From an optimization exercise on the open Yosys and OpenROAD flow, aimed at small area and a short achievable clock period; shortcuts taken in it are not production practice.
Where RTL was checked, it was by simulation tests only, not by an equivalence proof against the original.
Some runs may be left out. An edit can pass the tests and still lose a function that they never use.
The RTL of runs 3 and 9 to 11 was laid out without a check of its function.

--- flow/design.v: outline only ---
// module dit_fft_8: 4850 lines
// module fa: 6 lines
// module ha: 6 lines
module dit_fft_8(clk,rst_n,in1r,in1i,in2r,in2i,in3r,in3i,in4r,in4i,in5r,in5i,in6r,in6i,in7r,in7i,in8r,in8i,y1r,y1i,y2r,y2i,y3r,y3i,y4r,y4i,y5r,y5i,y6r,y6i,y7r,y7i,y8r,y8i,write,start,ready);
  // ...
==> flow/run.sh <==
#!/bin/bash
# synth_recipe.tcl (not shown) runs the flow's synth.tcl, then flattens the netlist and writes it again
# the make line also repeats each setting of config.mk as NAME=value (left out here)
make -C /OpenROAD-flow-scripts/flow DESIGN_CONFIG=/design/flow/config.mk WORK_HOME=/design/flow/orfs CLKGATE_MAP_FILE= SYNTH_SCRIPT=/design/flow/synth_recipe.tcl finish
==> flow/config.mk <==
export PLATFORM = sky130hd
export DESIGN_NAME = dit_fft_8
export DESIGN_NICKNAME = dit_fft_8
export VERILOG_FILES = /design/flow/design.v
export SDC_FILE = /design/flow/constraint.sdc
export NUM_CORES = 4
export LEC_CHECK = 0
export CAP_MARGIN = 20
export CORE_MARGIN = 2
export CORE_UTILIZATION = 40
export SLEW_MARGIN = 20
export SYNTH_HIERARCHICAL = 1
==> flow/constraint.sdc <==
create_clock -name core_clock -period 10.0 [get_ports {clk}]
set_input_delay 2.0000 -clock core_clock [delete_from_list [all_inputs] [get_ports {clk}]]
set_output_delay 2.0000 -clock core_clock [all_outputs]
set_load 0.01 [all_outputs]
### Cells coloured by class, run 1

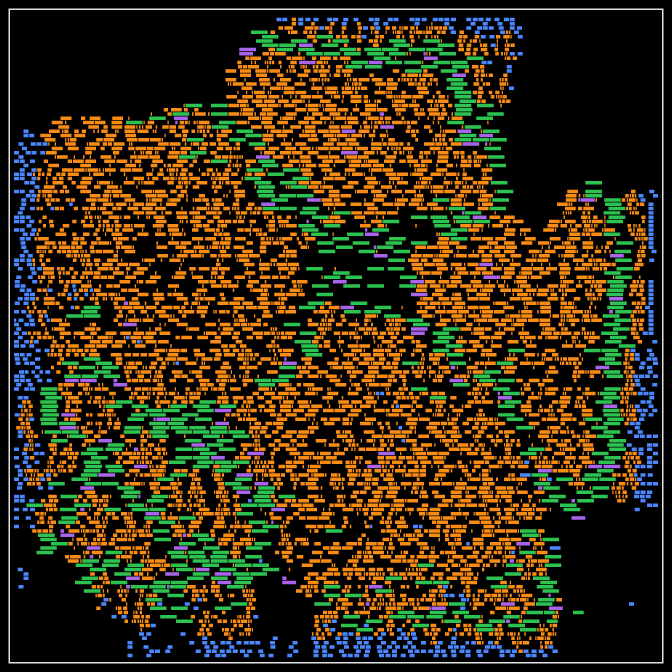
Key: green = sequential cells [cells 506, share of their area 20%]; purple = clock drivers and dummy loads [cells 110, share of their area 3.0%]; orange = combinational and other logic [cells 5076, share of their area 69%]; blue = remaining buffers and delay cells [cells 548, share of their area 7.3%]
final instance area: 76750 um2
Seq/total area: 19.76%

### Clock tree after CTS, run 1

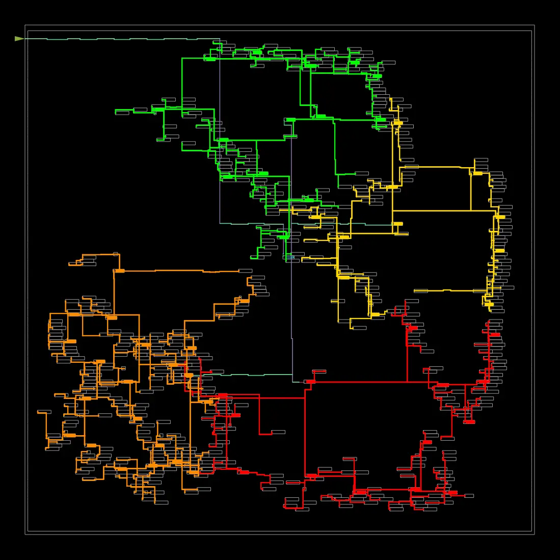
clock buffer count from CTS: 61
number of sequential cells: 506

### A small window of the routed layout, run 1

Window x 78 to 128, y 284 to 334 um. Cells in grey, sequential cells in the stronger grey; small squares are vias.
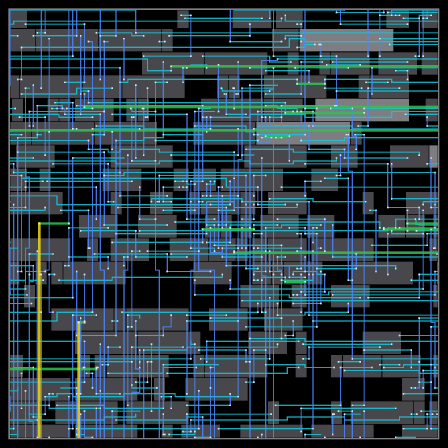
Key: yellow = metal 4; blue = metal 2; green = metal 3; cyan = metal 1
129 logic cells have their middle in the window. Most frequent: fa_1 (36), inv_1 (34), ha_1 (30). Sequential cells in the window: 3.

### Routed metal, one colour a layer, run 1

The bar under the picture is 100 um long.
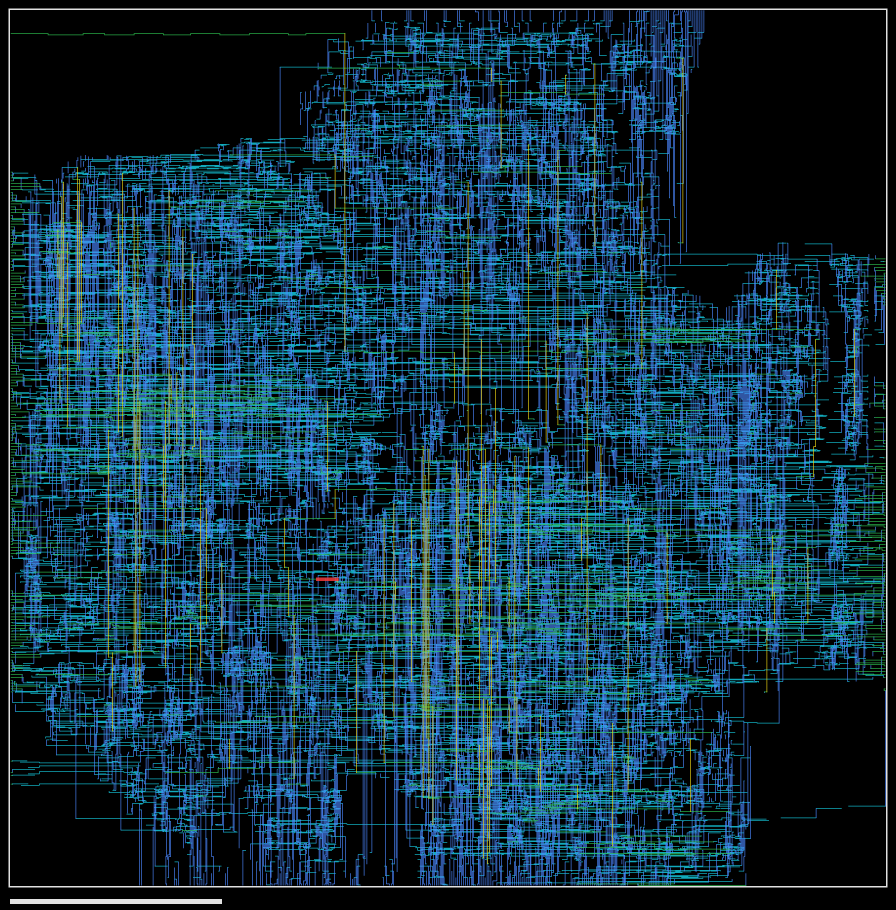
Key: yellow = metal 4 [wire length 6550 um]; blue = metal 2 [wire length 93.8 mm]; green = metal 3 [wire length 11800 um]; cyan = metal 1 [wire length 89.8 mm]; red = metal 5 [wire length 9.20 um]
wirelength, routed: 201900 um
GR Util All Layers: 24.11%

==> results.txt, run 1 <==
Slew @ Worst Pin 1.111 ns; # DRC 0; Async SR Flop Fraction 0%; Core Area ~170000 um2; First-pass DRT Iterations 5; synthesized area per cell ~12 um2; Detail Route Antenna Nets 0; Post-CTS Hold Fix Bufs 0; max_cap viols 0; largest net degree at the start of global routing approximately 130; crit share post-route between 70% and 80%; post-synthesis register bit count about 510; Setup crit end kind register; clk buf depth 3; outcome timing/DRC/antenna clean; Critical Path Source Type input pin; r2r worst-path depth 16; vias per inst between 5 and 6; Post-DP HPWL around 180000 um; first-pass GRT wire length roughly 300000 um; most frequent cells in the layout fa_1, inv_1, ha_1; area delta synth->final 14.91%; sum of negative setup slack 0 ns; EDFF count, synth between 500 and 600; clk_skew ~0.068 ns; Worst Setup Path Type in2reg; Mapped Cells 5657; RSZ-0062 raised after global routing false; Synth Area in XOR/XNOR roughly a tenth; Port-buffer cells approximately 520; layout cells sized above 1 approximately 2.9%; setup slack, reg-to-reg roughly 3.3 ns; Clock Root Buffer clkbuf_16; Hold WS around 0.54 ns; nets 8356; CTS Sinks 506; Adder-Cell Fraction of Synth Area roughly half; CTS tree yes; ys flop type edfxtp_1; Cells on Worst Hold Path 1; Placed Instances 8319; synth warn 7
-- run 1: kinds of logic after synthesis --
family,count (synthesis)
AO/OA/AOI/OAI,652
other,1
flip-flops,506
XOR/XNOR,716
buffers and inverters,1283
adder cells (fa/ha/maj),1903
AND/OR/NAND/NOR,596
-- run 1: worst max-delay path: stages --
cell and delay [ns]:
clkdlybuf4s50_1 1.17, buf_4 0.34, xor2_1 0.51, inv_1 0.15, fa_1 0.52, fa_1 0.49, inv_1 0.04, ha_1 0.28
ha_1 0.33, nand2_1 0.08, o31ai_1 0.82, a221oi_1 0.21, fa_1 0.43, xnor2_1 0.14, xnor2_1 0.12
-- run 1: cell usage after synthesis, types with 22 or more instances --
master | count | area [um2]
nor4_1 | 63 | 394.1
edfxtp_1 | 503 | 15100
o21ai_0 | 156 | 780.8
nand4_1 | 41 | 256.5
o31ai_1 | 72 | 540.5
xnor2_1 | 362 | 3171
a31oi_1 | 22 | 137.6
fa_1 | 1233 | 24680
a211oi_1 | 33 | 247.7
clkbuf_1 | 45 | 168.9
nand2_1 | 188 | 705.7
a21o_1 | 47 | 352.8
o41ai_1 | 25 | 219.0
buf_4 | 32 | 240.2
o21a_1 | 38 | 285.3
nor2_1 | 105 | 394.1
inv_1 | 1187 | 4456
nand2b_1 | 37 | 231.5
ha_1 | 670 | 8383
a21oi_1 | 148 | 740.7
xor2_1 | 354 | 3100
nor3_1 | 50 | 250.2
-- run 1: layer usage --
| metal | track usage [%] | vias to the layer above | part of all wire [%] |
|---|---|---|---|
| met3 | 3.715 | 215 | 5.8 |
| li1 | - | 19280 | - |
| met2 | 38.87 | 1304 | 46 |
| met1 | 33.72 | 22250 | 44 |
| met4 | 6.922 | 2 | 3.2 |
| met5 | 0 | - | 0.0045 |
-- run 1: final cells by class --
class                           instances  area, um2
Tap cell                             2189       2739
Inverter                             1187       4456
Sequential cell                       506      15160
Antenna cell                            1      2.502
Multi-Input combinational cell       3889      46760
Clock buffer                           65       1541
Fill cell                           15120      88610
Timing Repair Buffer                  548       5415
Clock inverter                         45      674.4
-- run 1: metrics by stage --
stage                     setup WS, ns  util, %  cell area [um2]
after floorplan                 0.9361        -            66870
after global placement           2.192    45.08            74550
after detailed placement         2.099    45.08            74550
after CTS                        2.813    46.42            76760
after global routing             2.484    46.41            76750
final                            2.769    46.42            76750
==> inputs of run 2 (changes only) <==
--- a/flow/config.mk
+++ b/flow/config.mk
@@ -8,5 +8,6 @@
 export CAP_MARGIN = 20
 export CORE_MARGIN = 2
 export CORE_UTILIZATION = 40
+export SETUP_SLACK_MARGIN = 4.5
 export SLEW_MARGIN = 20
 export SYNTH_HIERARCHICAL = 1
### Routed metal, one colour a layer, run 2

The bar under the picture is 100 um long.
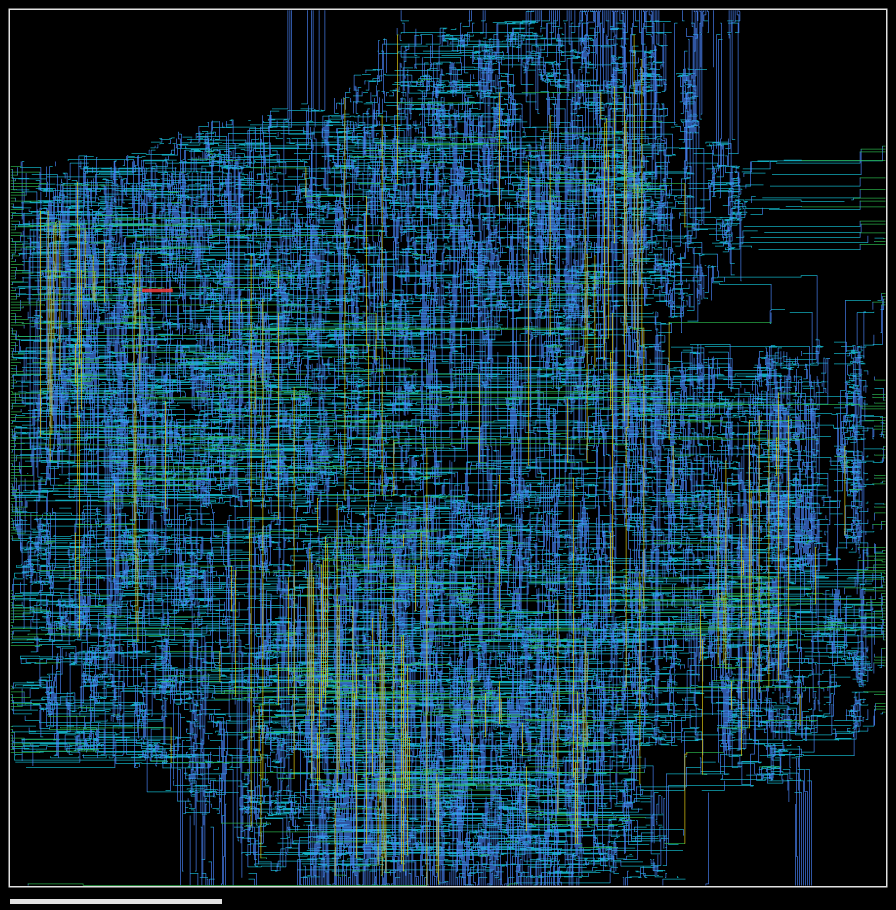
Key: yellow = metal 4 [wire length 9850 um]; green = metal 3 [wire length 13600 um]; red = metal 5 [wire length 12.9 um]; blue = metal 2 [wire length 103 mm]; cyan = metal 1 [wire length 91.0 mm]

### Clock tree after CTS, run 2

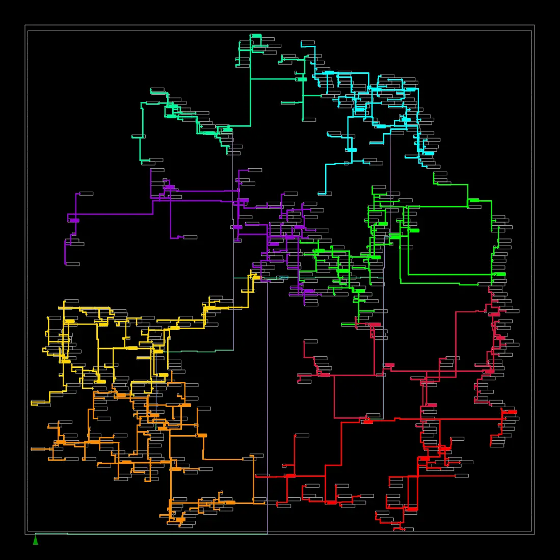
clock buffer count from CTS: 67
H-Tree Depth: 3
Clock Root Buffer: clkbuf_16
CTS Sinks: 506

### A small window of the routed layout, run 2

Window x 78 to 128, y 284 to 334 um. Cells in grey, sequential cells in the stronger grey; small squares are vias.
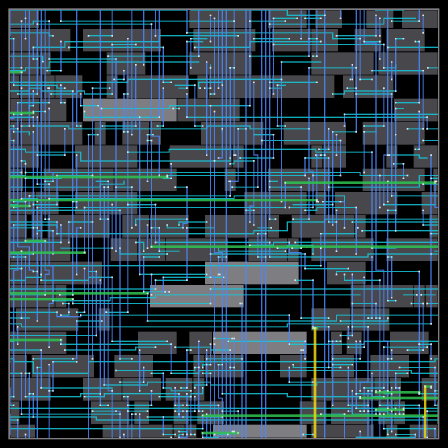
Key: yellow = metal 4; green = metal 3; cyan = metal 1; blue = metal 2
Most frequent: fa_1 (33), ha_1 (19), inv_1 (18). 120 logic cells have their middle in the window. Sequential cells in the window: 5.

### Cells coloured by class, run 2

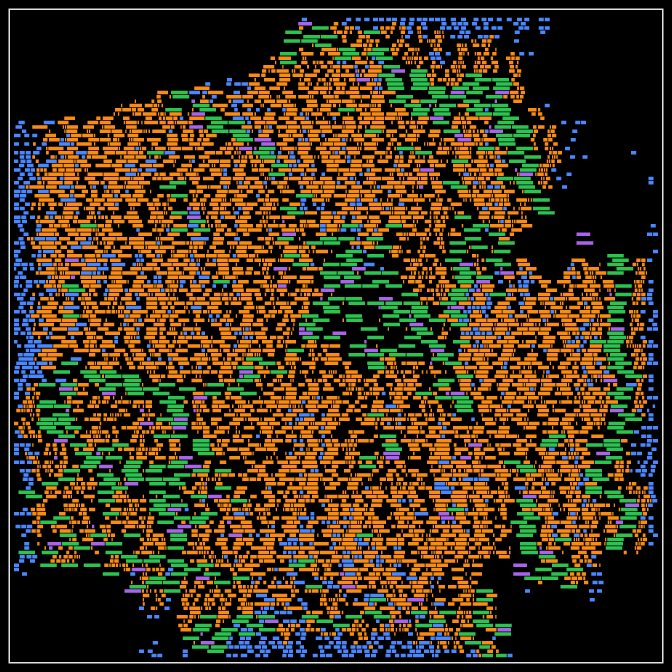
Key: green = sequential cells [cells 506, share of their area 18%]; orange = combinational and other logic [cells 5076, share of their area 67%]; purple = clock drivers and dummy loads [cells 119, share of their area 2.6%]; blue = remaining buffers and delay cells [cells 1032, share of their area 12%]
row cnt: 149
Core Area: 165400 um2
final instance area: 87870 um2
Seq/total area: 17.26%

==> run 2 against run 1 <==
  * Global-route usage up 1.3 points
  * Non-clock buffer count up 484
  * Critical endpoint is now X1r[14]
==> results.txt, run 2 <==
DR WL met2 102900 um (+9.7%); Synth area leaders fa_1, edfxtp_1, ha_1; Highest Signal Layer met5; Critical Path Source Type register; wirelength, routed 217300 um (+7.6%); CTS tree yes; pre-CTS setup slack 2.799 ns (+0.7003 ns); Port-buffer cells 516 (unchanged); synthesized area per cell 11.81 um2 (unchanged); top cells by count, synth fa_1, inv_1, ha_1; diode count 0 (-1); Worst path slowest cell fa_2; most used cell, CP fa_2; clk buf depth 3 (unchanged); # DRC 0 (unchanged); setup slack, reg-to-reg 3.83 ns (+0.54 ns); metal3 WL 13550 um (+15%); slowest cell delay on critical path 0.58 ns (-0.59 ns); clk_skew 0.04363 ns (-0.02445 ns); crit share post-route 61.69% (-11 points); count leader, synth fa_1; GR Util All Layers 25.41% (+1.3 points); Worst Setup Path Type reg2reg; CP bufs+invs 6 (+2); nets 8846 (+5.9%); delay-heaviest family, CP adder cells; most frequent cells in the layout inv_1, fa_1, ha_1; ys flop type edfxtp_1; post-synthesis register bit count 506 (unchanged); max_cap viols 0 (unchanged); Detail Route Antenna Nets 0 (unchanged); sum of negative setup slack 0 ns (unchanged); Met1 Wirelength 90990 um (+1.3%); r2r worst-path depth 19 (+3); outcome timing/DRC/antenna clean; Slew @ Worst Pin 1.101 ns (-0.01060 ns); EDFF count, synth 503 (unchanged); post-synth top area cell fa_1; Post-CTS Hold Fix Bufs 0 (unchanged); setup ws final 3.831 ns (+1.063 ns); Setup crit end kind register
==> run 2: cell count changes in the layout (fill, tap and decap cells not counted), sizes merged <==
cell	change
dlymetal6s2s	+62
diode	-1
clkdlybuf4s50	-137
buf	+483
clkinvlp	-2
clkbuf	+32
bufbuf	+1
dlygate4sd2	+47
inv	+4
bufinv	-6
clkinv	-2
clkdlybuf4s15	+11
==> run 2: metrics by stage <==
stage	area (um2)	hold slack (ns)	cells
6_report	87870	0.5191	8922
5_1_grt	87870	0.5377	8922
4_1_cts	84000	0.5221	8677
3_5_place_dp	77490	0.5131	8309
3_3_place_gp	77500	0.5059	8309
2_1_floorplan	70410	0.5012	5678
==> run 2: routing by layer <==
layer	track usage, %	vias up
met4	9.634	2
met3	3.490	333
met5	0	-
li1	-	20180
met1	34.48	23760
met2	41.51	1566
==> run 2: kinds of logic after synthesis <==
group / share of synthesized area, %
buf+inv: 7.418
other cells: 0.005614
simple gates: 4.533
fa+ha+maj: 49.51
flops: 22.70
compound gates: 6.444
xor+xnor: 9.389
==> run 2: cell type report <==
cell class	instances	area (um2)
Fill cell	13880	77500
Multi-Input combinational cell	3889	52870
Sequential cell	506	15160
Timing Repair Buffer	1032	10390
Inverter	1187	4456
Tap cell	2189	2739
Clock buffer	80	1757
Clock inverter	39	491.7
==> run 2: repair_timing <==
action	CTS	global route
gates resized for setup	515	344
setup endpoints to repair	246	182
buffers inserted	247	238
gates cloned	2	7
pin swaps	200	195
endpoints found under the hold margin	0	0
==> inputs of run 3 (changes only) <==
--- a/flow/design.v
+++ b/flow/design.v
@@ -9,6 +9,21 @@
 	input [15:0] x;
 	sm = x[15] ? {1'b1, ~x[14:0] + 15'd1} : x;
 endfunction
+function [15:0] tosm;
+	input [15:0] x;
+	reg [15:0] o;
+	reg g1, g2, g3;
+	integer i;
+	begin
+		g1 = |x[3:0];
+		g2 = g1 | (|x[7:4]);
+		g3 = g2 | (|x[11:8]);
+		o[0] = 1'b0;
+		for (i = 1; i < 16; i = i + 1)
+			o[i] = (i % 4 == 0) ? (i == 4 ? g1 : (i == 8 ? g2 : g3)) : (o[i-1] | x[i-1]);
+		tosm = {x[15], x[14:0] ^ ({15{x[15]}} & o[14:0])};
+	end
+endfunction
 wire in1r_z = ~|in1r[14:0];
 wire [15:0] in1r_v = {in1r[15] & ~in1r_z, in1r[14:0] ^ {15{in1r[15]}}};
 wire in1i_z = ~|in1i[14:0];
@@ -4831,22 +4846,22 @@
 		end
 	end
 end
-assign y1r = sm(X0r);
-assign y1i = sm(X0i);
-assign y2r = sm(X1r);
-assign y2i = sm(X1i);
-assign y3r = sm(X2r);
-assign y3i = sm(X2i);
-assign y4r = sm(X3r);
-assign y4i = sm(X3i);
-assign y5r = sm(X4r);
-assign y5i = sm(X4i);
-assign y6r = sm(X5r);
-assign y6i = sm(X5i);
-assign y7r = sm(X6r);
-assign y7i = sm(X6i);
-assign y8r = sm(X7r);
-assign y8i = sm(X7i);
+assign y1r = tosm(X0r);
+assign y1i = tosm(X0i);
+assign y2r = tosm(X1r);
+assign y2i = tosm(X1i);
+assign y3r = tosm(X2r);
+assign y3i = tosm(X2i);
+assign y4r = tosm(X3r);
+assign y4i = tosm(X3i);
+assign y5r = tosm(X4r);
+assign y5i = tosm(X4i);
+assign y6r = tosm(X5r);
+assign y6i = tosm(X5i);
+assign y7r = tosm(X6r);
+assign y7i = tosm(X6i);
+assign y8r = tosm(X7r);
+assign y8i = tosm(X7i);
 endmodule
 module fa(a, b, c, s, co);
 input a, b, c;
==> flow/flow/run.sh (new file) <==
#!/bin/bash
# The standard layout, with small buffers on the ports (timing repair
# upsizes the ones that need it). make's full output goes to make.log here;
# ORFS keeps each step's own log under orfs/logs.
set -euo pipefail
export BUFFER_PORTS_ARGS="-buffer_cell sky130_fd_sc_hd__buf_2"
bash standard.sh > make.log 2>&1
==> flow/standard.sh (new file) <==
#!/bin/bash
# synth_recipe.tcl (not shown) runs the flow's synth.tcl, then flattens the netlist and writes it again
# the make line also repeats each setting of config.mk as NAME=value (left out here)
make -C /OpenROAD-flow-scripts/flow DESIGN_CONFIG=/design/flow/config.mk WORK_HOME=/design/flow/orfs CLKGATE_MAP_FILE= SYNTH_SCRIPT=/design/flow/synth_recipe.tcl "${@:-finish}"
removed: flow/run.sh
### A small window of the routed layout, run 3

Window x 77 to 127, y 282 to 332 um. Cells in grey, sequential cells in the stronger grey; small squares are vias.
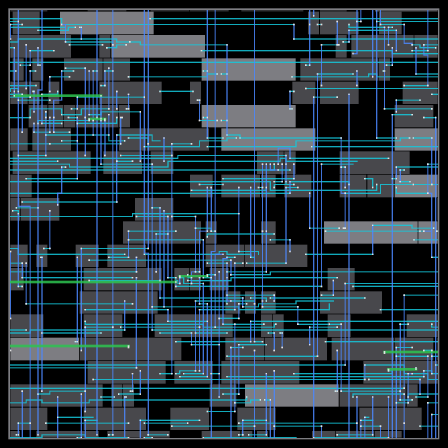
Key: green = metal 3; cyan = metal 1; blue = metal 2
101 logic cells have their middle in the window. Sequential cells in the window: 8. Most frequent: ha_1 (16), inv_1 (15), fa_1 (12).

### Clock tree after CTS, run 3

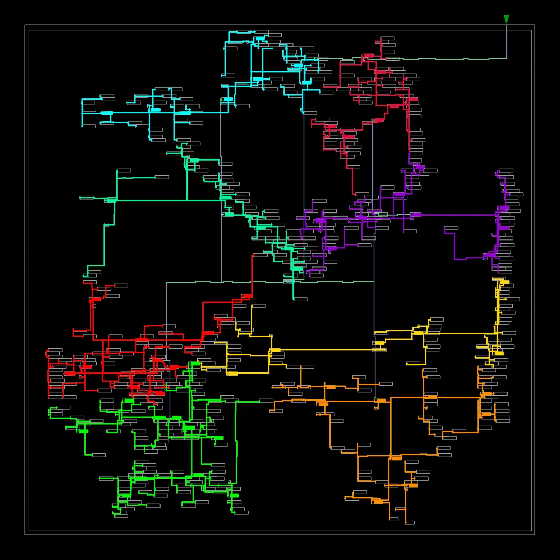
CTS Sinks: 507
number of sequential cells: 507
clock buffer count from CTS: 68

==> run 3 against run 2 <==
  * Critical path depth decreased by 2
  * Clock skew decreased by 0.013 ns
  * Core utilization decreased by 2.1 points
  * Critical endpoint is now X3i[15]
  * Wire length decreased by 2.7%
  * Worst setup slack got worse by 0.0034 ns
  * Synthesized cell count decreased by 3.4%
  * Still clean
  * Count of clock-buffer cells in the layout unchanged
  * Area after synthesis decreased by 1.6%
  * Largest cell class unchanged
==> results.txt, run 3 <==
Synth area leaders fa_1, edfxtp_1, ha_1; CTS tree yes; GR Util All Layers 25.22% (-0.20 points); most frequent cells in the layout inv_1, fa_1, ha_1; H-Tree Depth 3 (unchanged); Port-buffer cells 516 (unchanged); top cells by count, synth fa_1, inv_1, ha_1; post-synthesis register bit count 507 (+0.20%); post-synth top area cell fa_1; setup slack, reg-to-reg 3.83 ns (about the same); r2r worst-path depth 17 (-2); Slew @ Worst Pin 1.078 ns (-0.02250 ns); Critical Path Source Type register; clk buf depth 3 (unchanged); crit share post-route 61.72% (about the same); Clock Root Buffer clkbuf_16; Worst Setup Path Type reg2reg; nets 8554 (-3.3%); Hold WS 0.5213 ns (+0.002272 ns); outcome timing/DRC/antenna clean; synthesized area per cell 12.02 um2 (+1.8%); max_cap viols 0 (unchanged); fill count 14.18k (+2.1%); count leader, synth fa_1; wirelength, routed 211300 um (-2.7%); # DRC 0 (unchanged); clk_skew 0.03090 ns (-0.01273 ns); Detail Route Antenna Nets 0 (unchanged); Post-DP HPWL between 150000 and 200000 um; EDFF count, synth 504 (+0.20%); Core Area 163000 um2 (-1.5%); row cnt 148 (-0.67%); final instance area 83180 um2 (-5.3%); Setup crit end kind register
### Routed metal, one colour a layer, run 3

The bar under the picture is 100 um long.
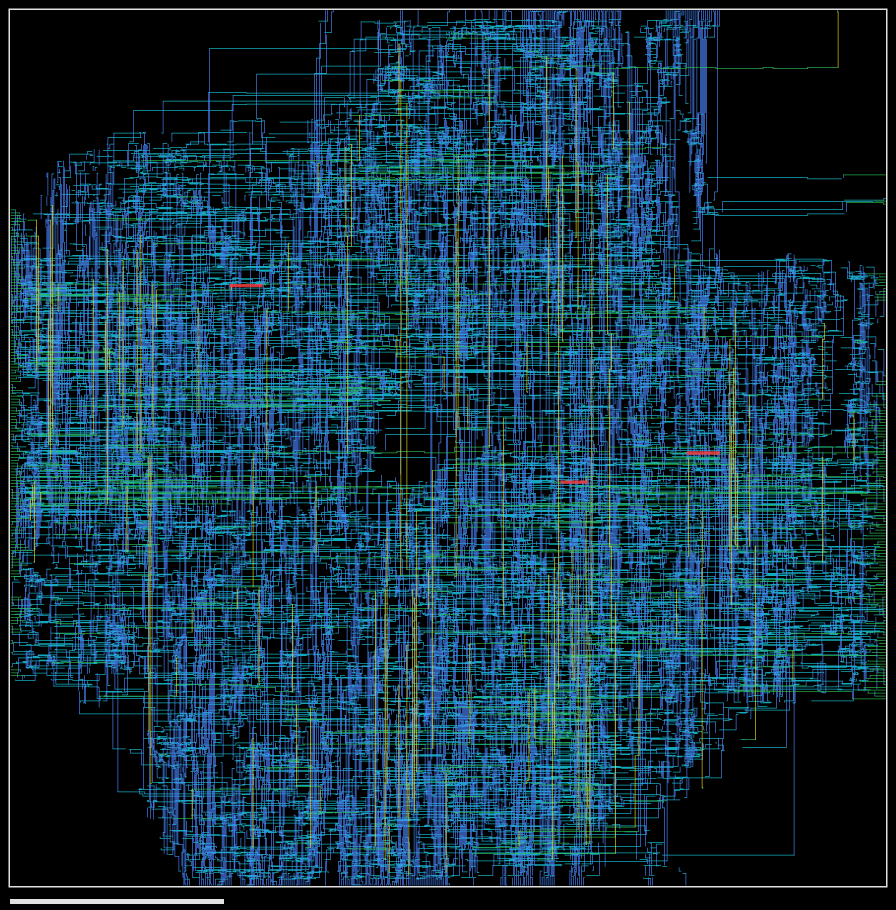
Key: cyan = metal 1 [wire length 87.7 mm]; blue = metal 2 [wire length 102 mm]; green = metal 3 [wire length 13600 um]; yellow = metal 4 [wire length 7470 um]; red = metal 5 [wire length 38.6 um]

### Cells coloured by class, run 3

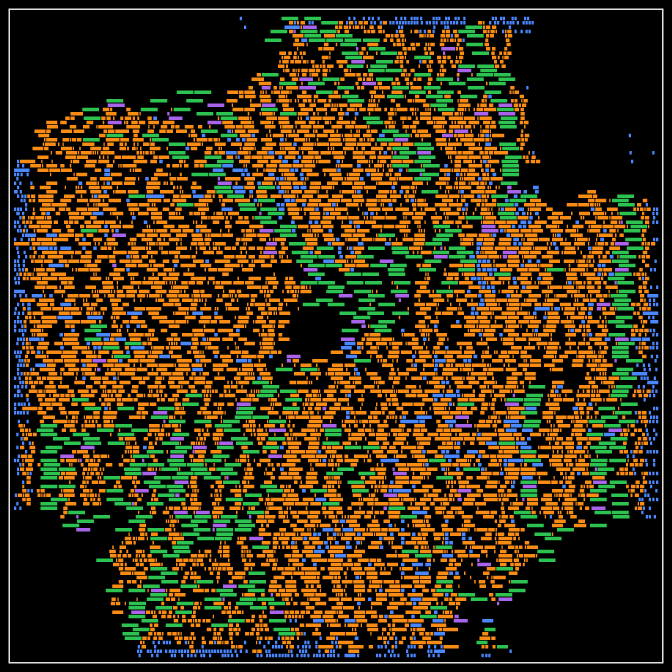
Key: blue = remaining buffers and delay cells [cells 942, share of their area 8.9%]; purple = clock drivers and dummy loads [cells 123, share of their area 2.8%]; green = sequential cells [cells 507, share of their area 19%]; orange = combinational and other logic [cells 4887, share of their area 69%]

[run 3: cell count changes after synthesis, sizes merged, moves of 16 or more]
cell	change
nand2	-34
nand3	-18
nor3	-22
nand2b	+34
a21oi	-33
ha	-16
or4	-16
o41ai	-18
nor4	+31
nor2	-50
o31ai	-24
[run 3: stage by stage]
stage / utilization [%] / setup WS, ns / instances
6_report: 51.04 / 3.828 / 8636
5_1_grt: 51.04 / 3.664 / 8634
4_1_cts: 49.20 / 3.852 / 8465
3_5_place_dp: 45.16 / 2.735 / 8103
3_3_place_gp: 45.15 / 2.789 / 8103
2_1_floorplan: - / 3.821 / 5486
[run 3: cell type report]
cell class / instances / area (um2) / share of cell area, %
clock buffer: 80 / 1768 / 2.125
timing repair buffer: 942 / 7184 / 8.637
antenna: 2 / 5.005 / 0.006017
inverter: 1172 / 4404 / 5.295
sequential: 507 / 15190 / 18.27
multi-input combinational: 3715 / 51440 / 61.85
tap: 2175 / 2721 / 3.272
clock inverter: 43 / 456.7 / 0.5490
[run 3: what timing repair did]
| item | in CTS | in global routing |
|---|---|---|
| hold buffers | 0 | 0 |
| gates cloned | 8 | 3 |
| endpoints found under the setup margin | 247 | 166 |
| pin swaps | 151 | 167 |
| resized for setup | 413 | 249 |
| setup buffers | 231 | 166 |
[run 3: layer usage]
metal,up-vias,wire length (um),GRT usage (%)
met1,22730,87740,33.60
met5,-,38,0
li1,19300,-,-
met4,6,7468,8.164
met3,250,13580,4.120
met2,1342,102500,42.01
[run 3: critical path, cell delays in order (launching register included)]
cell and delay, ns:
edfxtp_1 0.50, buf_6 0.19, buf_6 0.11, fa_1 0.40, fa_1 0.41, inv_1 0.09
fa_1 0.43, fa_2 0.40, fa_1 0.52, fa_2 0.64, fa_1 0.46, ha_1 0.40
a21o_1 0.26, a21oi_2 0.18, a211oi_4 0.07, o41a_1 0.35, fa_2 0.35, xnor2_1 0.15
[run 3: cell families (layout without fill, tap and decap cells)]
kind of cell	Yosys count	after routing	share of synthesized area (%)
AO/OA/AOI/OAI	591	591	5.798
XOR/XNOR	732	732	9.759
adder cells (fa/ha/maj)	1888	1888	50.06
buffers and inverters	1264	2237	7.434
flip-flops	507	507	23.13
other	1	24	0.005708
AND/OR/NAND/NOR	482	482	3.813
## Run 4: large edit since run 3, in outline
flow/design.v: 4877 -> 5117 lines; modules unchanged: 2
  dit_fft_8: edited, 4865 -> 5105 lines
### A small window of the routed layout, run 4

Window x 80 to 130, y 291 to 341 um. Cells in grey, sequential cells in the stronger grey; small squares are vias.
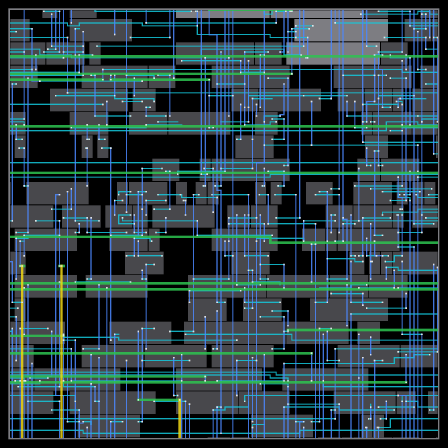
Key: yellow = metal 4; blue = metal 2; cyan = metal 1; green = metal 3
Sequential cells in the window: 2. Most frequent: inv_1 (23), fa_1 (23), ha_1 (19). 111 logic cells have their middle in the window.

### Clock tree after CTS, run 4

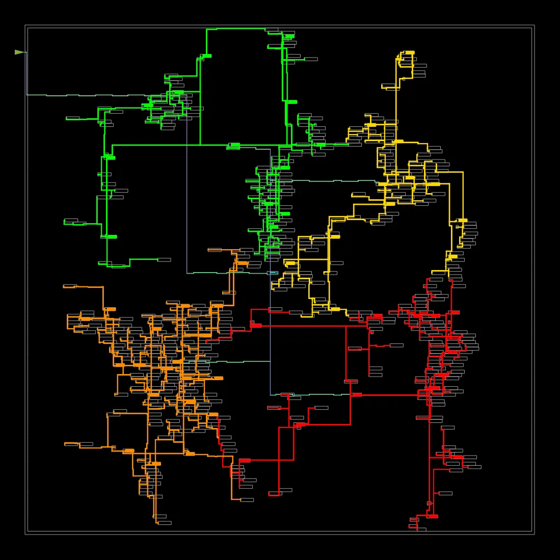
H-Tree Depth: 2
CTS Sinks: 509
clock buffer count from CTS: 58

==> run 4 against run 3 <==
  * Still clean
  * Final cell count rose by 15%
  * Register-to-register slack improved by 0.51 ns
  * Count of clock-buffer cells in the layout is 18 lower
  * Critical path type is now reg2out
  * Critical endpoint is now y7i[7]
==> results.txt, run 4 <==
Port-buffer cells 516 (unchanged); # DRC 0 (unchanged); max_cap viols 0 (unchanged); most frequent cells in the layout inv_1, fa_1, ha_1; GR Util All Layers 26.23% (+1.0 points); CTS tree yes; count leader, synth inv_1; synthesized area per cell 10.89 um2 (-9.4%); outcome timing/DRC/antenna clean; mux cell area share after synthesis 3.175% (+3.2 points); post-synth top area cell fa_1; post-synthesis register bit count 509 (+0.39%); wirelength, routed 239800 um (+14%); pre-CTS setup slack 2.760 ns (+0.02472 ns); fill count 14.79k (+4.3%); Final Non-Filler Cells 9931 (+15%); setup ws final 4.286 ns (+0.4581 ns); Hold WS 0.4130 ns (-0.1083 ns); Compound-Gate Fraction of Synth Area 8.420% (+2.6 points); top cells by count, synth inv_1, fa_1, ha_1; setup slack, reg-to-reg 4.34 ns (+0.51 ns); Critical Path Source Type register; post-synthesis simple-gate area fraction 5.126% (+1.3 points); Slew @ Worst Pin 1.226 ns (+0.1481 ns); Detail Route Antenna Nets 0 (unchanged); Synth Area in XOR/XNOR 8.361% (-1.4 points); Synth area leaders fa_1, edfxtp_1, ha_1; EDFF count, synth 506 (+0.40%); Adder-Cell Fraction of Synth Area 44.60% (-5.5 points); Post-DP HPWL 192700 um (+8.2%); clk_skew 0.04904 ns (+0.01814 ns)
### Routed metal, one colour a layer, run 4

The bar under the picture is 100 um long.
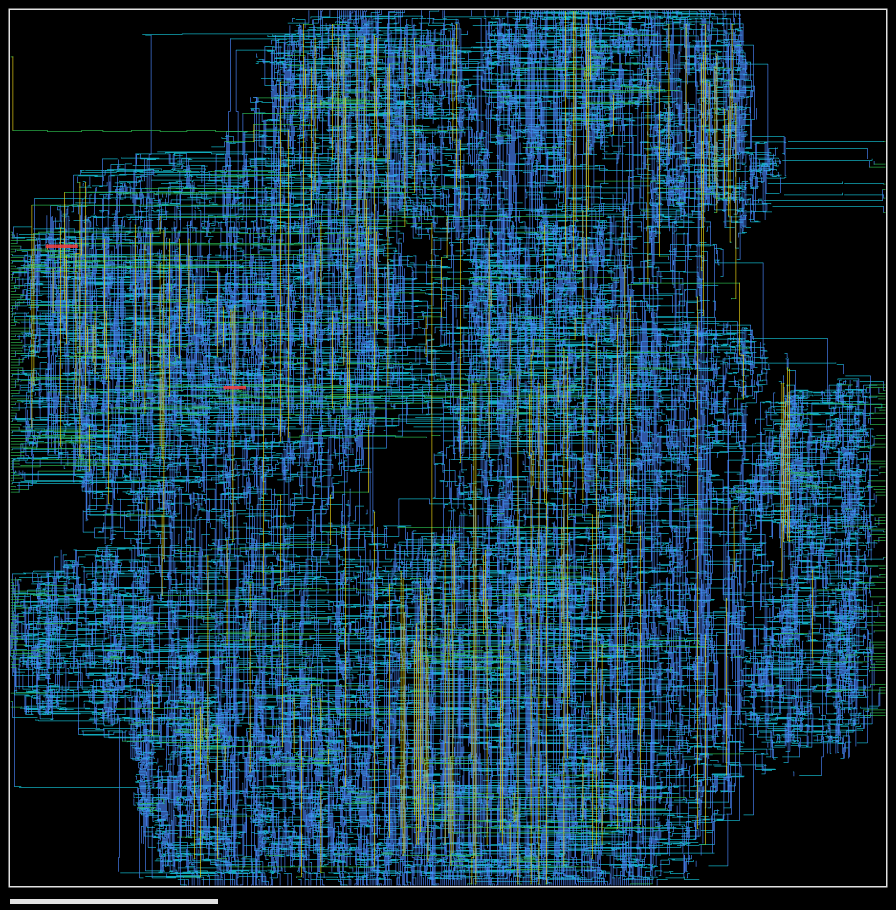
Key: cyan = metal 1 [wire length 96.8 mm]; yellow = metal 4 [wire length 14700 um]; red = metal 5 [wire length 23.0 um]; green = metal 3 [wire length 10700 um]; blue = metal 2 [wire length 118 mm]

### Cells coloured by class, run 4

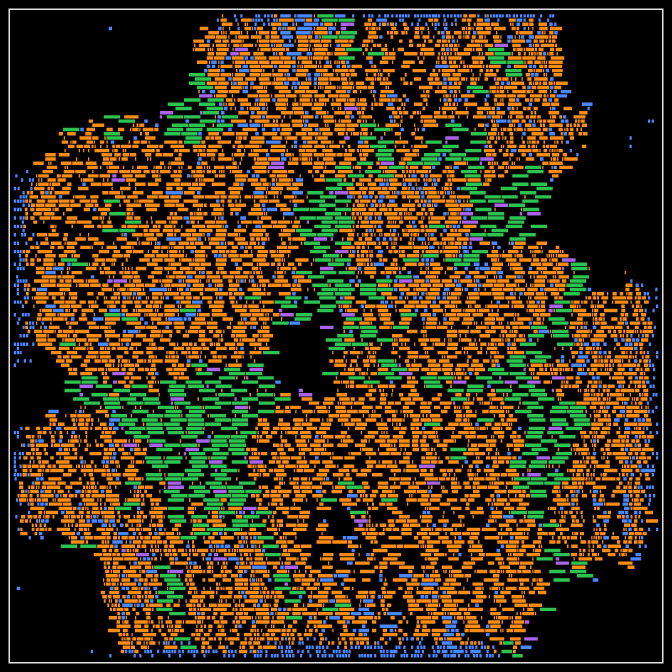
Key: purple = clock drivers and dummy loads [cells 107, share of their area 2.0%]; blue = remaining buffers and delay cells [cells 1181, share of their area 10%]; orange = combinational and other logic [cells 5804, share of their area 71%]; green = sequential cells [cells 509, share of their area 17%]
Core Area: 173400 um2
utilization after layout: 54.23%
row cnt: 153

[run 4: changes by cell type after synthesis, moves of 34 or more]
cell,previous run,this run
fa_1,1234,992
ha_1,654,896
nor3_1,28,62
a21oi_1,115,257
o21ai_0,168,78
mux2i_1,0,212
nand2b_1,70,19
nand3_1,3,58
a21o_1,51,130
xnor2_1,365,274
o21bai_1,13,54
nor2_1,55,164
inv_1,1172,1395
o21ai_1,1,54
[run 4: critical path, stage by stage (launching register included)]
cell      delay (ns)
edfxtp_1        0.40
inv_2           0.06
ha_4            0.29
inv_4           0.05
ha_4            0.28
nand4_1         0.22
a221oi_4        0.35
o21ai_2         0.12
mux2_4          0.38
nand2_8         0.17
mux2i_4         0.27
xor2_2          0.27
buf_2           0.19
[run 4: routing by layer]
layer | track usage (%) | wire length (um)
met1 | 33.02 | 96780
met2 | 45.09 | 117700
met3 | 2.958 | 10660
met4 | 12.29 | 14720
met5 | 0 | 23
[run 4: cell type report]
type | instances | area, um2 | share of cell area (%)
Clock buffer | 62 | 1466 | 1.559
Multi-Input combinational cell | 4379 | 59410 | 63.17
Inverter | 1424 | 5423 | 5.766
Clock inverter | 45 | 386.6 | 0.4111
Timing Repair Buffer | 1181 | 9176 | 9.757
Tap cell | 2325 | 2909 | 3.093
Sequential cell | 509 | 15250 | 16.22
Antenna cell | 5 | 12.51 | 0.01330
Timing Repair inverter | 1 | 11.26 | 0.01197
[run 4: metrics by stage]
stage / area [um2] / util [%]
2_1_floorplan: 72730 / -
3_3_place_gp: 77450 / 44.66
3_5_place_dp: 77460 / 44.66
4_1_cts: 87880 / 50.67
5_1_grt: 94040 / 54.22
6_report: 94050 / 54.23
[run 4: cells by family after synthesis]
kind of cell	Yosys count
other cells	1
simple gates	717
compound gates	885
buf+inv	1521
mux	220
xor+xnor	654
fa+ha+maj	1888
flops	509
[run 4: repair_timing]
action                                  in CTS  in global routing
endpoints found under the setup margin     387                295
resized for setup                          911                720
hold buffers                                 0                  0
gates cloned                                17                  2
pin swaps                                  330                470
buffers inserted                           355                270
==> inputs of run 5 (changes only) <==
--- a/flow/config.mk
+++ b/flow/config.mk
@@ -8,6 +8,6 @@
 export CAP_MARGIN = 20
 export CORE_MARGIN = 2
 export CORE_UTILIZATION = 40
-export SETUP_SLACK_MARGIN = 4.5
+export SETUP_SLACK_MARGIN = 3.0
 export SLEW_MARGIN = 20
 export SYNTH_HIERARCHICAL = 1
### A small window of the routed layout, run 5

Window x 80 to 130, y 291 to 341 um. Cells in grey, sequential cells in the stronger grey; small squares are vias.
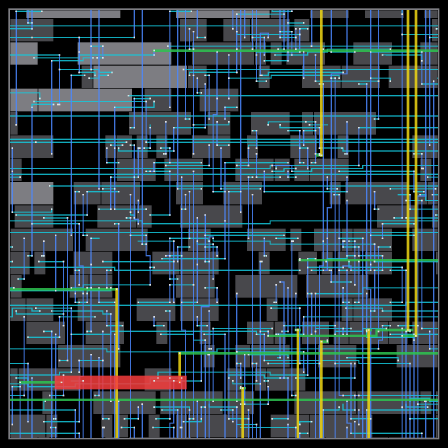
Key: yellow = metal 4; green = metal 3; blue = metal 2; red = metal 5; cyan = metal 1
Most frequent: ha_1 (35), inv_1 (32), fa_1 (21). 127 logic cells have their middle in the window. Sequential cells in the window: 3.

### Clock tree after CTS, run 5

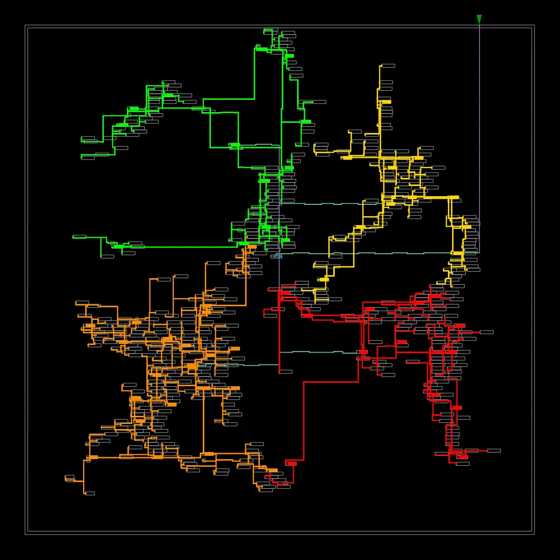
number of sequential cells: 509
clock buffer count from CTS: 60

### Routed metal, one colour a layer, run 5

The bar under the picture is 100 um long.
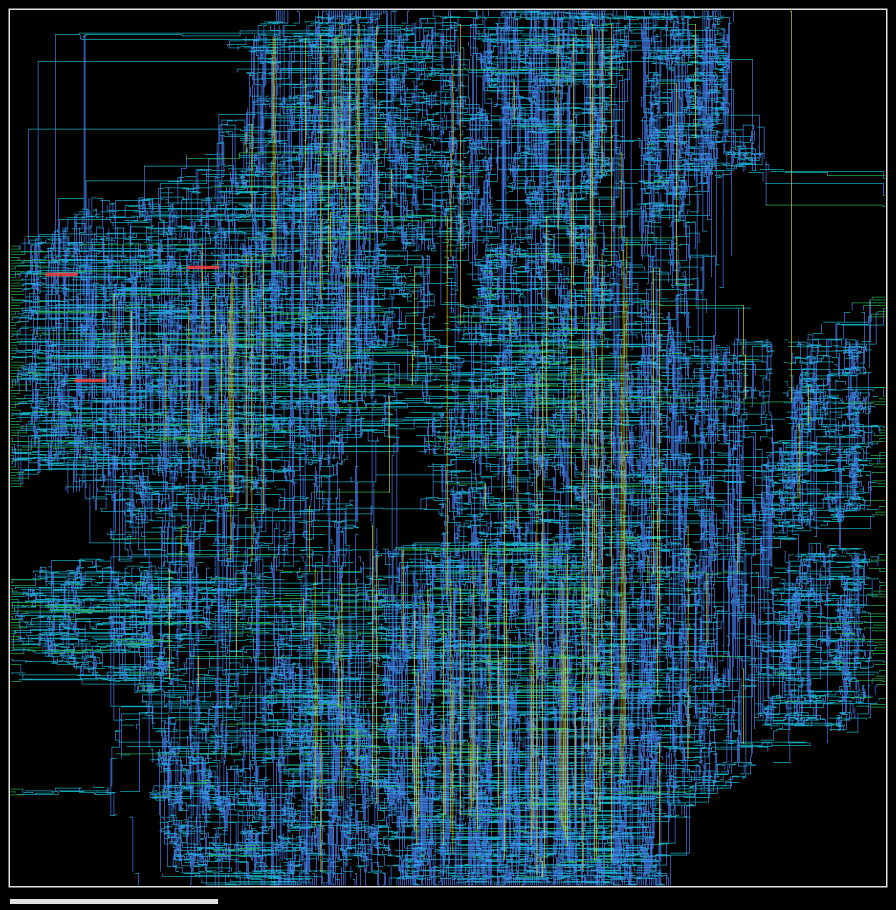
Key: cyan = metal 1 [wire length 92.2 mm]; green = metal 3 [wire length 9540 um]; blue = metal 2 [wire length 105 mm]; red = metal 5 [wire length 41.4 um]; yellow = metal 4 [wire length 11100 um]

### Cells coloured by class, run 5

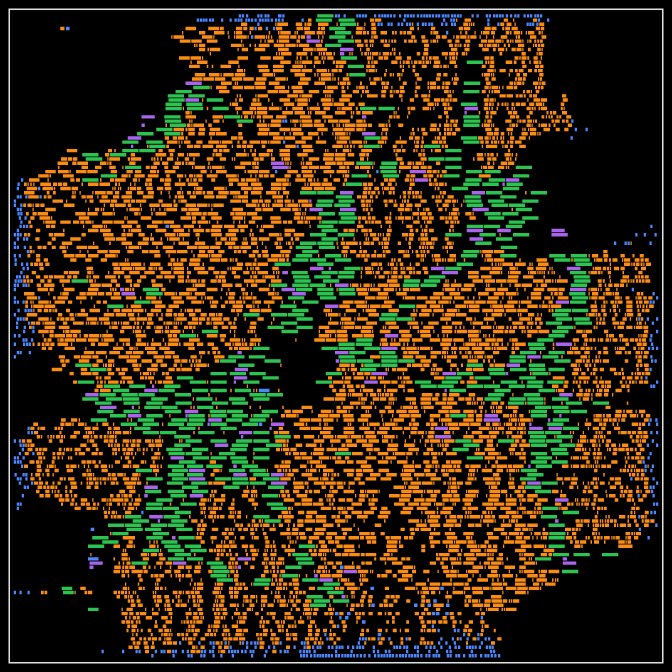
Key: blue = remaining buffers and delay cells [cells 539, share of their area 3.7%]; orange = combinational and other logic [cells 5796, share of their area 73%]; purple = clock drivers and dummy loads [cells 114, share of their area 3.1%]; green = sequential cells [cells 509, share of their area 21%]
Seq/total area: 19.76%
utilization after layout: 44.51%
final instance area: 77210 um2

==> run 5 against run 4 <==
  * Still clean on timing, DRC and antenna
  * Die area unchanged
  * Clock skew grew 0.053 ns
  * Count of clock-buffer cells in the layout increased by 2
  * Global-route usage is 1.8 points lower
  * Via count decreased by 7.7%
  * First-iteration DRC count decreased by 4.2%
  * Worst setup slack got worse by 1.0 ns
  * Final cell count is 6.5% lower
  * Sequential cell count is the same
  * Wire length decreased by 9.0%
==> results.txt, run 5 <==
Worst path slowest cell xnor2_1; Met1 Wirelength 92230 um (-4.7%); fill count 16.53k (+12%); most frequent cells in the layout inv_1, fa_1, ha_1; post_cts resized 0 (-100%); EDFF count, synth 506 (unchanged); initial antenna violation count 6; metal3 WL 9544 um (-10%); wirelength, routed 218300 um (-9.0%); CTS Sinks 509 (unchanged); Slew @ Worst Pin 1.173 ns (-0.05315 ns); Sequential cell area 15250 um2 (unchanged); synthesized area per cell 10.89 um2 (unchanged); setup slack, reg-to-reg 3.63 ns (-0.71 ns); First-pass DRT Iterations 5; area of the multi-input gates 48640 um2 (-18%); clk_skew 0.1017 ns (+0.05266 ns); Synth area leaders fa_1, edfxtp_1, ha_1; # DRC 0 (unchanged); outcome timing/DRC/antenna clean; post-synthesis register bit count 509 (unchanged); Detail Route Antenna Nets 0 (unchanged); fin crit period just under 7 ns; CP max FO 15; max_cap viols 0 (unchanged); slowest cell delay on critical path 0.87 ns (+0.47 ns); Post-CTS Setup Inserts 0 (-100%); Critical Path Source Type register; top cells by count, synth inv_1, fa_1, ha_1; post-synth top area cell fa_1; Highest Signal Layer met5; clk buf depth 3; Post-CTS Hold Fix Bufs 0 (unchanged); row cnt 153 (unchanged); GR Util All Layers 24.45% (-1.8 points); Final Non-Filler Cells 9287 (-6.5%); Port-buffer cells 516 (unchanged); Core Area 173400 um2 (unchanged); setup ws final 3.251 ns (-1.035 ns); crit share post-route 67.49%; Worst Path Required ~8 ns; DR WL met2 105400 um (-10%); count leader, synth inv_1; CTS tree yes; pre-CTS setup slack 2.673 ns (-0.08694 ns); H-Tree Depth 2 (unchanged); GP Congestion around 1.0; worst-path cell chain inv_1 -> ha_1 -> nor3_1 -> nand2_1 -> nor4_1 -> or4b_1 -> nand3_2 -> mux2i_1 -> xnor2_1 -> buf_2; Post-DP HPWL 191700 um (-0.53%)
## run 5: cell types whose count changed in the layout (fill, tap and decap cells not counted), sizes merged, moves of 4 or more
cell and change:
buf -633, bufbuf -4, bufinv +14, clkinv -16
inv +4, nand2 -7
## run 5: cell families after synthesis
| group | after synthesis | synth area share [%] |
|---|---|---|
| buf+inv | 1521 | 8.416 |
| mux | 220 | 3.175 |
| fa+ha+maj | 1888 | 44.60 |
| flops | 509 | 21.90 |
| xor+xnor | 654 | 8.361 |
| simple gates | 717 | 5.126 |
| other cells | 1 | 0.005383 |
| compound gates | 885 | 8.420 |
## run 5: critical path: cells and delay by family (launching register included)
family	cells	cell delay (ns)
xor+xnor	1	0.87
fa+ha+maj	1	0.33
buf+inv	2	0.36
flops	1	0.43
mux	1	0.27
simple gates	5	1.78
## run 5: per-stage QoR
| stage | hold slack [ns] | area, um2 |
|---|---|---|
| 2_1_floorplan | 0.4003 | 69700 |
| 5_1_grt | 0.4095 | 77200 |
| 6_report | 0.4101 | 77210 |
| 3_5_place_dp | 0.4045 | 74900 |
| 4_1_cts | 0.3982 | 77170 |
| 3_3_place_gp | 0.4008 | 74880 |
## run 5: area by class of cell
| class | count | area share [%] |
|---|---|---|
| timing repair buffer | 539 | 3.601 |
| inverter | 1424 | 6.923 |
| clock inverter | 50 | 0.9756 |
| multi-input combinational | 4372 | 63.00 |
| tap | 2325 | 3.768 |
| clock buffer | 64 | 1.964 |
| sequential | 509 | 19.76 |
| antenna | 4 | 0.01296 |
## run 5: routing by layer
metal,GRT usage (%),up-vias
met3,2.738,287
met1,31.64,24050
met4,10.39,6
li1,-,22010
met2,41.50,1223
met5,0,-
==> inputs of run 6 (changes only) <==
--- a/flow/config.mk
+++ b/flow/config.mk
@@ -8,6 +8,6 @@
 export CAP_MARGIN = 20
 export CORE_MARGIN = 2
 export CORE_UTILIZATION = 40
-export SETUP_SLACK_MARGIN = 3.0
+export SETUP_SLACK_MARGIN = 4.0
 export SLEW_MARGIN = 20
 export SYNTH_HIERARCHICAL = 1
### A small window of the routed layout, run 6

Window x 80 to 130, y 291 to 341 um. Cells in grey, sequential cells in the stronger grey; small squares are vias.
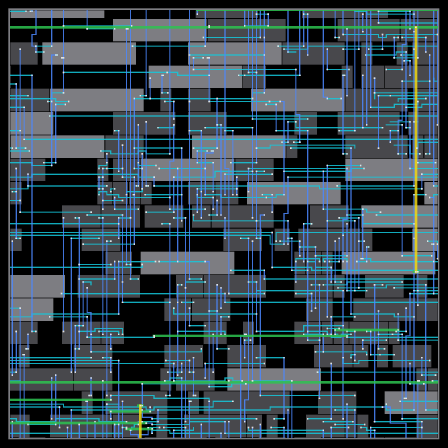
Key: blue = metal 2; yellow = metal 4; green = metal 3; cyan = metal 1
Most frequent: inv_1 (24), ha_1 (23), fa_1 (18). Sequential cells in the window: 17. 114 logic cells have their middle in the window.

### Routed metal, one colour a layer, run 6

The bar under the picture is 100 um long.
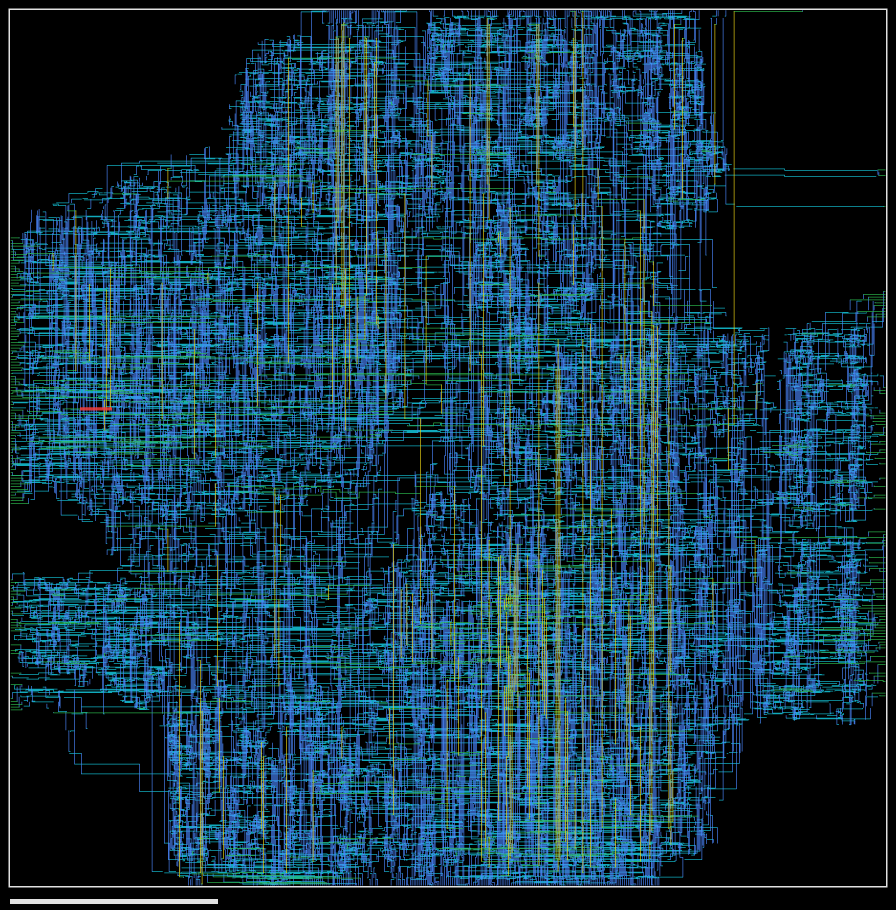
Key: blue = metal 2 [wire length 108 mm]; cyan = metal 1 [wire length 92.1 mm]; yellow = metal 4 [wire length 10900 um]; green = metal 3 [wire length 10100 um]; red = metal 5 [wire length 13.8 um]

==> run 6 against run 5 <==
  * Via count up 1.6%
  * Critical path depth did not move
  * Die area unchanged
  * Clock skew is 0.069 ns lower
  * Final cell count is 1.2% higher
  * Critical endpoint unchanged
  * Largest cell class unchanged
==> results.txt, run 6 <==
Detail Route Antenna Nets 0 (unchanged); Initial Util roughly two fifths; clk_skew 0.03252 ns (-0.06919 ns); worst-path cell chain inv_1 -> ha_1 -> o21bai_1 -> nor4b_4 -> nor4_4 -> a221oi_1 -> nand3_4 -> mux2i_1 -> xnor2_2 -> buf_2; placed cell areas 75810 um2 (+1.2%); fill count 16.21k (-1.9%); Worst path slowest cell xnor2_2; synthesized area per cell 10.89 um2 (unchanged); most frequent cells in the layout inv_1, fa_1, ha_1; outcome timing/DRC/antenna clean; fin crit period 5.969 ns (-0.7795 ns); GR Util All Layers 24.72% (+0.27 points); Slew Limit Fails 0; CP max FO 12 (-3); CTS Sinks 509 (unchanged); First-pass DRT Iterations 7 (+2); Port-buffer cells 516 (unchanged); area delta synth->final 15.59%; wirelength, routed 220900 um (+1.2%); slowest cell delay on critical path 0.59 ns (-0.28 ns); row cnt 153 (unchanged); Clock Latency Late Sink roughly 0.66 ns; Post-CTS Hold Fix Bufs 0 (unchanged); area of the multi-input gates 51040 um2 (+4.9%); Core Area 173400 um2 (unchanged); post-synth top area cell fa_1; setup slack, reg-to-reg 4.22 ns (+0.59 ns); final instance area 80530 um2 (+4.3%); Worst Path Required 8.00 ns (about the same); clk buf depth 3 (unchanged); CTS tree yes; crit share post-route 59.69% (-7.8 points); post-synthesis register bit count 509 (unchanged); count leader, synth inv_1; top cells by count, synth inv_1, fa_1, ha_1; # DRC 0 (unchanged); Slew @ Worst Pin 1.232 ns (+0.05933 ns); Setup crit end kind output port; EDFF count, synth 506 (unchanged); GP Congestion 1.036 (+2.9%); Slew headroom between 15 and 20%; Mapped Cells between 6k and 7k; initial antenna violation count 14 (+8); Sequential cell area 15250 um2 (unchanged); Synth area leaders fa_1, edfxtp_1, ha_1; Post-Syn Area approximately 70000 um2; Post-DP HPWL 190700 um (-0.51%)
### Cells coloured by class, run 6

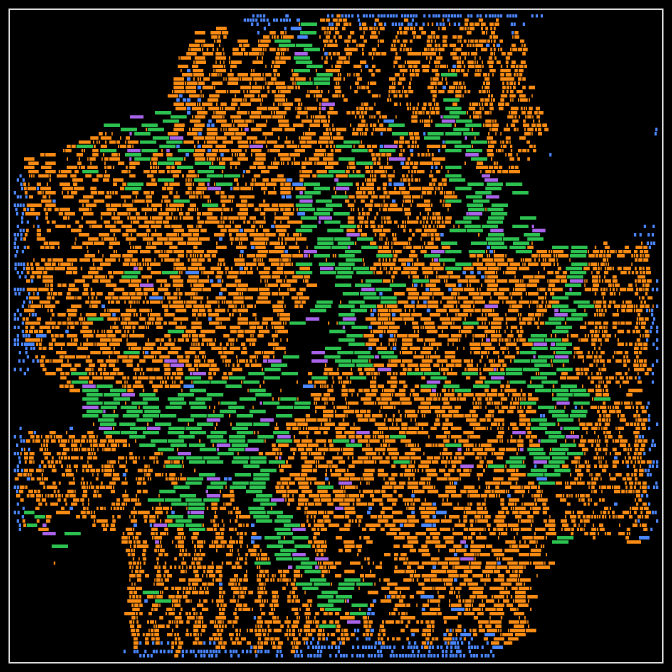
Key: orange = combinational and other logic [cells 5798, share of their area 73%]; green = sequential cells [cells 509, share of their area 20%]; blue = remaining buffers and delay cells [cells 643, share of their area 5.0%]; purple = clock drivers and dummy loads [cells 117, share of their area 2.7%]

### Clock tree after CTS, run 6

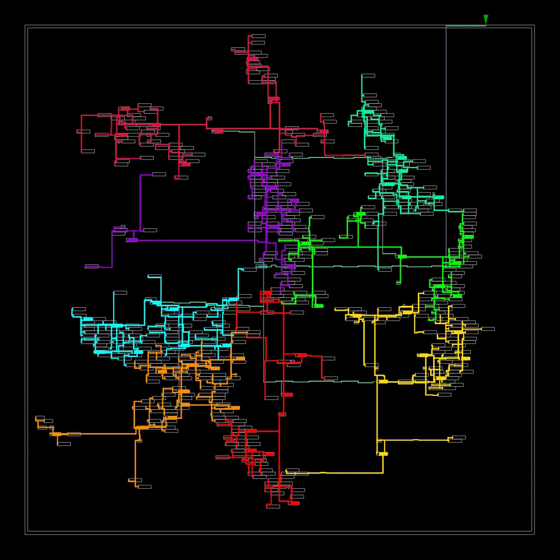
H-Tree Depth: 3
clock buffer count from CTS: 66

## run 6: cell types whose count changed in the layout (fill, tap and decap cells not counted), sizes merged
cell | before | now
buf | 539 | 635
clkinv | 19 | 22
clkbuf | 64 | 82
inv | 1432 | 1438
nand2 | 175 | 177
diode | 4 | 7
clkinvlp | 8 | 4
bufinv | 15 | 3
## run 6: metal layers
layer | vias to the layer above | global-route usage [%] | share of wire, %
li1 | 22190 | - | -
met1 | 24520 | 31.89 | 42
met2 | 1315 | 42.36 | 49
met3 | 316 | 2.514 | 4.6
met4 | 2 | 10.35 | 4.9
met5 | - | 0 | 0.0059
## run 6: kinds of logic (layout without fill, tap and decap cells)
| group | count (synthesis) | in the layout | synth area share [%] |
|---|---|---|---|
| AOI/OAI and AO/OA | 885 | 885 | 8.420 |
| xor gates and xnor gates | 654 | 654 | 8.361 |
| adders and majority gates | 1888 | 1888 | 44.60 |
| buffers and inverters | 1521 | 2184 | 8.416 |
| DFF | 509 | 509 | 21.90 |
| muxes | 220 | 220 | 3.175 |
| other | 1 | 15 | 0.005383 |
| and+or+nand+nor | 717 | 719 | 5.126 |
## run 6: layout make-up
class                           instances  area share (%)
Clock buffer                           74           2.115
Antenna cell                            7         0.02175
Timing Repair Buffer                  643           4.807
Inverter                             1424           6.650
Multi-Input combinational cell       4374           63.38
Tap cell                             2325           3.612
Sequential cell                       509           18.94
Clock inverter                         43          0.4708
## run 6: per-stage QoR
| stage | hold WS [ns] | setup WS [ns] | util, % |
|---|---|---|---|
| 2_1_floorplan | 0.4003 | 3.821 | - |
| 3_3_place_gp | 0.4017 | 2.945 | 43.71 |
| 3_5_place_dp | 0.4045 | 2.856 | 43.71 |
| 4_1_cts | 0.4094 | 3.988 | 45.41 |
| 5_1_grt | 0.4126 | 3.918 | 46.42 |
| 6_report | 0.4085 | 4.031 | 46.43 |
## run 6: worst max-delay path: cells and delay by family (launching register included)
kind            cells  cell delay (ns)
simple gates        3             0.70
fa+ha+maj           1             0.34
mux                 1             0.22
xor+xnor            1             0.59
buf+inv             2             0.33
flops               1             0.49
compound gates      2             0.66
## run 6: repair_timing
action	in CTS	in global routing
setup endpoints to repair	209	196
gates cloned	0	6
pin swaps	14	33
resized for setup	109	202
setup buffers	32	70
==> run 7: too many edits to list; what changed since run 6 <==
flow/design.v: 5117 -> 5266 lines; modules unchanged: 2
  dit_fft_8: edited, 5105 -> 5254 lines
--- a/flow/config.mk
+++ b/flow/config.mk
@@ -9,5 +9,5 @@
 export CORE_MARGIN = 2
 export CORE_UTILIZATION = 40
-export SETUP_SLACK_MARGIN = 4.0
+export SETUP_SLACK_MARGIN = 4.4
 export SLEW_MARGIN = 20
 export SYNTH_HIERARCHICAL = 1
### Cells coloured by class, run 7

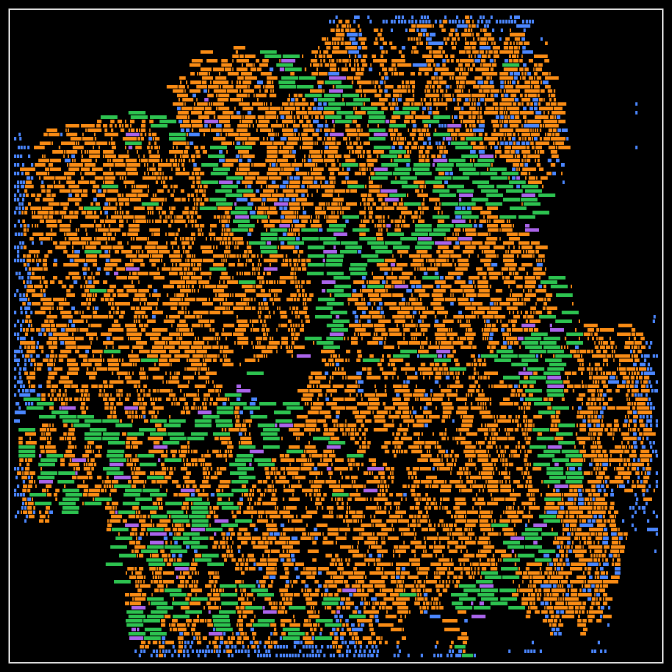
Key: blue = remaining buffers and delay cells [cells 960, share of their area 8.3%]; green = sequential cells [cells 505, share of their area 19%]; purple = clock drivers and dummy loads [cells 114, share of their area 2.6%]; orange = combinational and other logic [cells 5641, share of their area 70%]

### Routed metal, one colour a layer, run 7

The bar under the picture is 100 um long.
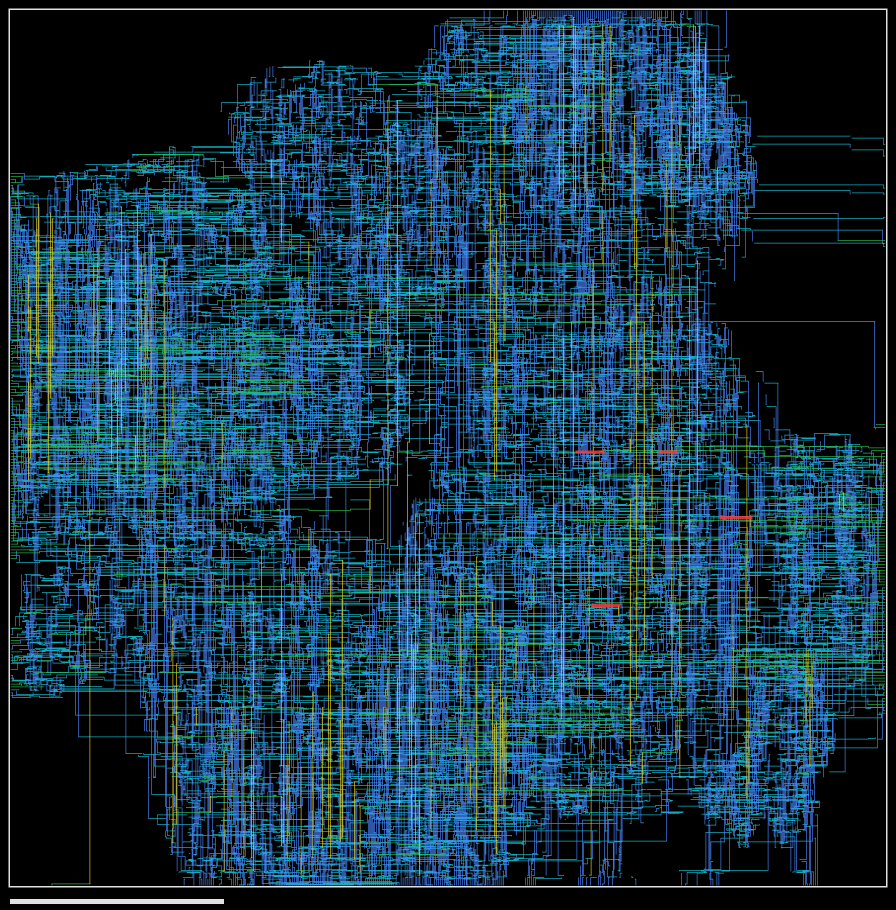
Key: cyan = metal 1 [wire length 92.8 mm]; green = metal 3 [wire length 11800 um]; blue = metal 2 [wire length 101 mm]; red = metal 5 [wire length 45.1 um]; yellow = metal 4 [wire length 9520 um]

### A small window of the routed layout, run 7

Window x 77 to 127, y 281 to 331 um. Cells in grey, sequential cells in the stronger grey; small squares are vias.
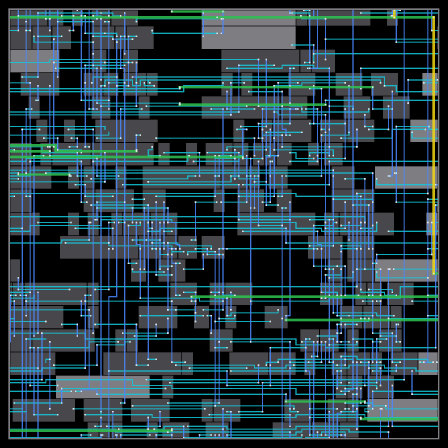
Key: green = metal 3; cyan = metal 1; yellow = metal 4; blue = metal 2
Sequential cells in the window: 7. 157 logic cells have their middle in the window. Most frequent: inv_1 (36), xnor2_1 (13), a21oi_1 (12).

### Clock tree after CTS, run 7

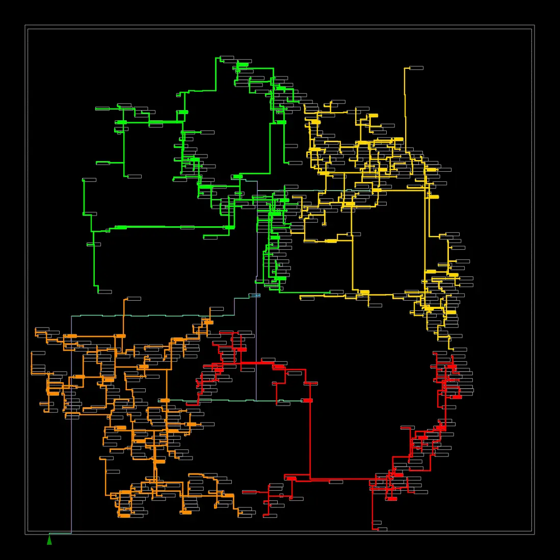
H-Tree Depth: 2
clock buffer count from CTS: 61

==> run 7 against run 6 <==
  * Count of clock-buffer cells in the layout down 9
  * Final area up 2.3%
  * Area after synthesis down 6.1%
  * Critical endpoint is now y4r[7]
==> results.txt, run 7 <==
Post-CTS Hold Fix Bufs 0 (unchanged); nets 8977; Post-Syn Area 65440 um2 (-6.1%); wirelength, routed 215300 um (-2.5%); CTS Sinks 505 (-0.79%); # DRC 0 (unchanged); Slew headroom 21.89% (+4.8 points); share of the synthesized area in the top cell type 28.88%; GP Congestion 0.9644 (-6.9%); slowest cell delay on critical path 0.41 ns (-0.18 ns); worst-path cell chain inv_2 -> ha_4 -> inv_4 -> ha_4 -> a21o_1 -> a21o_1 -> a221oi_4 -> a31o_4 -> xor2_4 -> buf_6 -> a21oi_1 -> a31oi_1 -> xnor2_1 -> buf_2; Setup crit end kind output port; count leader, synth inv_1; Mapped Cells 6226 (-2.6%); Core Area 162600 um2 (-6.3%); EDFF count, synth 502 (-0.79%); crit share post-route 58.46% (-1.2 points); CP max FO 5 (-7); final instance area 82390 um2 (+2.3%); First-pass DRT Iterations 6 (-1); fin crit period 5.846 ns (-0.1229 ns); Worst path slowest cell edfxtp_1; top cells by count, synth inv_1, fa_1, ha_1; post-synth top area cell fa_1; clk_skew 0.04892 ns (+0.01640 ns); row cnt 148 (-3.3%); Post-DP HPWL 179200 um (-6.0%); setup slack, reg-to-reg 4.21 ns (about the same); Slew Limit Fails 0 (unchanged); Slew @ Worst Pin 1.172 ns (-0.06075 ns); post-synthesis register bit count 505 (-0.79%); Synth area leaders fa_1, edfxtp_1, ha_1; outcome timing/DRC/antenna clean; initial antenna violation count 17 (+3); Worst Path Required 8.00 ns (about the same); DIE WIDTH ~400 um; area delta synth->final 25.91%; clk buf depth 3 (unchanged); Detail Route Antenna Nets 0 (unchanged); Fin. Hold Viols 0; Port-buffer cells 516 (unchanged); CTS tree yes; synthesized area per cell 10.51 um2 (-3.5%); GR Util All Layers 25.32% (+0.59 points); Clock Latency Late Sink 0.69 ns (+0.03 ns); placed cell areas 72250 um2 (-4.7%); Initial Util 40.25% (+0.082 points)
## run 7: cells by family after synthesis
kind of cell | after synthesis | share of synthesized area [%]
and+or+nand+nor | 777 | 5.954
AOI/OAI and AO/OA | 1016 | 9.828
muxes | 83 | 1.273
buffers and inverters | 1506 | 8.797
DFF | 505 | 23.13
other | 1 | 0.005731
xor gates and xnor gates | 790 | 10.59
adders and majority gates | 1548 | 40.43
## run 7: routing by layer
layer	wire, um	track usage, %
met5	45	0
met3	11800	2.982
met1	92850	34.32
met4	9519	9.238
met2	101100	41.76
## run 7: final cells by class
type | instances | area, um2
inverter | 1420 | 5371
sequential | 505 | 15130
clock inverter | 49 | 504.2
multi-input combinational | 4221 | 50460
antenna | 7 | 17.52
fill | 14530 | 80190
tap | 2175 | 2721
timing repair buffer | 960 | 6625
clock buffer | 65 | 1563
## run 7: what timing repair did
action                     in CTS  in global routing
setup endpoints to repair     246                226
pin swaps                     207                242
cloned                          5                  3
resized for setup             529                407
buffers inserted              260                138
## run 7: per-stage QoR
step	util, %	cells	setup slack [ns]	hold WS (ns)
2_1_floorplan	-	6229	3.821	0.4003
3_3_place_gp	44.43	8875	3.195	0.4023
3_5_place_dp	44.44	8875	3.214	0.4045
4_1_cts	48.75	9254	3.985	0.4082
5_1_grt	50.67	9397	4.021	0.4105
6_report	50.68	9402	4.154	0.4111
## run 7: critical path: cells and delay by family, from the launching register on
kind / cells / cell delay, ns
AO/OA/AOI/OAI: 6 / 1.28
XOR/XNOR: 2 / 0.50
adder cells (fa/ha/maj): 2 / 0.51
buffers and inverters: 4 / 0.46
flip-flops: 1 / 0.41
==> inputs of run 8 (changes only) <==
--- a/flow/config.mk
+++ b/flow/config.mk
@@ -8,6 +8,6 @@
 export CAP_MARGIN = 20
 export CORE_MARGIN = 2
 export CORE_UTILIZATION = 40
-export SETUP_SLACK_MARGIN = 4.4
+export SETUP_SLACK_MARGIN = 4.1
 export SLEW_MARGIN = 20
 export SYNTH_HIERARCHICAL = 1
### Routed metal, one colour a layer, run 8

The bar under the picture is 100 um long.
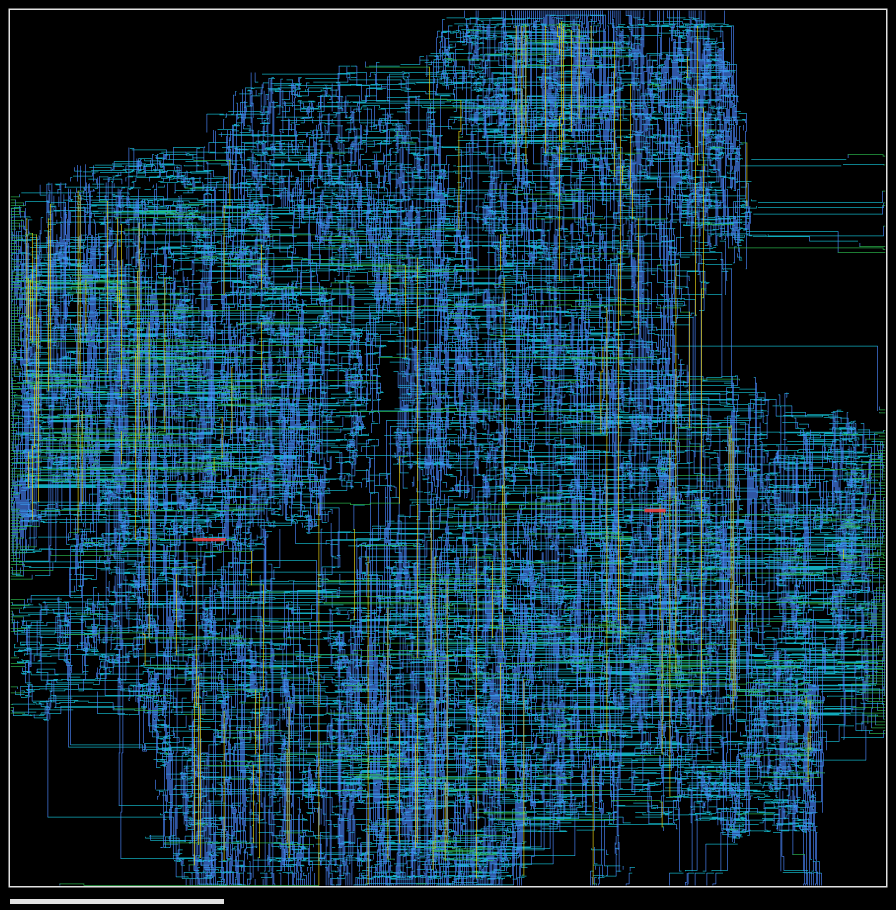
Key: red = metal 5 [wire length 22.1 um]; yellow = metal 4 [wire length 7180 um]; cyan = metal 1 [wire length 91.7 mm]; blue = metal 2 [wire length 99.7 mm]; green = metal 3 [wire length 11900 um]
via count: 46.97k
wirelength, routed: 210500 um
GR Util All Layers: 24.95%
WL per Instance: 22.97 um

### Clock tree after CTS, run 8

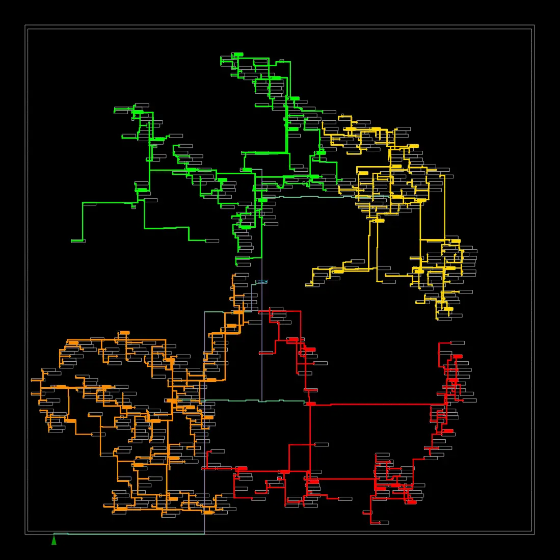
clock buffer count from CTS: 59
CTS Sinks: 505
number of sequential cells: 505

### Cells coloured by class, run 8

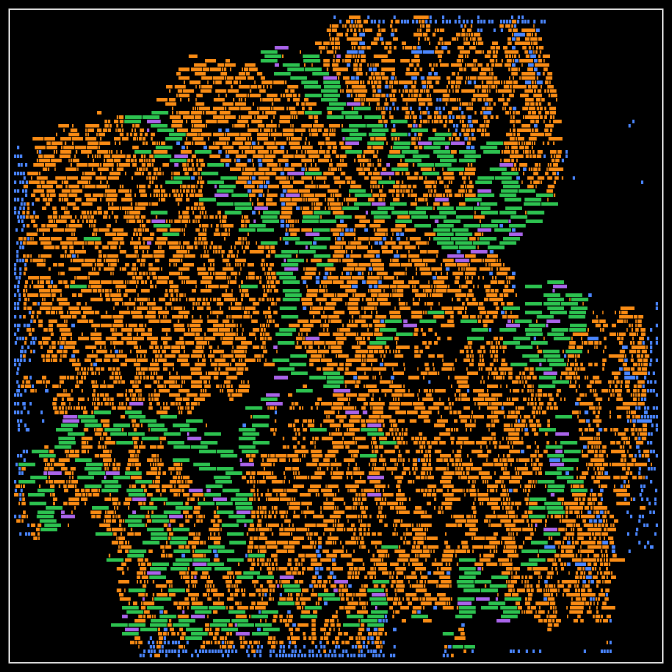
Key: purple = clock drivers and dummy loads [cells 112, share of their area 2.7%]; green = sequential cells [cells 505, share of their area 20%]; blue = remaining buffers and delay cells [cells 725, share of their area 5.9%]; orange = combinational and other logic [cells 5641, share of their area 71%]

### A small window of the routed layout, run 8

Window x 77 to 127, y 281 to 331 um. Cells in grey, sequential cells in the stronger grey; small squares are vias.
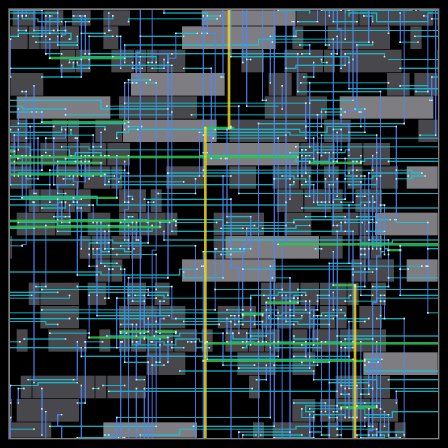
Key: blue = metal 2; green = metal 3; cyan = metal 1; yellow = metal 4
Sequential cells in the window: 12. Most frequent: inv_1 (29), a21oi_1 (17), xnor2_1 (16). 164 logic cells have their middle in the window.

==> run 8 against run 7 <==
  * Via count fell by 2.5%
  * Sequential share of layout area rose by 1.3 points
  * Non-clock buffer count fell by 235
  * Hold slack improved by 0.0021 ns
  * Count of clock-buffer cells in the layout rose by 2
==> results.txt, run 8 <==
First-pass DRT Iterations 5 (-1); Clock Latency Late Sink 0.70 ns (about the same); CP max FO 8 (+3); share of the synthesized area in the top cell type 28.88% (unchanged); GRT busiest layer met2; top cells by count, synth inv_1, fa_1, ha_1; Post-Syn Area 65440 um2 (unchanged); clk buf depth 3 (unchanged); Slew headroom 24.55% (+2.7 points); Worst path slowest cell edfxtp_1; Port-buffer cells 516 (unchanged); Mapped Cells 6226 (unchanged); Setup crit end kind output port; slowest cell delay on critical path 0.50 ns (+0.09 ns); post-synth top area cell fa_1; initial antenna violation count 12 (-5); Slew Limit Fails 0 (unchanged); outcome timing/DRC/antenna clean; Sequential cell area 15130 um2 (unchanged); Slew @ Worst Pin 1.132 ns (-0.04002 ns); utilization after layout 47.24% (-3.4 points); area of the multi-input gates 47230 um2 (-6.4%); Post-CTS Hold Fix Bufs 0 (unchanged); nets 8740 (-2.6%)
[run 8: cell counts after synthesis]
Identical to the previous run, type by type.
[run 8: cell type report]
type | instances | share of cell area (%)
antenna | 7 | 0.02281
tap | 2175 | 3.543
inverter | 1420 | 6.970
timing repair buffer | 725 | 5.705
sequential | 505 | 19.70
clock inverter | 45 | 0.5864
multi-input combinational | 4221 | 61.49
clock buffer | 67 | 1.974
[run 8: cell families (layout without fill, tap and decap cells)]
logic type	count (synthesis)	after routing	share of synthesized area, %
multiplexers	83	83	1.273
XOR/XNOR	790	793	10.59
AO/OA/AOI/OAI	1016	1016	9.828
AND/OR/NAND/NOR	777	777	5.954
buffers and inverters	1506	2257	8.797
adder cells (fa/ha/maj)	1548	1548	40.43
other	1	11	0.005731
flip-flops	505	505	23.13
[run 8: worst register-to-register path: cells and delay by family, from the launching register on]
kind | cells | cell delay (ns)
AO/OA/AOI/OAI | 3 | 0.58
adder cells (fa/ha/maj) | 8 | 3.77
buffers and inverters | 5 | 0.30
flip-flops | 1 | 0.52
AND/OR/NAND/NOR | 3 | 0.32
[run 8: routing by layer]
metal | wire (um) | up-vias | part of all wire, %
met3 | 11930 | 254 | 5.7
met1 | 91690 | 23820 | 44
met5 | 22 | - | 0.010
met2 | 99670 | 1477 | 47
li1 | - | 21410 | -
met4 | 7179 | 4 | 3.4
[run 8: repair_timing]
item                       in CTS  in global routing
setup endpoints to repair     160                190
gates resized for setup       181                255
buffers inserted               99                 75
pin swaps                      42                 98
cloned                          4                  0
[run 8: metrics by stage]
step	hold WS, ns	instances	cell area (um2)	setup WS (ns)
floorplan	0.4003	6229	65810	3.821
global placement	0.4003	8867	70980	3.095
finish	0.4132	9165	76810	4.074
global route	0.4196	9159	76790	3.846
detailed placement	0.4045	8868	71030	2.956
CTS	0.4163	9083	74960	4.024
==> run 9: too many edits to list; what changed since run 8 <==
flow/design.v: 5266 -> 5268 lines; modules unchanged: 2
  dit_fft_8: edited, 5254 -> 5256 lines
--- a/flow/config.mk
+++ b/flow/config.mk
@@ -9,5 +9,5 @@
 export CORE_MARGIN = 2
 export CORE_UTILIZATION = 40
-export SETUP_SLACK_MARGIN = 4.1
+export SETUP_SLACK_MARGIN = 4.2
 export SLEW_MARGIN = 20
 export SYNTH_HIERARCHICAL = 1
### A small window of the routed layout, run 9

Window x 78 to 128, y 284 to 334 um. Cells in grey, sequential cells in the stronger grey; small squares are vias.
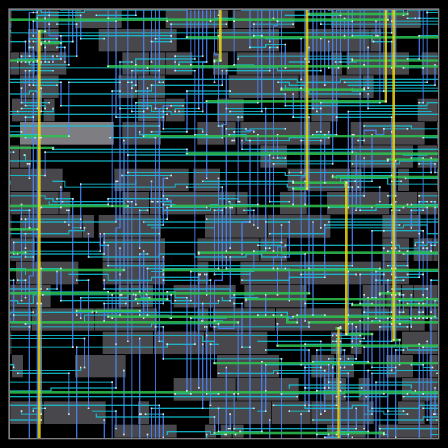
Key: blue = metal 2; green = metal 3; cyan = metal 1; yellow = metal 4
Sequential cells in the window: 1. Most frequent: fa_1 (41), inv_1 (24), xor2_1 (17). 133 logic cells have their middle in the window.

### Cells coloured by class, run 9

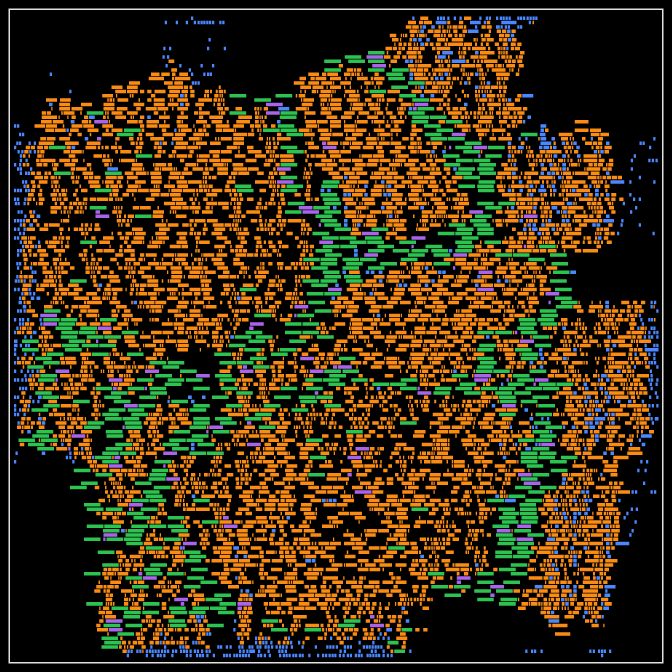
Key: green = sequential cells [cells 507, share of their area 19%]; purple = clock drivers and dummy loads [cells 114, share of their area 2.7%]; orange = combinational and other logic [cells 5686, share of their area 71%]; blue = remaining buffers and delay cells [cells 819, share of their area 6.8%]
Seq/total area: 18.82%
Core Area: 165200 um2
utilization after layout: 48.88%
row cnt: 149

==> run 9 against run 8 <==
  * Still clean on timing, DRC and antenna
  * Clock skew grew 0.031 ns
  * Non-clock buffer count up 94
  * Fmax up 0.88%
  * Critical path depth fell by 3
  * Register-to-register slack better by 0.15 ns
  * Die area grew 1.7%
  * Highest routed layer unchanged
==> results.txt, run 9 <==
top cells by count, synth inv_1, fa_1, ha_1; share of the synthesized area in the top cell type 28.40% (-0.48 points); Port-buffer cells 516 (unchanged); Synth Area in XOR/XNOR 9.713% (-0.87 points); post-synthesis simple-gate area fraction 8.389% (+2.4 points); pre-CTS setup slack 3.206 ns (+0.2498 ns); outcome timing/DRC/antenna clean; Slew @ Worst Pin 1.050 ns (-0.08194 ns); post-synth top area cell fa_1; Setup crit end kind output port; Post-Syn Area 66550 um2 (+1.7%); slowest cell delay on critical path 0.57 ns (+0.07 ns); initial antenna violation count 16 (+4); Yosys cell types between 70 and 80; Adder-Cell Fraction of Synth Area 39.53% (-0.90 points); CTS Sinks 507 (+0.40%); largest family of logic cells by synthesized area adder cells; mux cell area share after synthesis 0.9025% (-0.37 points); nets 8870 (+1.5%); CP max FO 7 (-1); Worst path slowest cell or4_4; Clock Latency Late Sink 0.72 ns (+0.02 ns); worst-path cell chain inv_2 -> ha_4 -> or4_4 -> a21oi_4 -> o211ai_1 -> nor3b_4 -> and3_4 -> nor2_4 -> clkinvlp_4 -> a2111oi_4 -> buf_2; clk buf depth 3 (unchanged); Slew Limit Fails 0 (unchanged); first-pass GRT wire length 329800 um; Slew headroom 30.02% (+5.5 points); r2r worst-path depth 17
### Clock tree after CTS, run 9

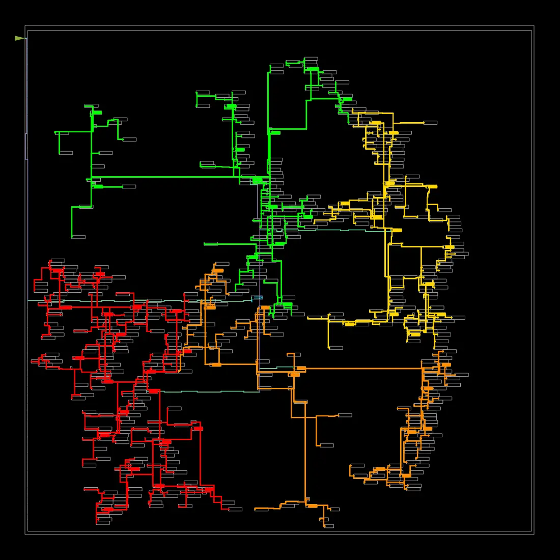
clock buffer count from CTS: 60
number of sequential cells: 507

### Routed metal, one colour a layer, run 9

The bar under the picture is 100 um long.
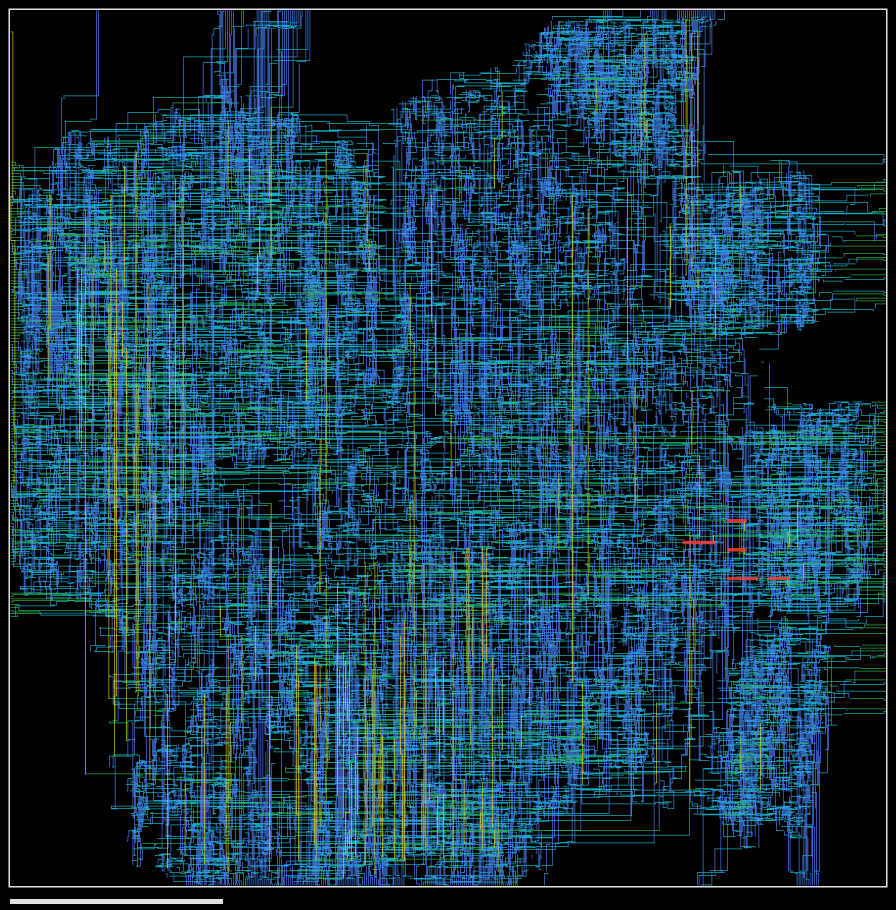
Key: red = metal 5 [wire length 49.7 um]; yellow = metal 4 [wire length 9360 um]; cyan = metal 1 [wire length 98.4 mm]; green = metal 3 [wire length 15500 um]; blue = metal 2 [wire length 104 mm]
WL per Instance: 24.40 um
via count: 50.42k
wirelength, routed: 227400 um
GR Util All Layers: 26.32%

## run 9: changes by cell type in the layout (fill, tap and decap cells not counted), moves of 48 or more
cell	before	now
nand2_1	195	291
a211oi_1	2	50
ha_1	522	457
buf_4	187	268
inv_1	1346	990
o21ai_0	149	219
a21oi_1	317	261
nor2_1	197	248
## run 9: cell type report
cell class / instances / area [um2] / area share, %
tap: 2189 / 2739 / 3.392
clock inverter: 49 / 608.1 / 0.7531
timing repair buffer: 819 / 5268 / 6.524
multi-input combinational: 4635 / 51410 / 63.67
sequential: 507 / 15190 / 18.82
clock buffer: 65 / 1520 / 1.883
inverter: 1051 / 3995 / 4.948
antenna: 5 / 12.51 / 0.01550
## run 9: worst max-delay path, delay by kind of cell (launching register included)
| kind | cells | cell delay (ns) |
|---|---|---|
| and+or+nand+nor | 4 | 1.22 |
| AOI/OAI and AO/OA | 3 | 0.76 |
| buffers and inverters | 3 | 0.51 |
| DFF | 1 | 0.50 |
| adders and majority gates | 1 | 0.21 |
## run 9: cell families after synthesis
group           Yosys count
flops                   507
simple gates           1106
compound gates         1192
mux                      60
fa+ha+maj              1536
xor+xnor                738
buf+inv                1167
## run 9: metrics by stage
| step | cell area, um2 | instances | util (%) |
|---|---|---|---|
| 5_1_grt | 80740 | 9318 | 48.88 |
| 4_1_cts | 77440 | 9160 | 46.88 |
| 6_report | 80740 | 9320 | 48.88 |
| 3_3_place_gp | 72440 | 8919 | 43.85 |
| 2_1_floorplan | 67450 | 6306 | - |
| 3_5_place_dp | 72440 | 8919 | 43.86 |
## run 9: repair_timing
action	4_1_cts	5_1_grt
hold buffers	0	0
setup buffers	122	150
gates resized for setup	343	397
setup endpoints to repair	170	183
pin swaps	78	194
gates cloned	5	5
hold endpoints to repair	0	0
## run 9: metal layers
layer / vias up / track usage, % / part of all wire (%)
li1: 22720 / - / -
met1: 25530 / 36.54 / 43
met2: 1829 / 41.69 / 46
met3: 327 / 4.174 / 6.8
met4: 10 / 9.363 / 4.1
met5: - / 0 / 0.022
==> inputs of run 10 (changes only) <==
--- a/flow/config.mk
+++ b/flow/config.mk
@@ -7,7 +7,8 @@
 export LEC_CHECK = 0
 export CAP_MARGIN = 20
 export CORE_MARGIN = 2
-export CORE_UTILIZATION = 40
-export SETUP_SLACK_MARGIN = 4.2
+export CORE_UTILIZATION = 60
+export PLACE_DENSITY = 0.72
+export SETUP_SLACK_MARGIN = 4.1
 export SLEW_MARGIN = 20
 export SYNTH_HIERARCHICAL = 1
### Cells coloured by class, run 10

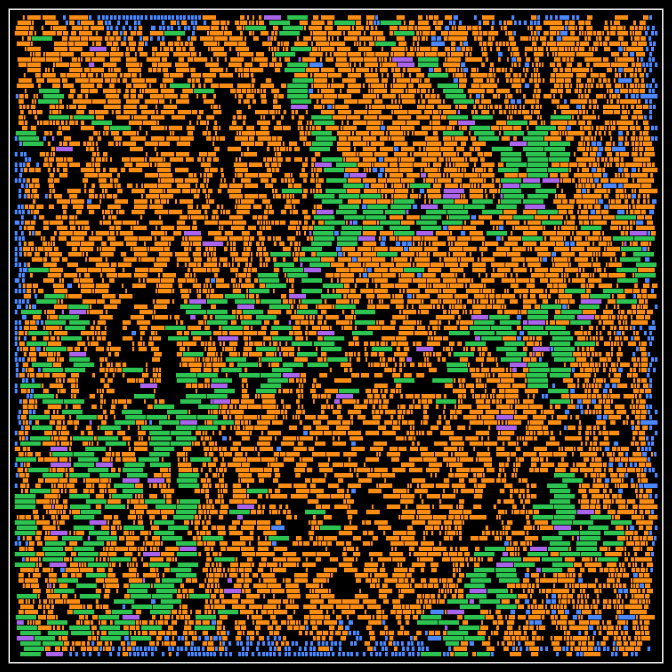
Key: blue = remaining buffers and delay cells [cells 686, share of their area 5.5%]; orange = combinational and other logic [cells 5687, share of their area 72%]; purple = clock drivers and dummy loads [cells 103, share of their area 2.6%]; green = sequential cells [cells 507, share of their area 20%]
final instance area: 76460 um2
Core Area: 110400 um2
utilization after layout: 69.28%
Seq/total area: 19.87%

### Clock tree after CTS, run 10

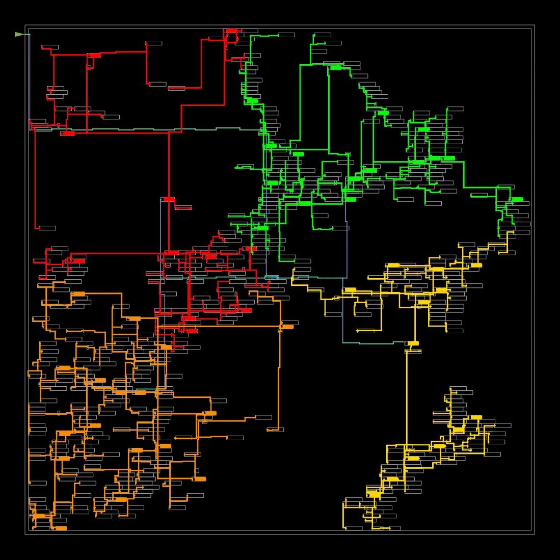
clock buffer count from CTS: 59
CTS Sinks: 507

### Routed metal, one colour a layer, run 10

The bar under the picture is 100 um long.
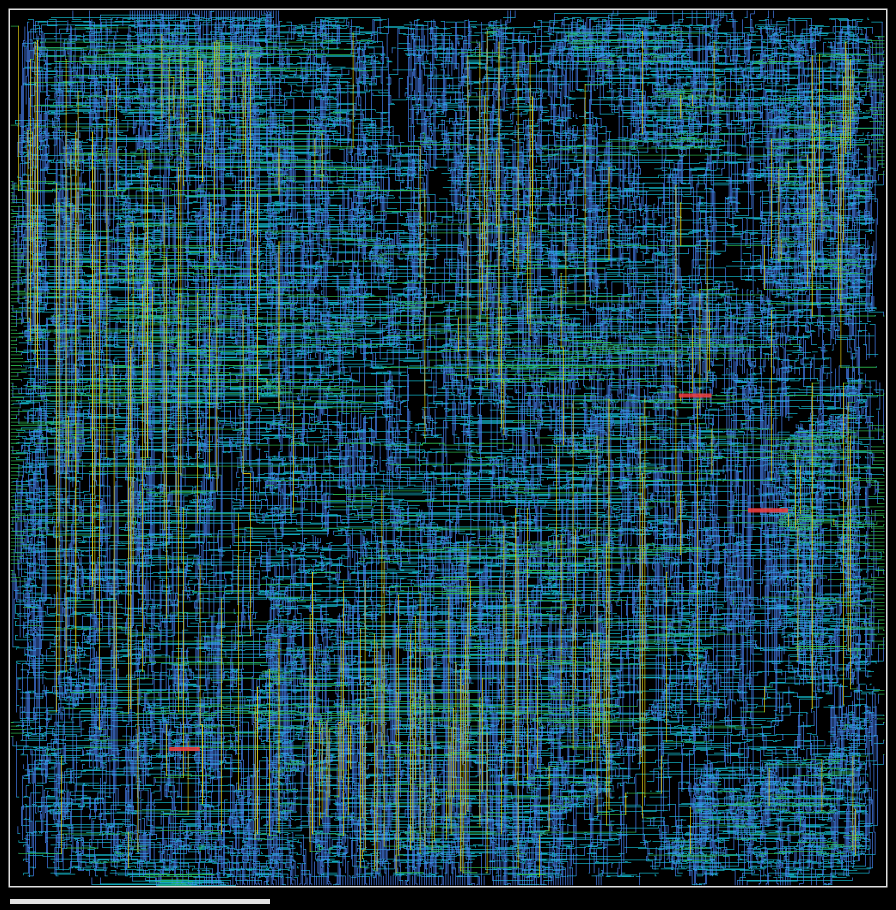
Key: cyan = metal 1 [wire length 86.1 mm]; green = metal 3 [wire length 17800 um]; yellow = metal 4 [wire length 13800 um]; blue = metal 2 [wire length 98.4 mm]; red = metal 5 [wire length 35.0 um]
wirelength, routed: 216100 um
via count: 50.68k
WL per Instance: 25.50 um
GR Util All Layers: 37.72%

### A small window of the routed layout, run 10

Window x 59 to 109, y 228 to 278 um. Cells in grey, sequential cells in the stronger grey; small squares are vias.
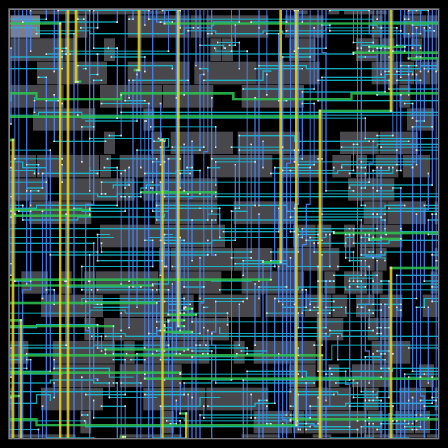
Key: cyan = metal 1; yellow = metal 4; green = metal 3; blue = metal 2
127 logic cells have their middle in the window. Sequential cells in the window: 0. Most frequent: fa_1 (41), inv_1 (23), ha_1 (11).

==> run 10 against run 9 <==
  * Still clean on timing, DRC and antenna
  * Count of clock-buffer cells in the layout up 4
  * Global-route usage up 11 points
  * Non-clock buffer count down 133
  * Critical path depth unchanged
  * Core utilization up 20 points
  * Sequential share of layout area up 1.1 points
  * Final cell count down 9.1%
  * Hold slack about the same
  * First-iteration DRC count up 11%
  * Synthesized cell count unchanged
  * Critical path type unchanged
  * Critical endpoint is now y8r[3]
  * Largest cell class unchanged
==> results.txt, run 10 <==
pre-CTS setup slack 3.286 ns (+0.07964 ns); max_cap viols 0; clk buf depth 3 (unchanged); setup slack, reg-to-reg roughly 4.2 ns; top cells by count, synth inv_1, fa_1, ha_1; outcome timing/DRC/antenna clean; Worst Path Required approximately 8.0 ns; Port-buffer cells 516 (unchanged); GRT overflow 0; worst-path cell chain buf_4 -> ha_4 -> nand2b_1 -> a21oi_2 -> o211ai_1 -> nor3b_4 -> and3_4 -> nor2_4 -> buf_4 -> a2111oi_1 -> buf_2; fill count roughly 8.5k; first-pass GRT wire length 314100 um (-4.8%); placed cell areas 71070 um2 (-1.9%); delay-heaviest family, CP simple AND/OR/NAND/NOR gates; row cnt 122 (-18%); Sequential cell area 15190 um2 (unchanged); Slew headroom 19.55% (-10 points); CP Depth 11 (unchanged); ys flop type edfxtp_1; Slew Limit Fails 0 (unchanged); IO Count between 500 and 600; post-synth top area cell fa_1; area of the multi-input gates 49450 um2 (-3.8%); Async SR Flop Fraction 0%; synth warn 7; vias in the first global route roughly 50k; commonest non-fill, non-tap cell in the layout inv_1; sum of negative setup slack 0 ns; r2r worst-path depth 17 (unchanged); CP max FO 8 (+1); Synth area leaders fa_1, edfxtp_1, ha_1; share of the synthesized area in the top cell type 28.40% (unchanged); Detail Route Antenna Nets 0; Post-Syn Area 66550 um2 (unchanged); Clock Latency Late Sink 0.70 ns (-0.02 ns); crit share post-route between 50 and 60%; Placed Instances 8212 (-7.9%); count leader, synth inv_1; Setup crit end kind output port; Yosys cell types 74 (unchanged); initial antenna violation count 15 (-1); nets 8737 (-1.5%); layout cells sized above 1 between 10% and 20%; clk_skew 0.05040 ns; Worst-path clk slew ~0.060 ns; slowest cell delay on critical path 0.53 ns (-0.04 ns); Final Non-Filler Cells 8475 (-9.1%); Worst path slowest cell edfxtp_1; Slew @ Worst Pin 1.203 ns (+0.1530 ns); CTS tree yes; CP bufs+invs 3 (unchanged)
-- run 10: cell families (layout without fill, tap and decap cells) --
| group | after synthesis | count (layout) | share of synthesized area, % |
|---|---|---|---|
| adder cells (fa/ha/maj) | 1536 | 1536 | 39.53 |
| AO/OA/AOI/OAI | 1192 | 1194 | 11.88 |
| buffers and inverters | 1167 | 1840 | 6.748 |
| AND/OR/NAND/NOR | 1106 | 1108 | 8.389 |
| XOR/XNOR | 738 | 738 | 9.713 |
| flip-flops | 507 | 507 | 22.83 |
| multiplexers | 60 | 60 | 0.9025 |
| other | 0 | 4 | 0 |
-- run 10: cell type report --
| type | instances | area share [%] |
|---|---|---|
| multi-input cells | 4636 | 64.67 |
| flip-flops and latches | 507 | 19.87 |
| repair buffers | 686 | 5.333 |
| inverters | 1051 | 5.166 |
| well taps | 1488 | 2.435 |
| clock buffers | 69 | 1.980 |
| clock inverters | 34 | 0.5318 |
| diodes | 4 | 0.01309 |
-- run 10: repair_timing --
action                     in CTS  in global routing
hold buffers                    0                  0
gates resized for setup       196                240
gates cloned                    2                  5
pin swaps                      40                 62
setup buffers                  64                 85
setup endpoints to repair     145                163
-- run 10: layer usage --
layer  track usage (%)  part of all wire, %
met5                 0                0.016
met4             19.87                  6.4
met3             6.355                  8.2
met2             58.83                   46
met1             50.88                   40
-- run 10: metrics by stage --
stage	utilization, %	hold slack [ns]
final	69.28	0.4133
after floorplan	-	0.4003
after global placement	64.40	0.4023
after detailed placement	64.40	0.4045
after global routing	69.28	0.4155
after CTS	67.47	0.4157
==> inputs of run 11 (changes only) <==
--- a/flow/design.v
+++ b/flow/design.v
@@ -11,15 +11,19 @@
 endfunction
 function [14:0] orpre;
 	input [14:0] x;
-	reg g1, g2, g3;
-	integer i;
+	reg a0, a1, a2;
+	reg [3:0] gp;
+	integer i, j;
 	begin
-		g1 = |x[3:0];
-		g2 = g1 | (|x[7:4]);
-		g3 = g2 | (|x[11:8]);
-		orpre[0] = 1'b0;
-		for (i = 1; i < 15; i = i + 1)
-			orpre[i] = (i % 4 == 0) ? (i == 4 ? g1 : (i == 8 ? g2 : g3)) : (orpre[i-1] | x[i-1]);
+		a0 = |x[3:0];
+		a1 = |x[7:4];
+		a2 = |x[11:8];
+		gp = {a0 | a1 | a2, a0 | a1, a0, 1'b0};
+		for (i = 0; i < 15; i = i + 1) begin
+			orpre[i] = gp[i / 4];
+			for (j = (i / 4) * 4; j < i; j = j + 1)
+				orpre[i] = orpre[i] | x[j];
+		end
 	end
 endfunction
 function [15:0] tosm;
--- a/flow/config.mk
+++ b/flow/config.mk
@@ -7,8 +7,7 @@
 export LEC_CHECK = 0
 export CAP_MARGIN = 20
 export CORE_MARGIN = 2
-export CORE_UTILIZATION = 60
-export PLACE_DENSITY = 0.72
-export SETUP_SLACK_MARGIN = 4.1
+export CORE_UTILIZATION = 40
+export SETUP_SLACK_MARGIN = 4.0
 export SLEW_MARGIN = 20
 export SYNTH_HIERARCHICAL = 1
### Clock tree after CTS, run 11

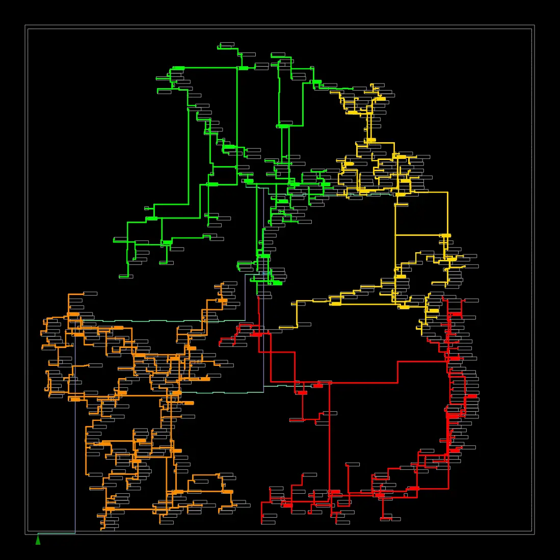
clock buffer count from CTS: 60

### Cells coloured by class, run 11

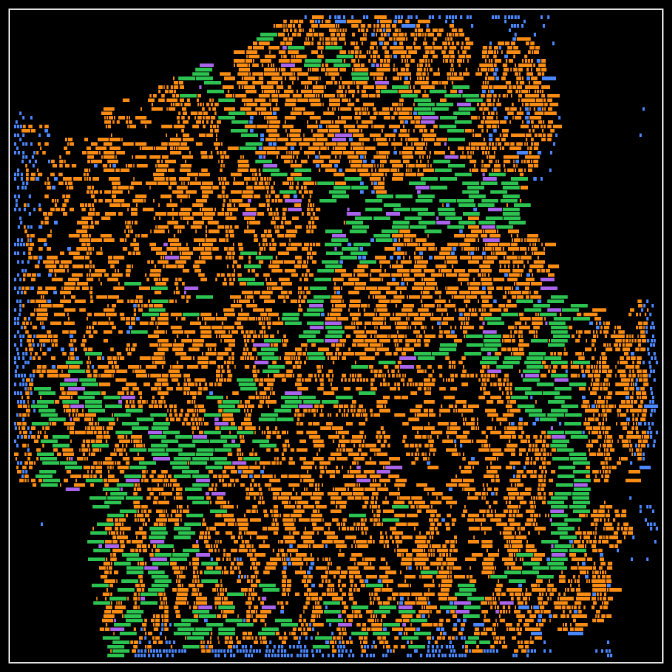
Key: blue = remaining buffers and delay cells [cells 705, share of their area 5.8%]; orange = combinational and other logic [cells 5284, share of their area 70%]; green = sequential cells [cells 507, share of their area 21%]; purple = clock drivers and dummy loads [cells 111, share of their area 3.0%]
Seq/total area: 20.34%
final instance area: 74690 um2
Core Area: 160400 um2

### A small window of the routed layout, run 11

Window x 76 to 126, y 279 to 329 um. Cells in grey, sequential cells in the stronger grey; small squares are vias.
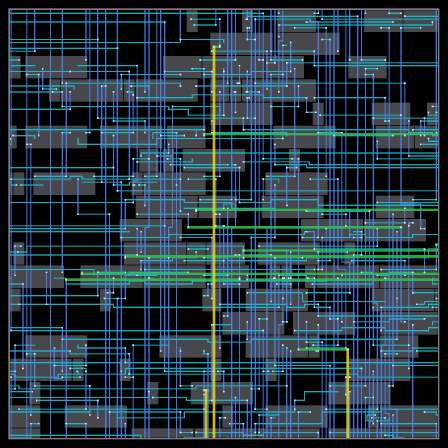
Key: cyan = metal 1; blue = metal 2; yellow = metal 4; green = metal 3
90 logic cells have their middle in the window. Most frequent: fa_1 (42), inv_1 (25), ha_1 (15). Sequential cells in the window: 0.

### Routed metal, one colour a layer, run 11

The bar under the picture is 100 um long.
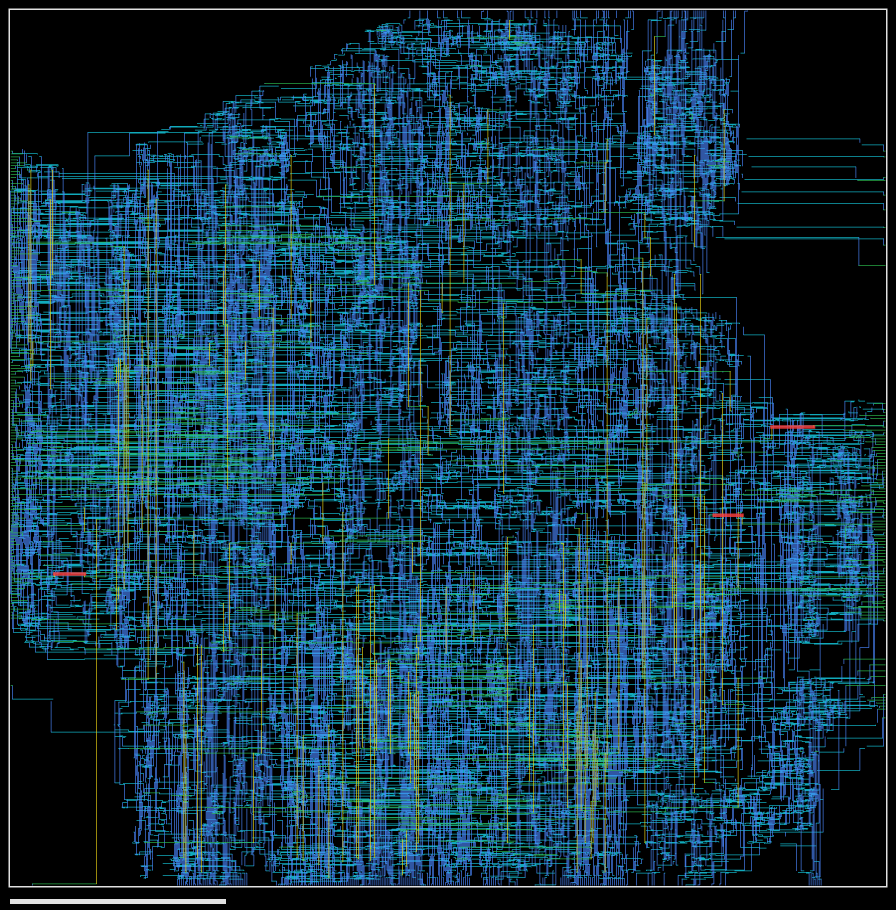
Key: yellow = metal 4 [wire length 8040 um]; green = metal 3 [wire length 12200 um]; cyan = metal 1 [wire length 89.8 mm]; blue = metal 2 [wire length 99.2 mm]; red = metal 5 [wire length 46.0 um]

==> run 11 against run 10 <==
  * Clock skew decreased by 0.0075 ns
  * Area after synthesis shrank 3.0%
  * Synthesized cell count decreased by 6.8%
  * Final cell count grew 3.5%
==> results.txt, run 11 <==
via count 45.81k (-9.6%); Post-Syn Area 64530 um2 (-3.0%); crit share post-route 60.57% (+1.1 points); metal3 WL 12180 um (-32%); CTS tree yes; fill count 14.98k (+76%); Clock Latency Late Sink 0.70 ns (about the same); IO Count 517 (unchanged); Worst path slowest cell o41ai_1; count leader, synth inv_1; CTS Sinks 507 (unchanged); nets 8354 (-4.4%); Slew @ Worst Pin 1.182 ns (-0.02114 ns); Met1 Wirelength 89780 um (+4.3%); commonest non-fill, non-tap cell in the layout inv_1; initial antenna violation count 14 (-1); outcome timing/DRC/antenna clean; share of the synthesized area in the top cell type 29.29% (+0.89 points); WL per Instance 23.86 um (-6.4%); Worst Path Required 10.45 ns (+2.45 ns); post-synth top area cell fa_1; row cnt 147 (+20%); Worst-path clk slew 0.06 ns (about the same); slowest cell delay on critical path 0.60 ns (+0.07 ns); Final Non-Filler Cells 8770 (+3.5%); synth warn 7 (unchanged); sum of negative setup slack 0 ns (unchanged); top cells by count, synth inv_1, fa_1, ha_1; ys flop type edfxtp_1; GRT overflow 0 (unchanged); layout cells sized above 1 16.69% (-0.76 points)
-- run 11: changes by cell type after synthesis, sizes merged, moves of 22 or more --
cell and delta:
clkbuf -22, a211oi -69, o211ai -37, xnor2 +61, nor2 -70, a2111oi -35
nand2 -114, mux2i +48, o21ai -112
-- run 11: cells by family after synthesis --
| logic type | Yosys count | share of synthesized area (%) |
|---|---|---|
| AO/OA/AOI/OAI | 938 | 9.600 |
| XOR/XNOR | 790 | 10.76 |
| adder cells (fa/ha/maj) | 1536 | 40.77 |
| buffers and inverters | 1118 | 6.719 |
| flip-flops | 507 | 23.55 |
| multiplexers | 108 | 1.675 |
| AND/OR/NAND/NOR | 878 | 6.934 |
-- run 11: per-layer routing --
layer / vias up / GRT usage [%]
li1: 20830 / -
met1: 23330 / 34.26
met4: 6 / 8.048
met3: 259 / 3.454
met2: 1383 / 42.09
met5: - / 0
-- run 11: area by class of cell --
| class | instances | area [um2] | share of cell area [%] |
|---|---|---|---|
| Antenna cell | 3 | 7.507 | 0.01005 |
| Sequential cell | 507 | 15190 | 20.34 |
| Timing Repair Buffer | 705 | 4168 | 5.580 |
| Clock inverter | 46 | 626.9 | 0.8393 |
| Multi-Input combinational cell | 4250 | 46570 | 62.36 |
| Clock buffer | 65 | 1520 | 2.035 |
| Inverter | 1034 | 3894 | 5.213 |
| Tap cell | 2160 | 2703 | 3.619 |
-- run 11: stage by stage --
| step | util [%] | area, um2 | hold WS (ns) |
|---|---|---|---|
| floorplan | - | 64600 | 0.4003 |
| global placement | 43.60 | 69930 | 0.4048 |
| detailed placement | 43.61 | 69940 | 0.4045 |
| CTS | 45.63 | 73190 | 0.3998 |
| global route | 46.56 | 74680 | 0.4211 |
| finish | 46.57 | 74690 | 0.4092 |
-- run 11: worst max-delay path, delay by kind of cell --
kind                     cells  cell delay [ns]
AND/OR/NAND/NOR              1             0.15
adder cells (fa/ha/maj)      3             1.35
XOR/XNOR                     2             0.59
AO/OA/AOI/OAI                6             1.86
buffers and inverters        2             0.53
-- run 11: timing repair --
item | CTS | global route
hold buffers | 0 | 0
hold endpoints to repair | 0 | 0
pin swaps | 40 | 79
gates resized for setup | 98 | 160
endpoints found under the setup margin | 107 | 129
buffers inserted | 52 | 69
gates cloned | 1 | 3

[what the ideal ports hide]
No port has a modelled driver above. Below, the same layouts with a new extraction and two added sets of constraints. Step 1 assumes that a clkbuf_16 drives the clock port and a buf_2 every other input. Step 2, shift: input delay + t, output delay - t, t = (earliest + latest rising clock arrival at the registers) / 2. This alone moves slack from input paths to output paths. a / b / c = no drivers / after step 1 / after step 2; a / b = the first two.
run | shift t [ns] | setup slack, ns | worst register clock-pin slew, ns
run 1 | 0.760 | 2.769 / 2.822 / 2.063 | 0.08 / 0.08
run 2 | 0.745 | 3.831 / 3.831 / 3.756 | 0.07 / 0.07
run 3 | 0.751 | 3.828 / 3.828 / 3.760 | 0.07 / 0.07
run 4 | 0.759 | 4.286 / 4.209 / 3.708 | 0.08 / 0.08
run 5 | 0.763 | 3.251 / 3.172 / 2.622 | 0.08 / 0.08
run 6 | 0.728 | 4.031 / 3.950 / 3.403 | 0.07 / 0.07
run 7 | 0.740 | 4.154 / 4.081 / 3.590 | 0.08 / 0.08
run 8 | 0.749 | 4.074 / 4.000 / 3.472 | 0.08 / 0.08
run 9 | 0.777 | 4.126 / 4.041 / 3.396 | 0.07 / 0.07
run 10 | 0.752 | 4.056 / 3.977 / 3.381 | 0.07 / 0.07
run 11 | 0.754 | 3.943 / 3.898 / 3.237 | 0.07 / 0.07
After both steps every run listed still meets setup and hold. For run 9, which loses most, drivers alone change the setup slack by -0.085 ns; drivers and shift together by -0.730 ns.
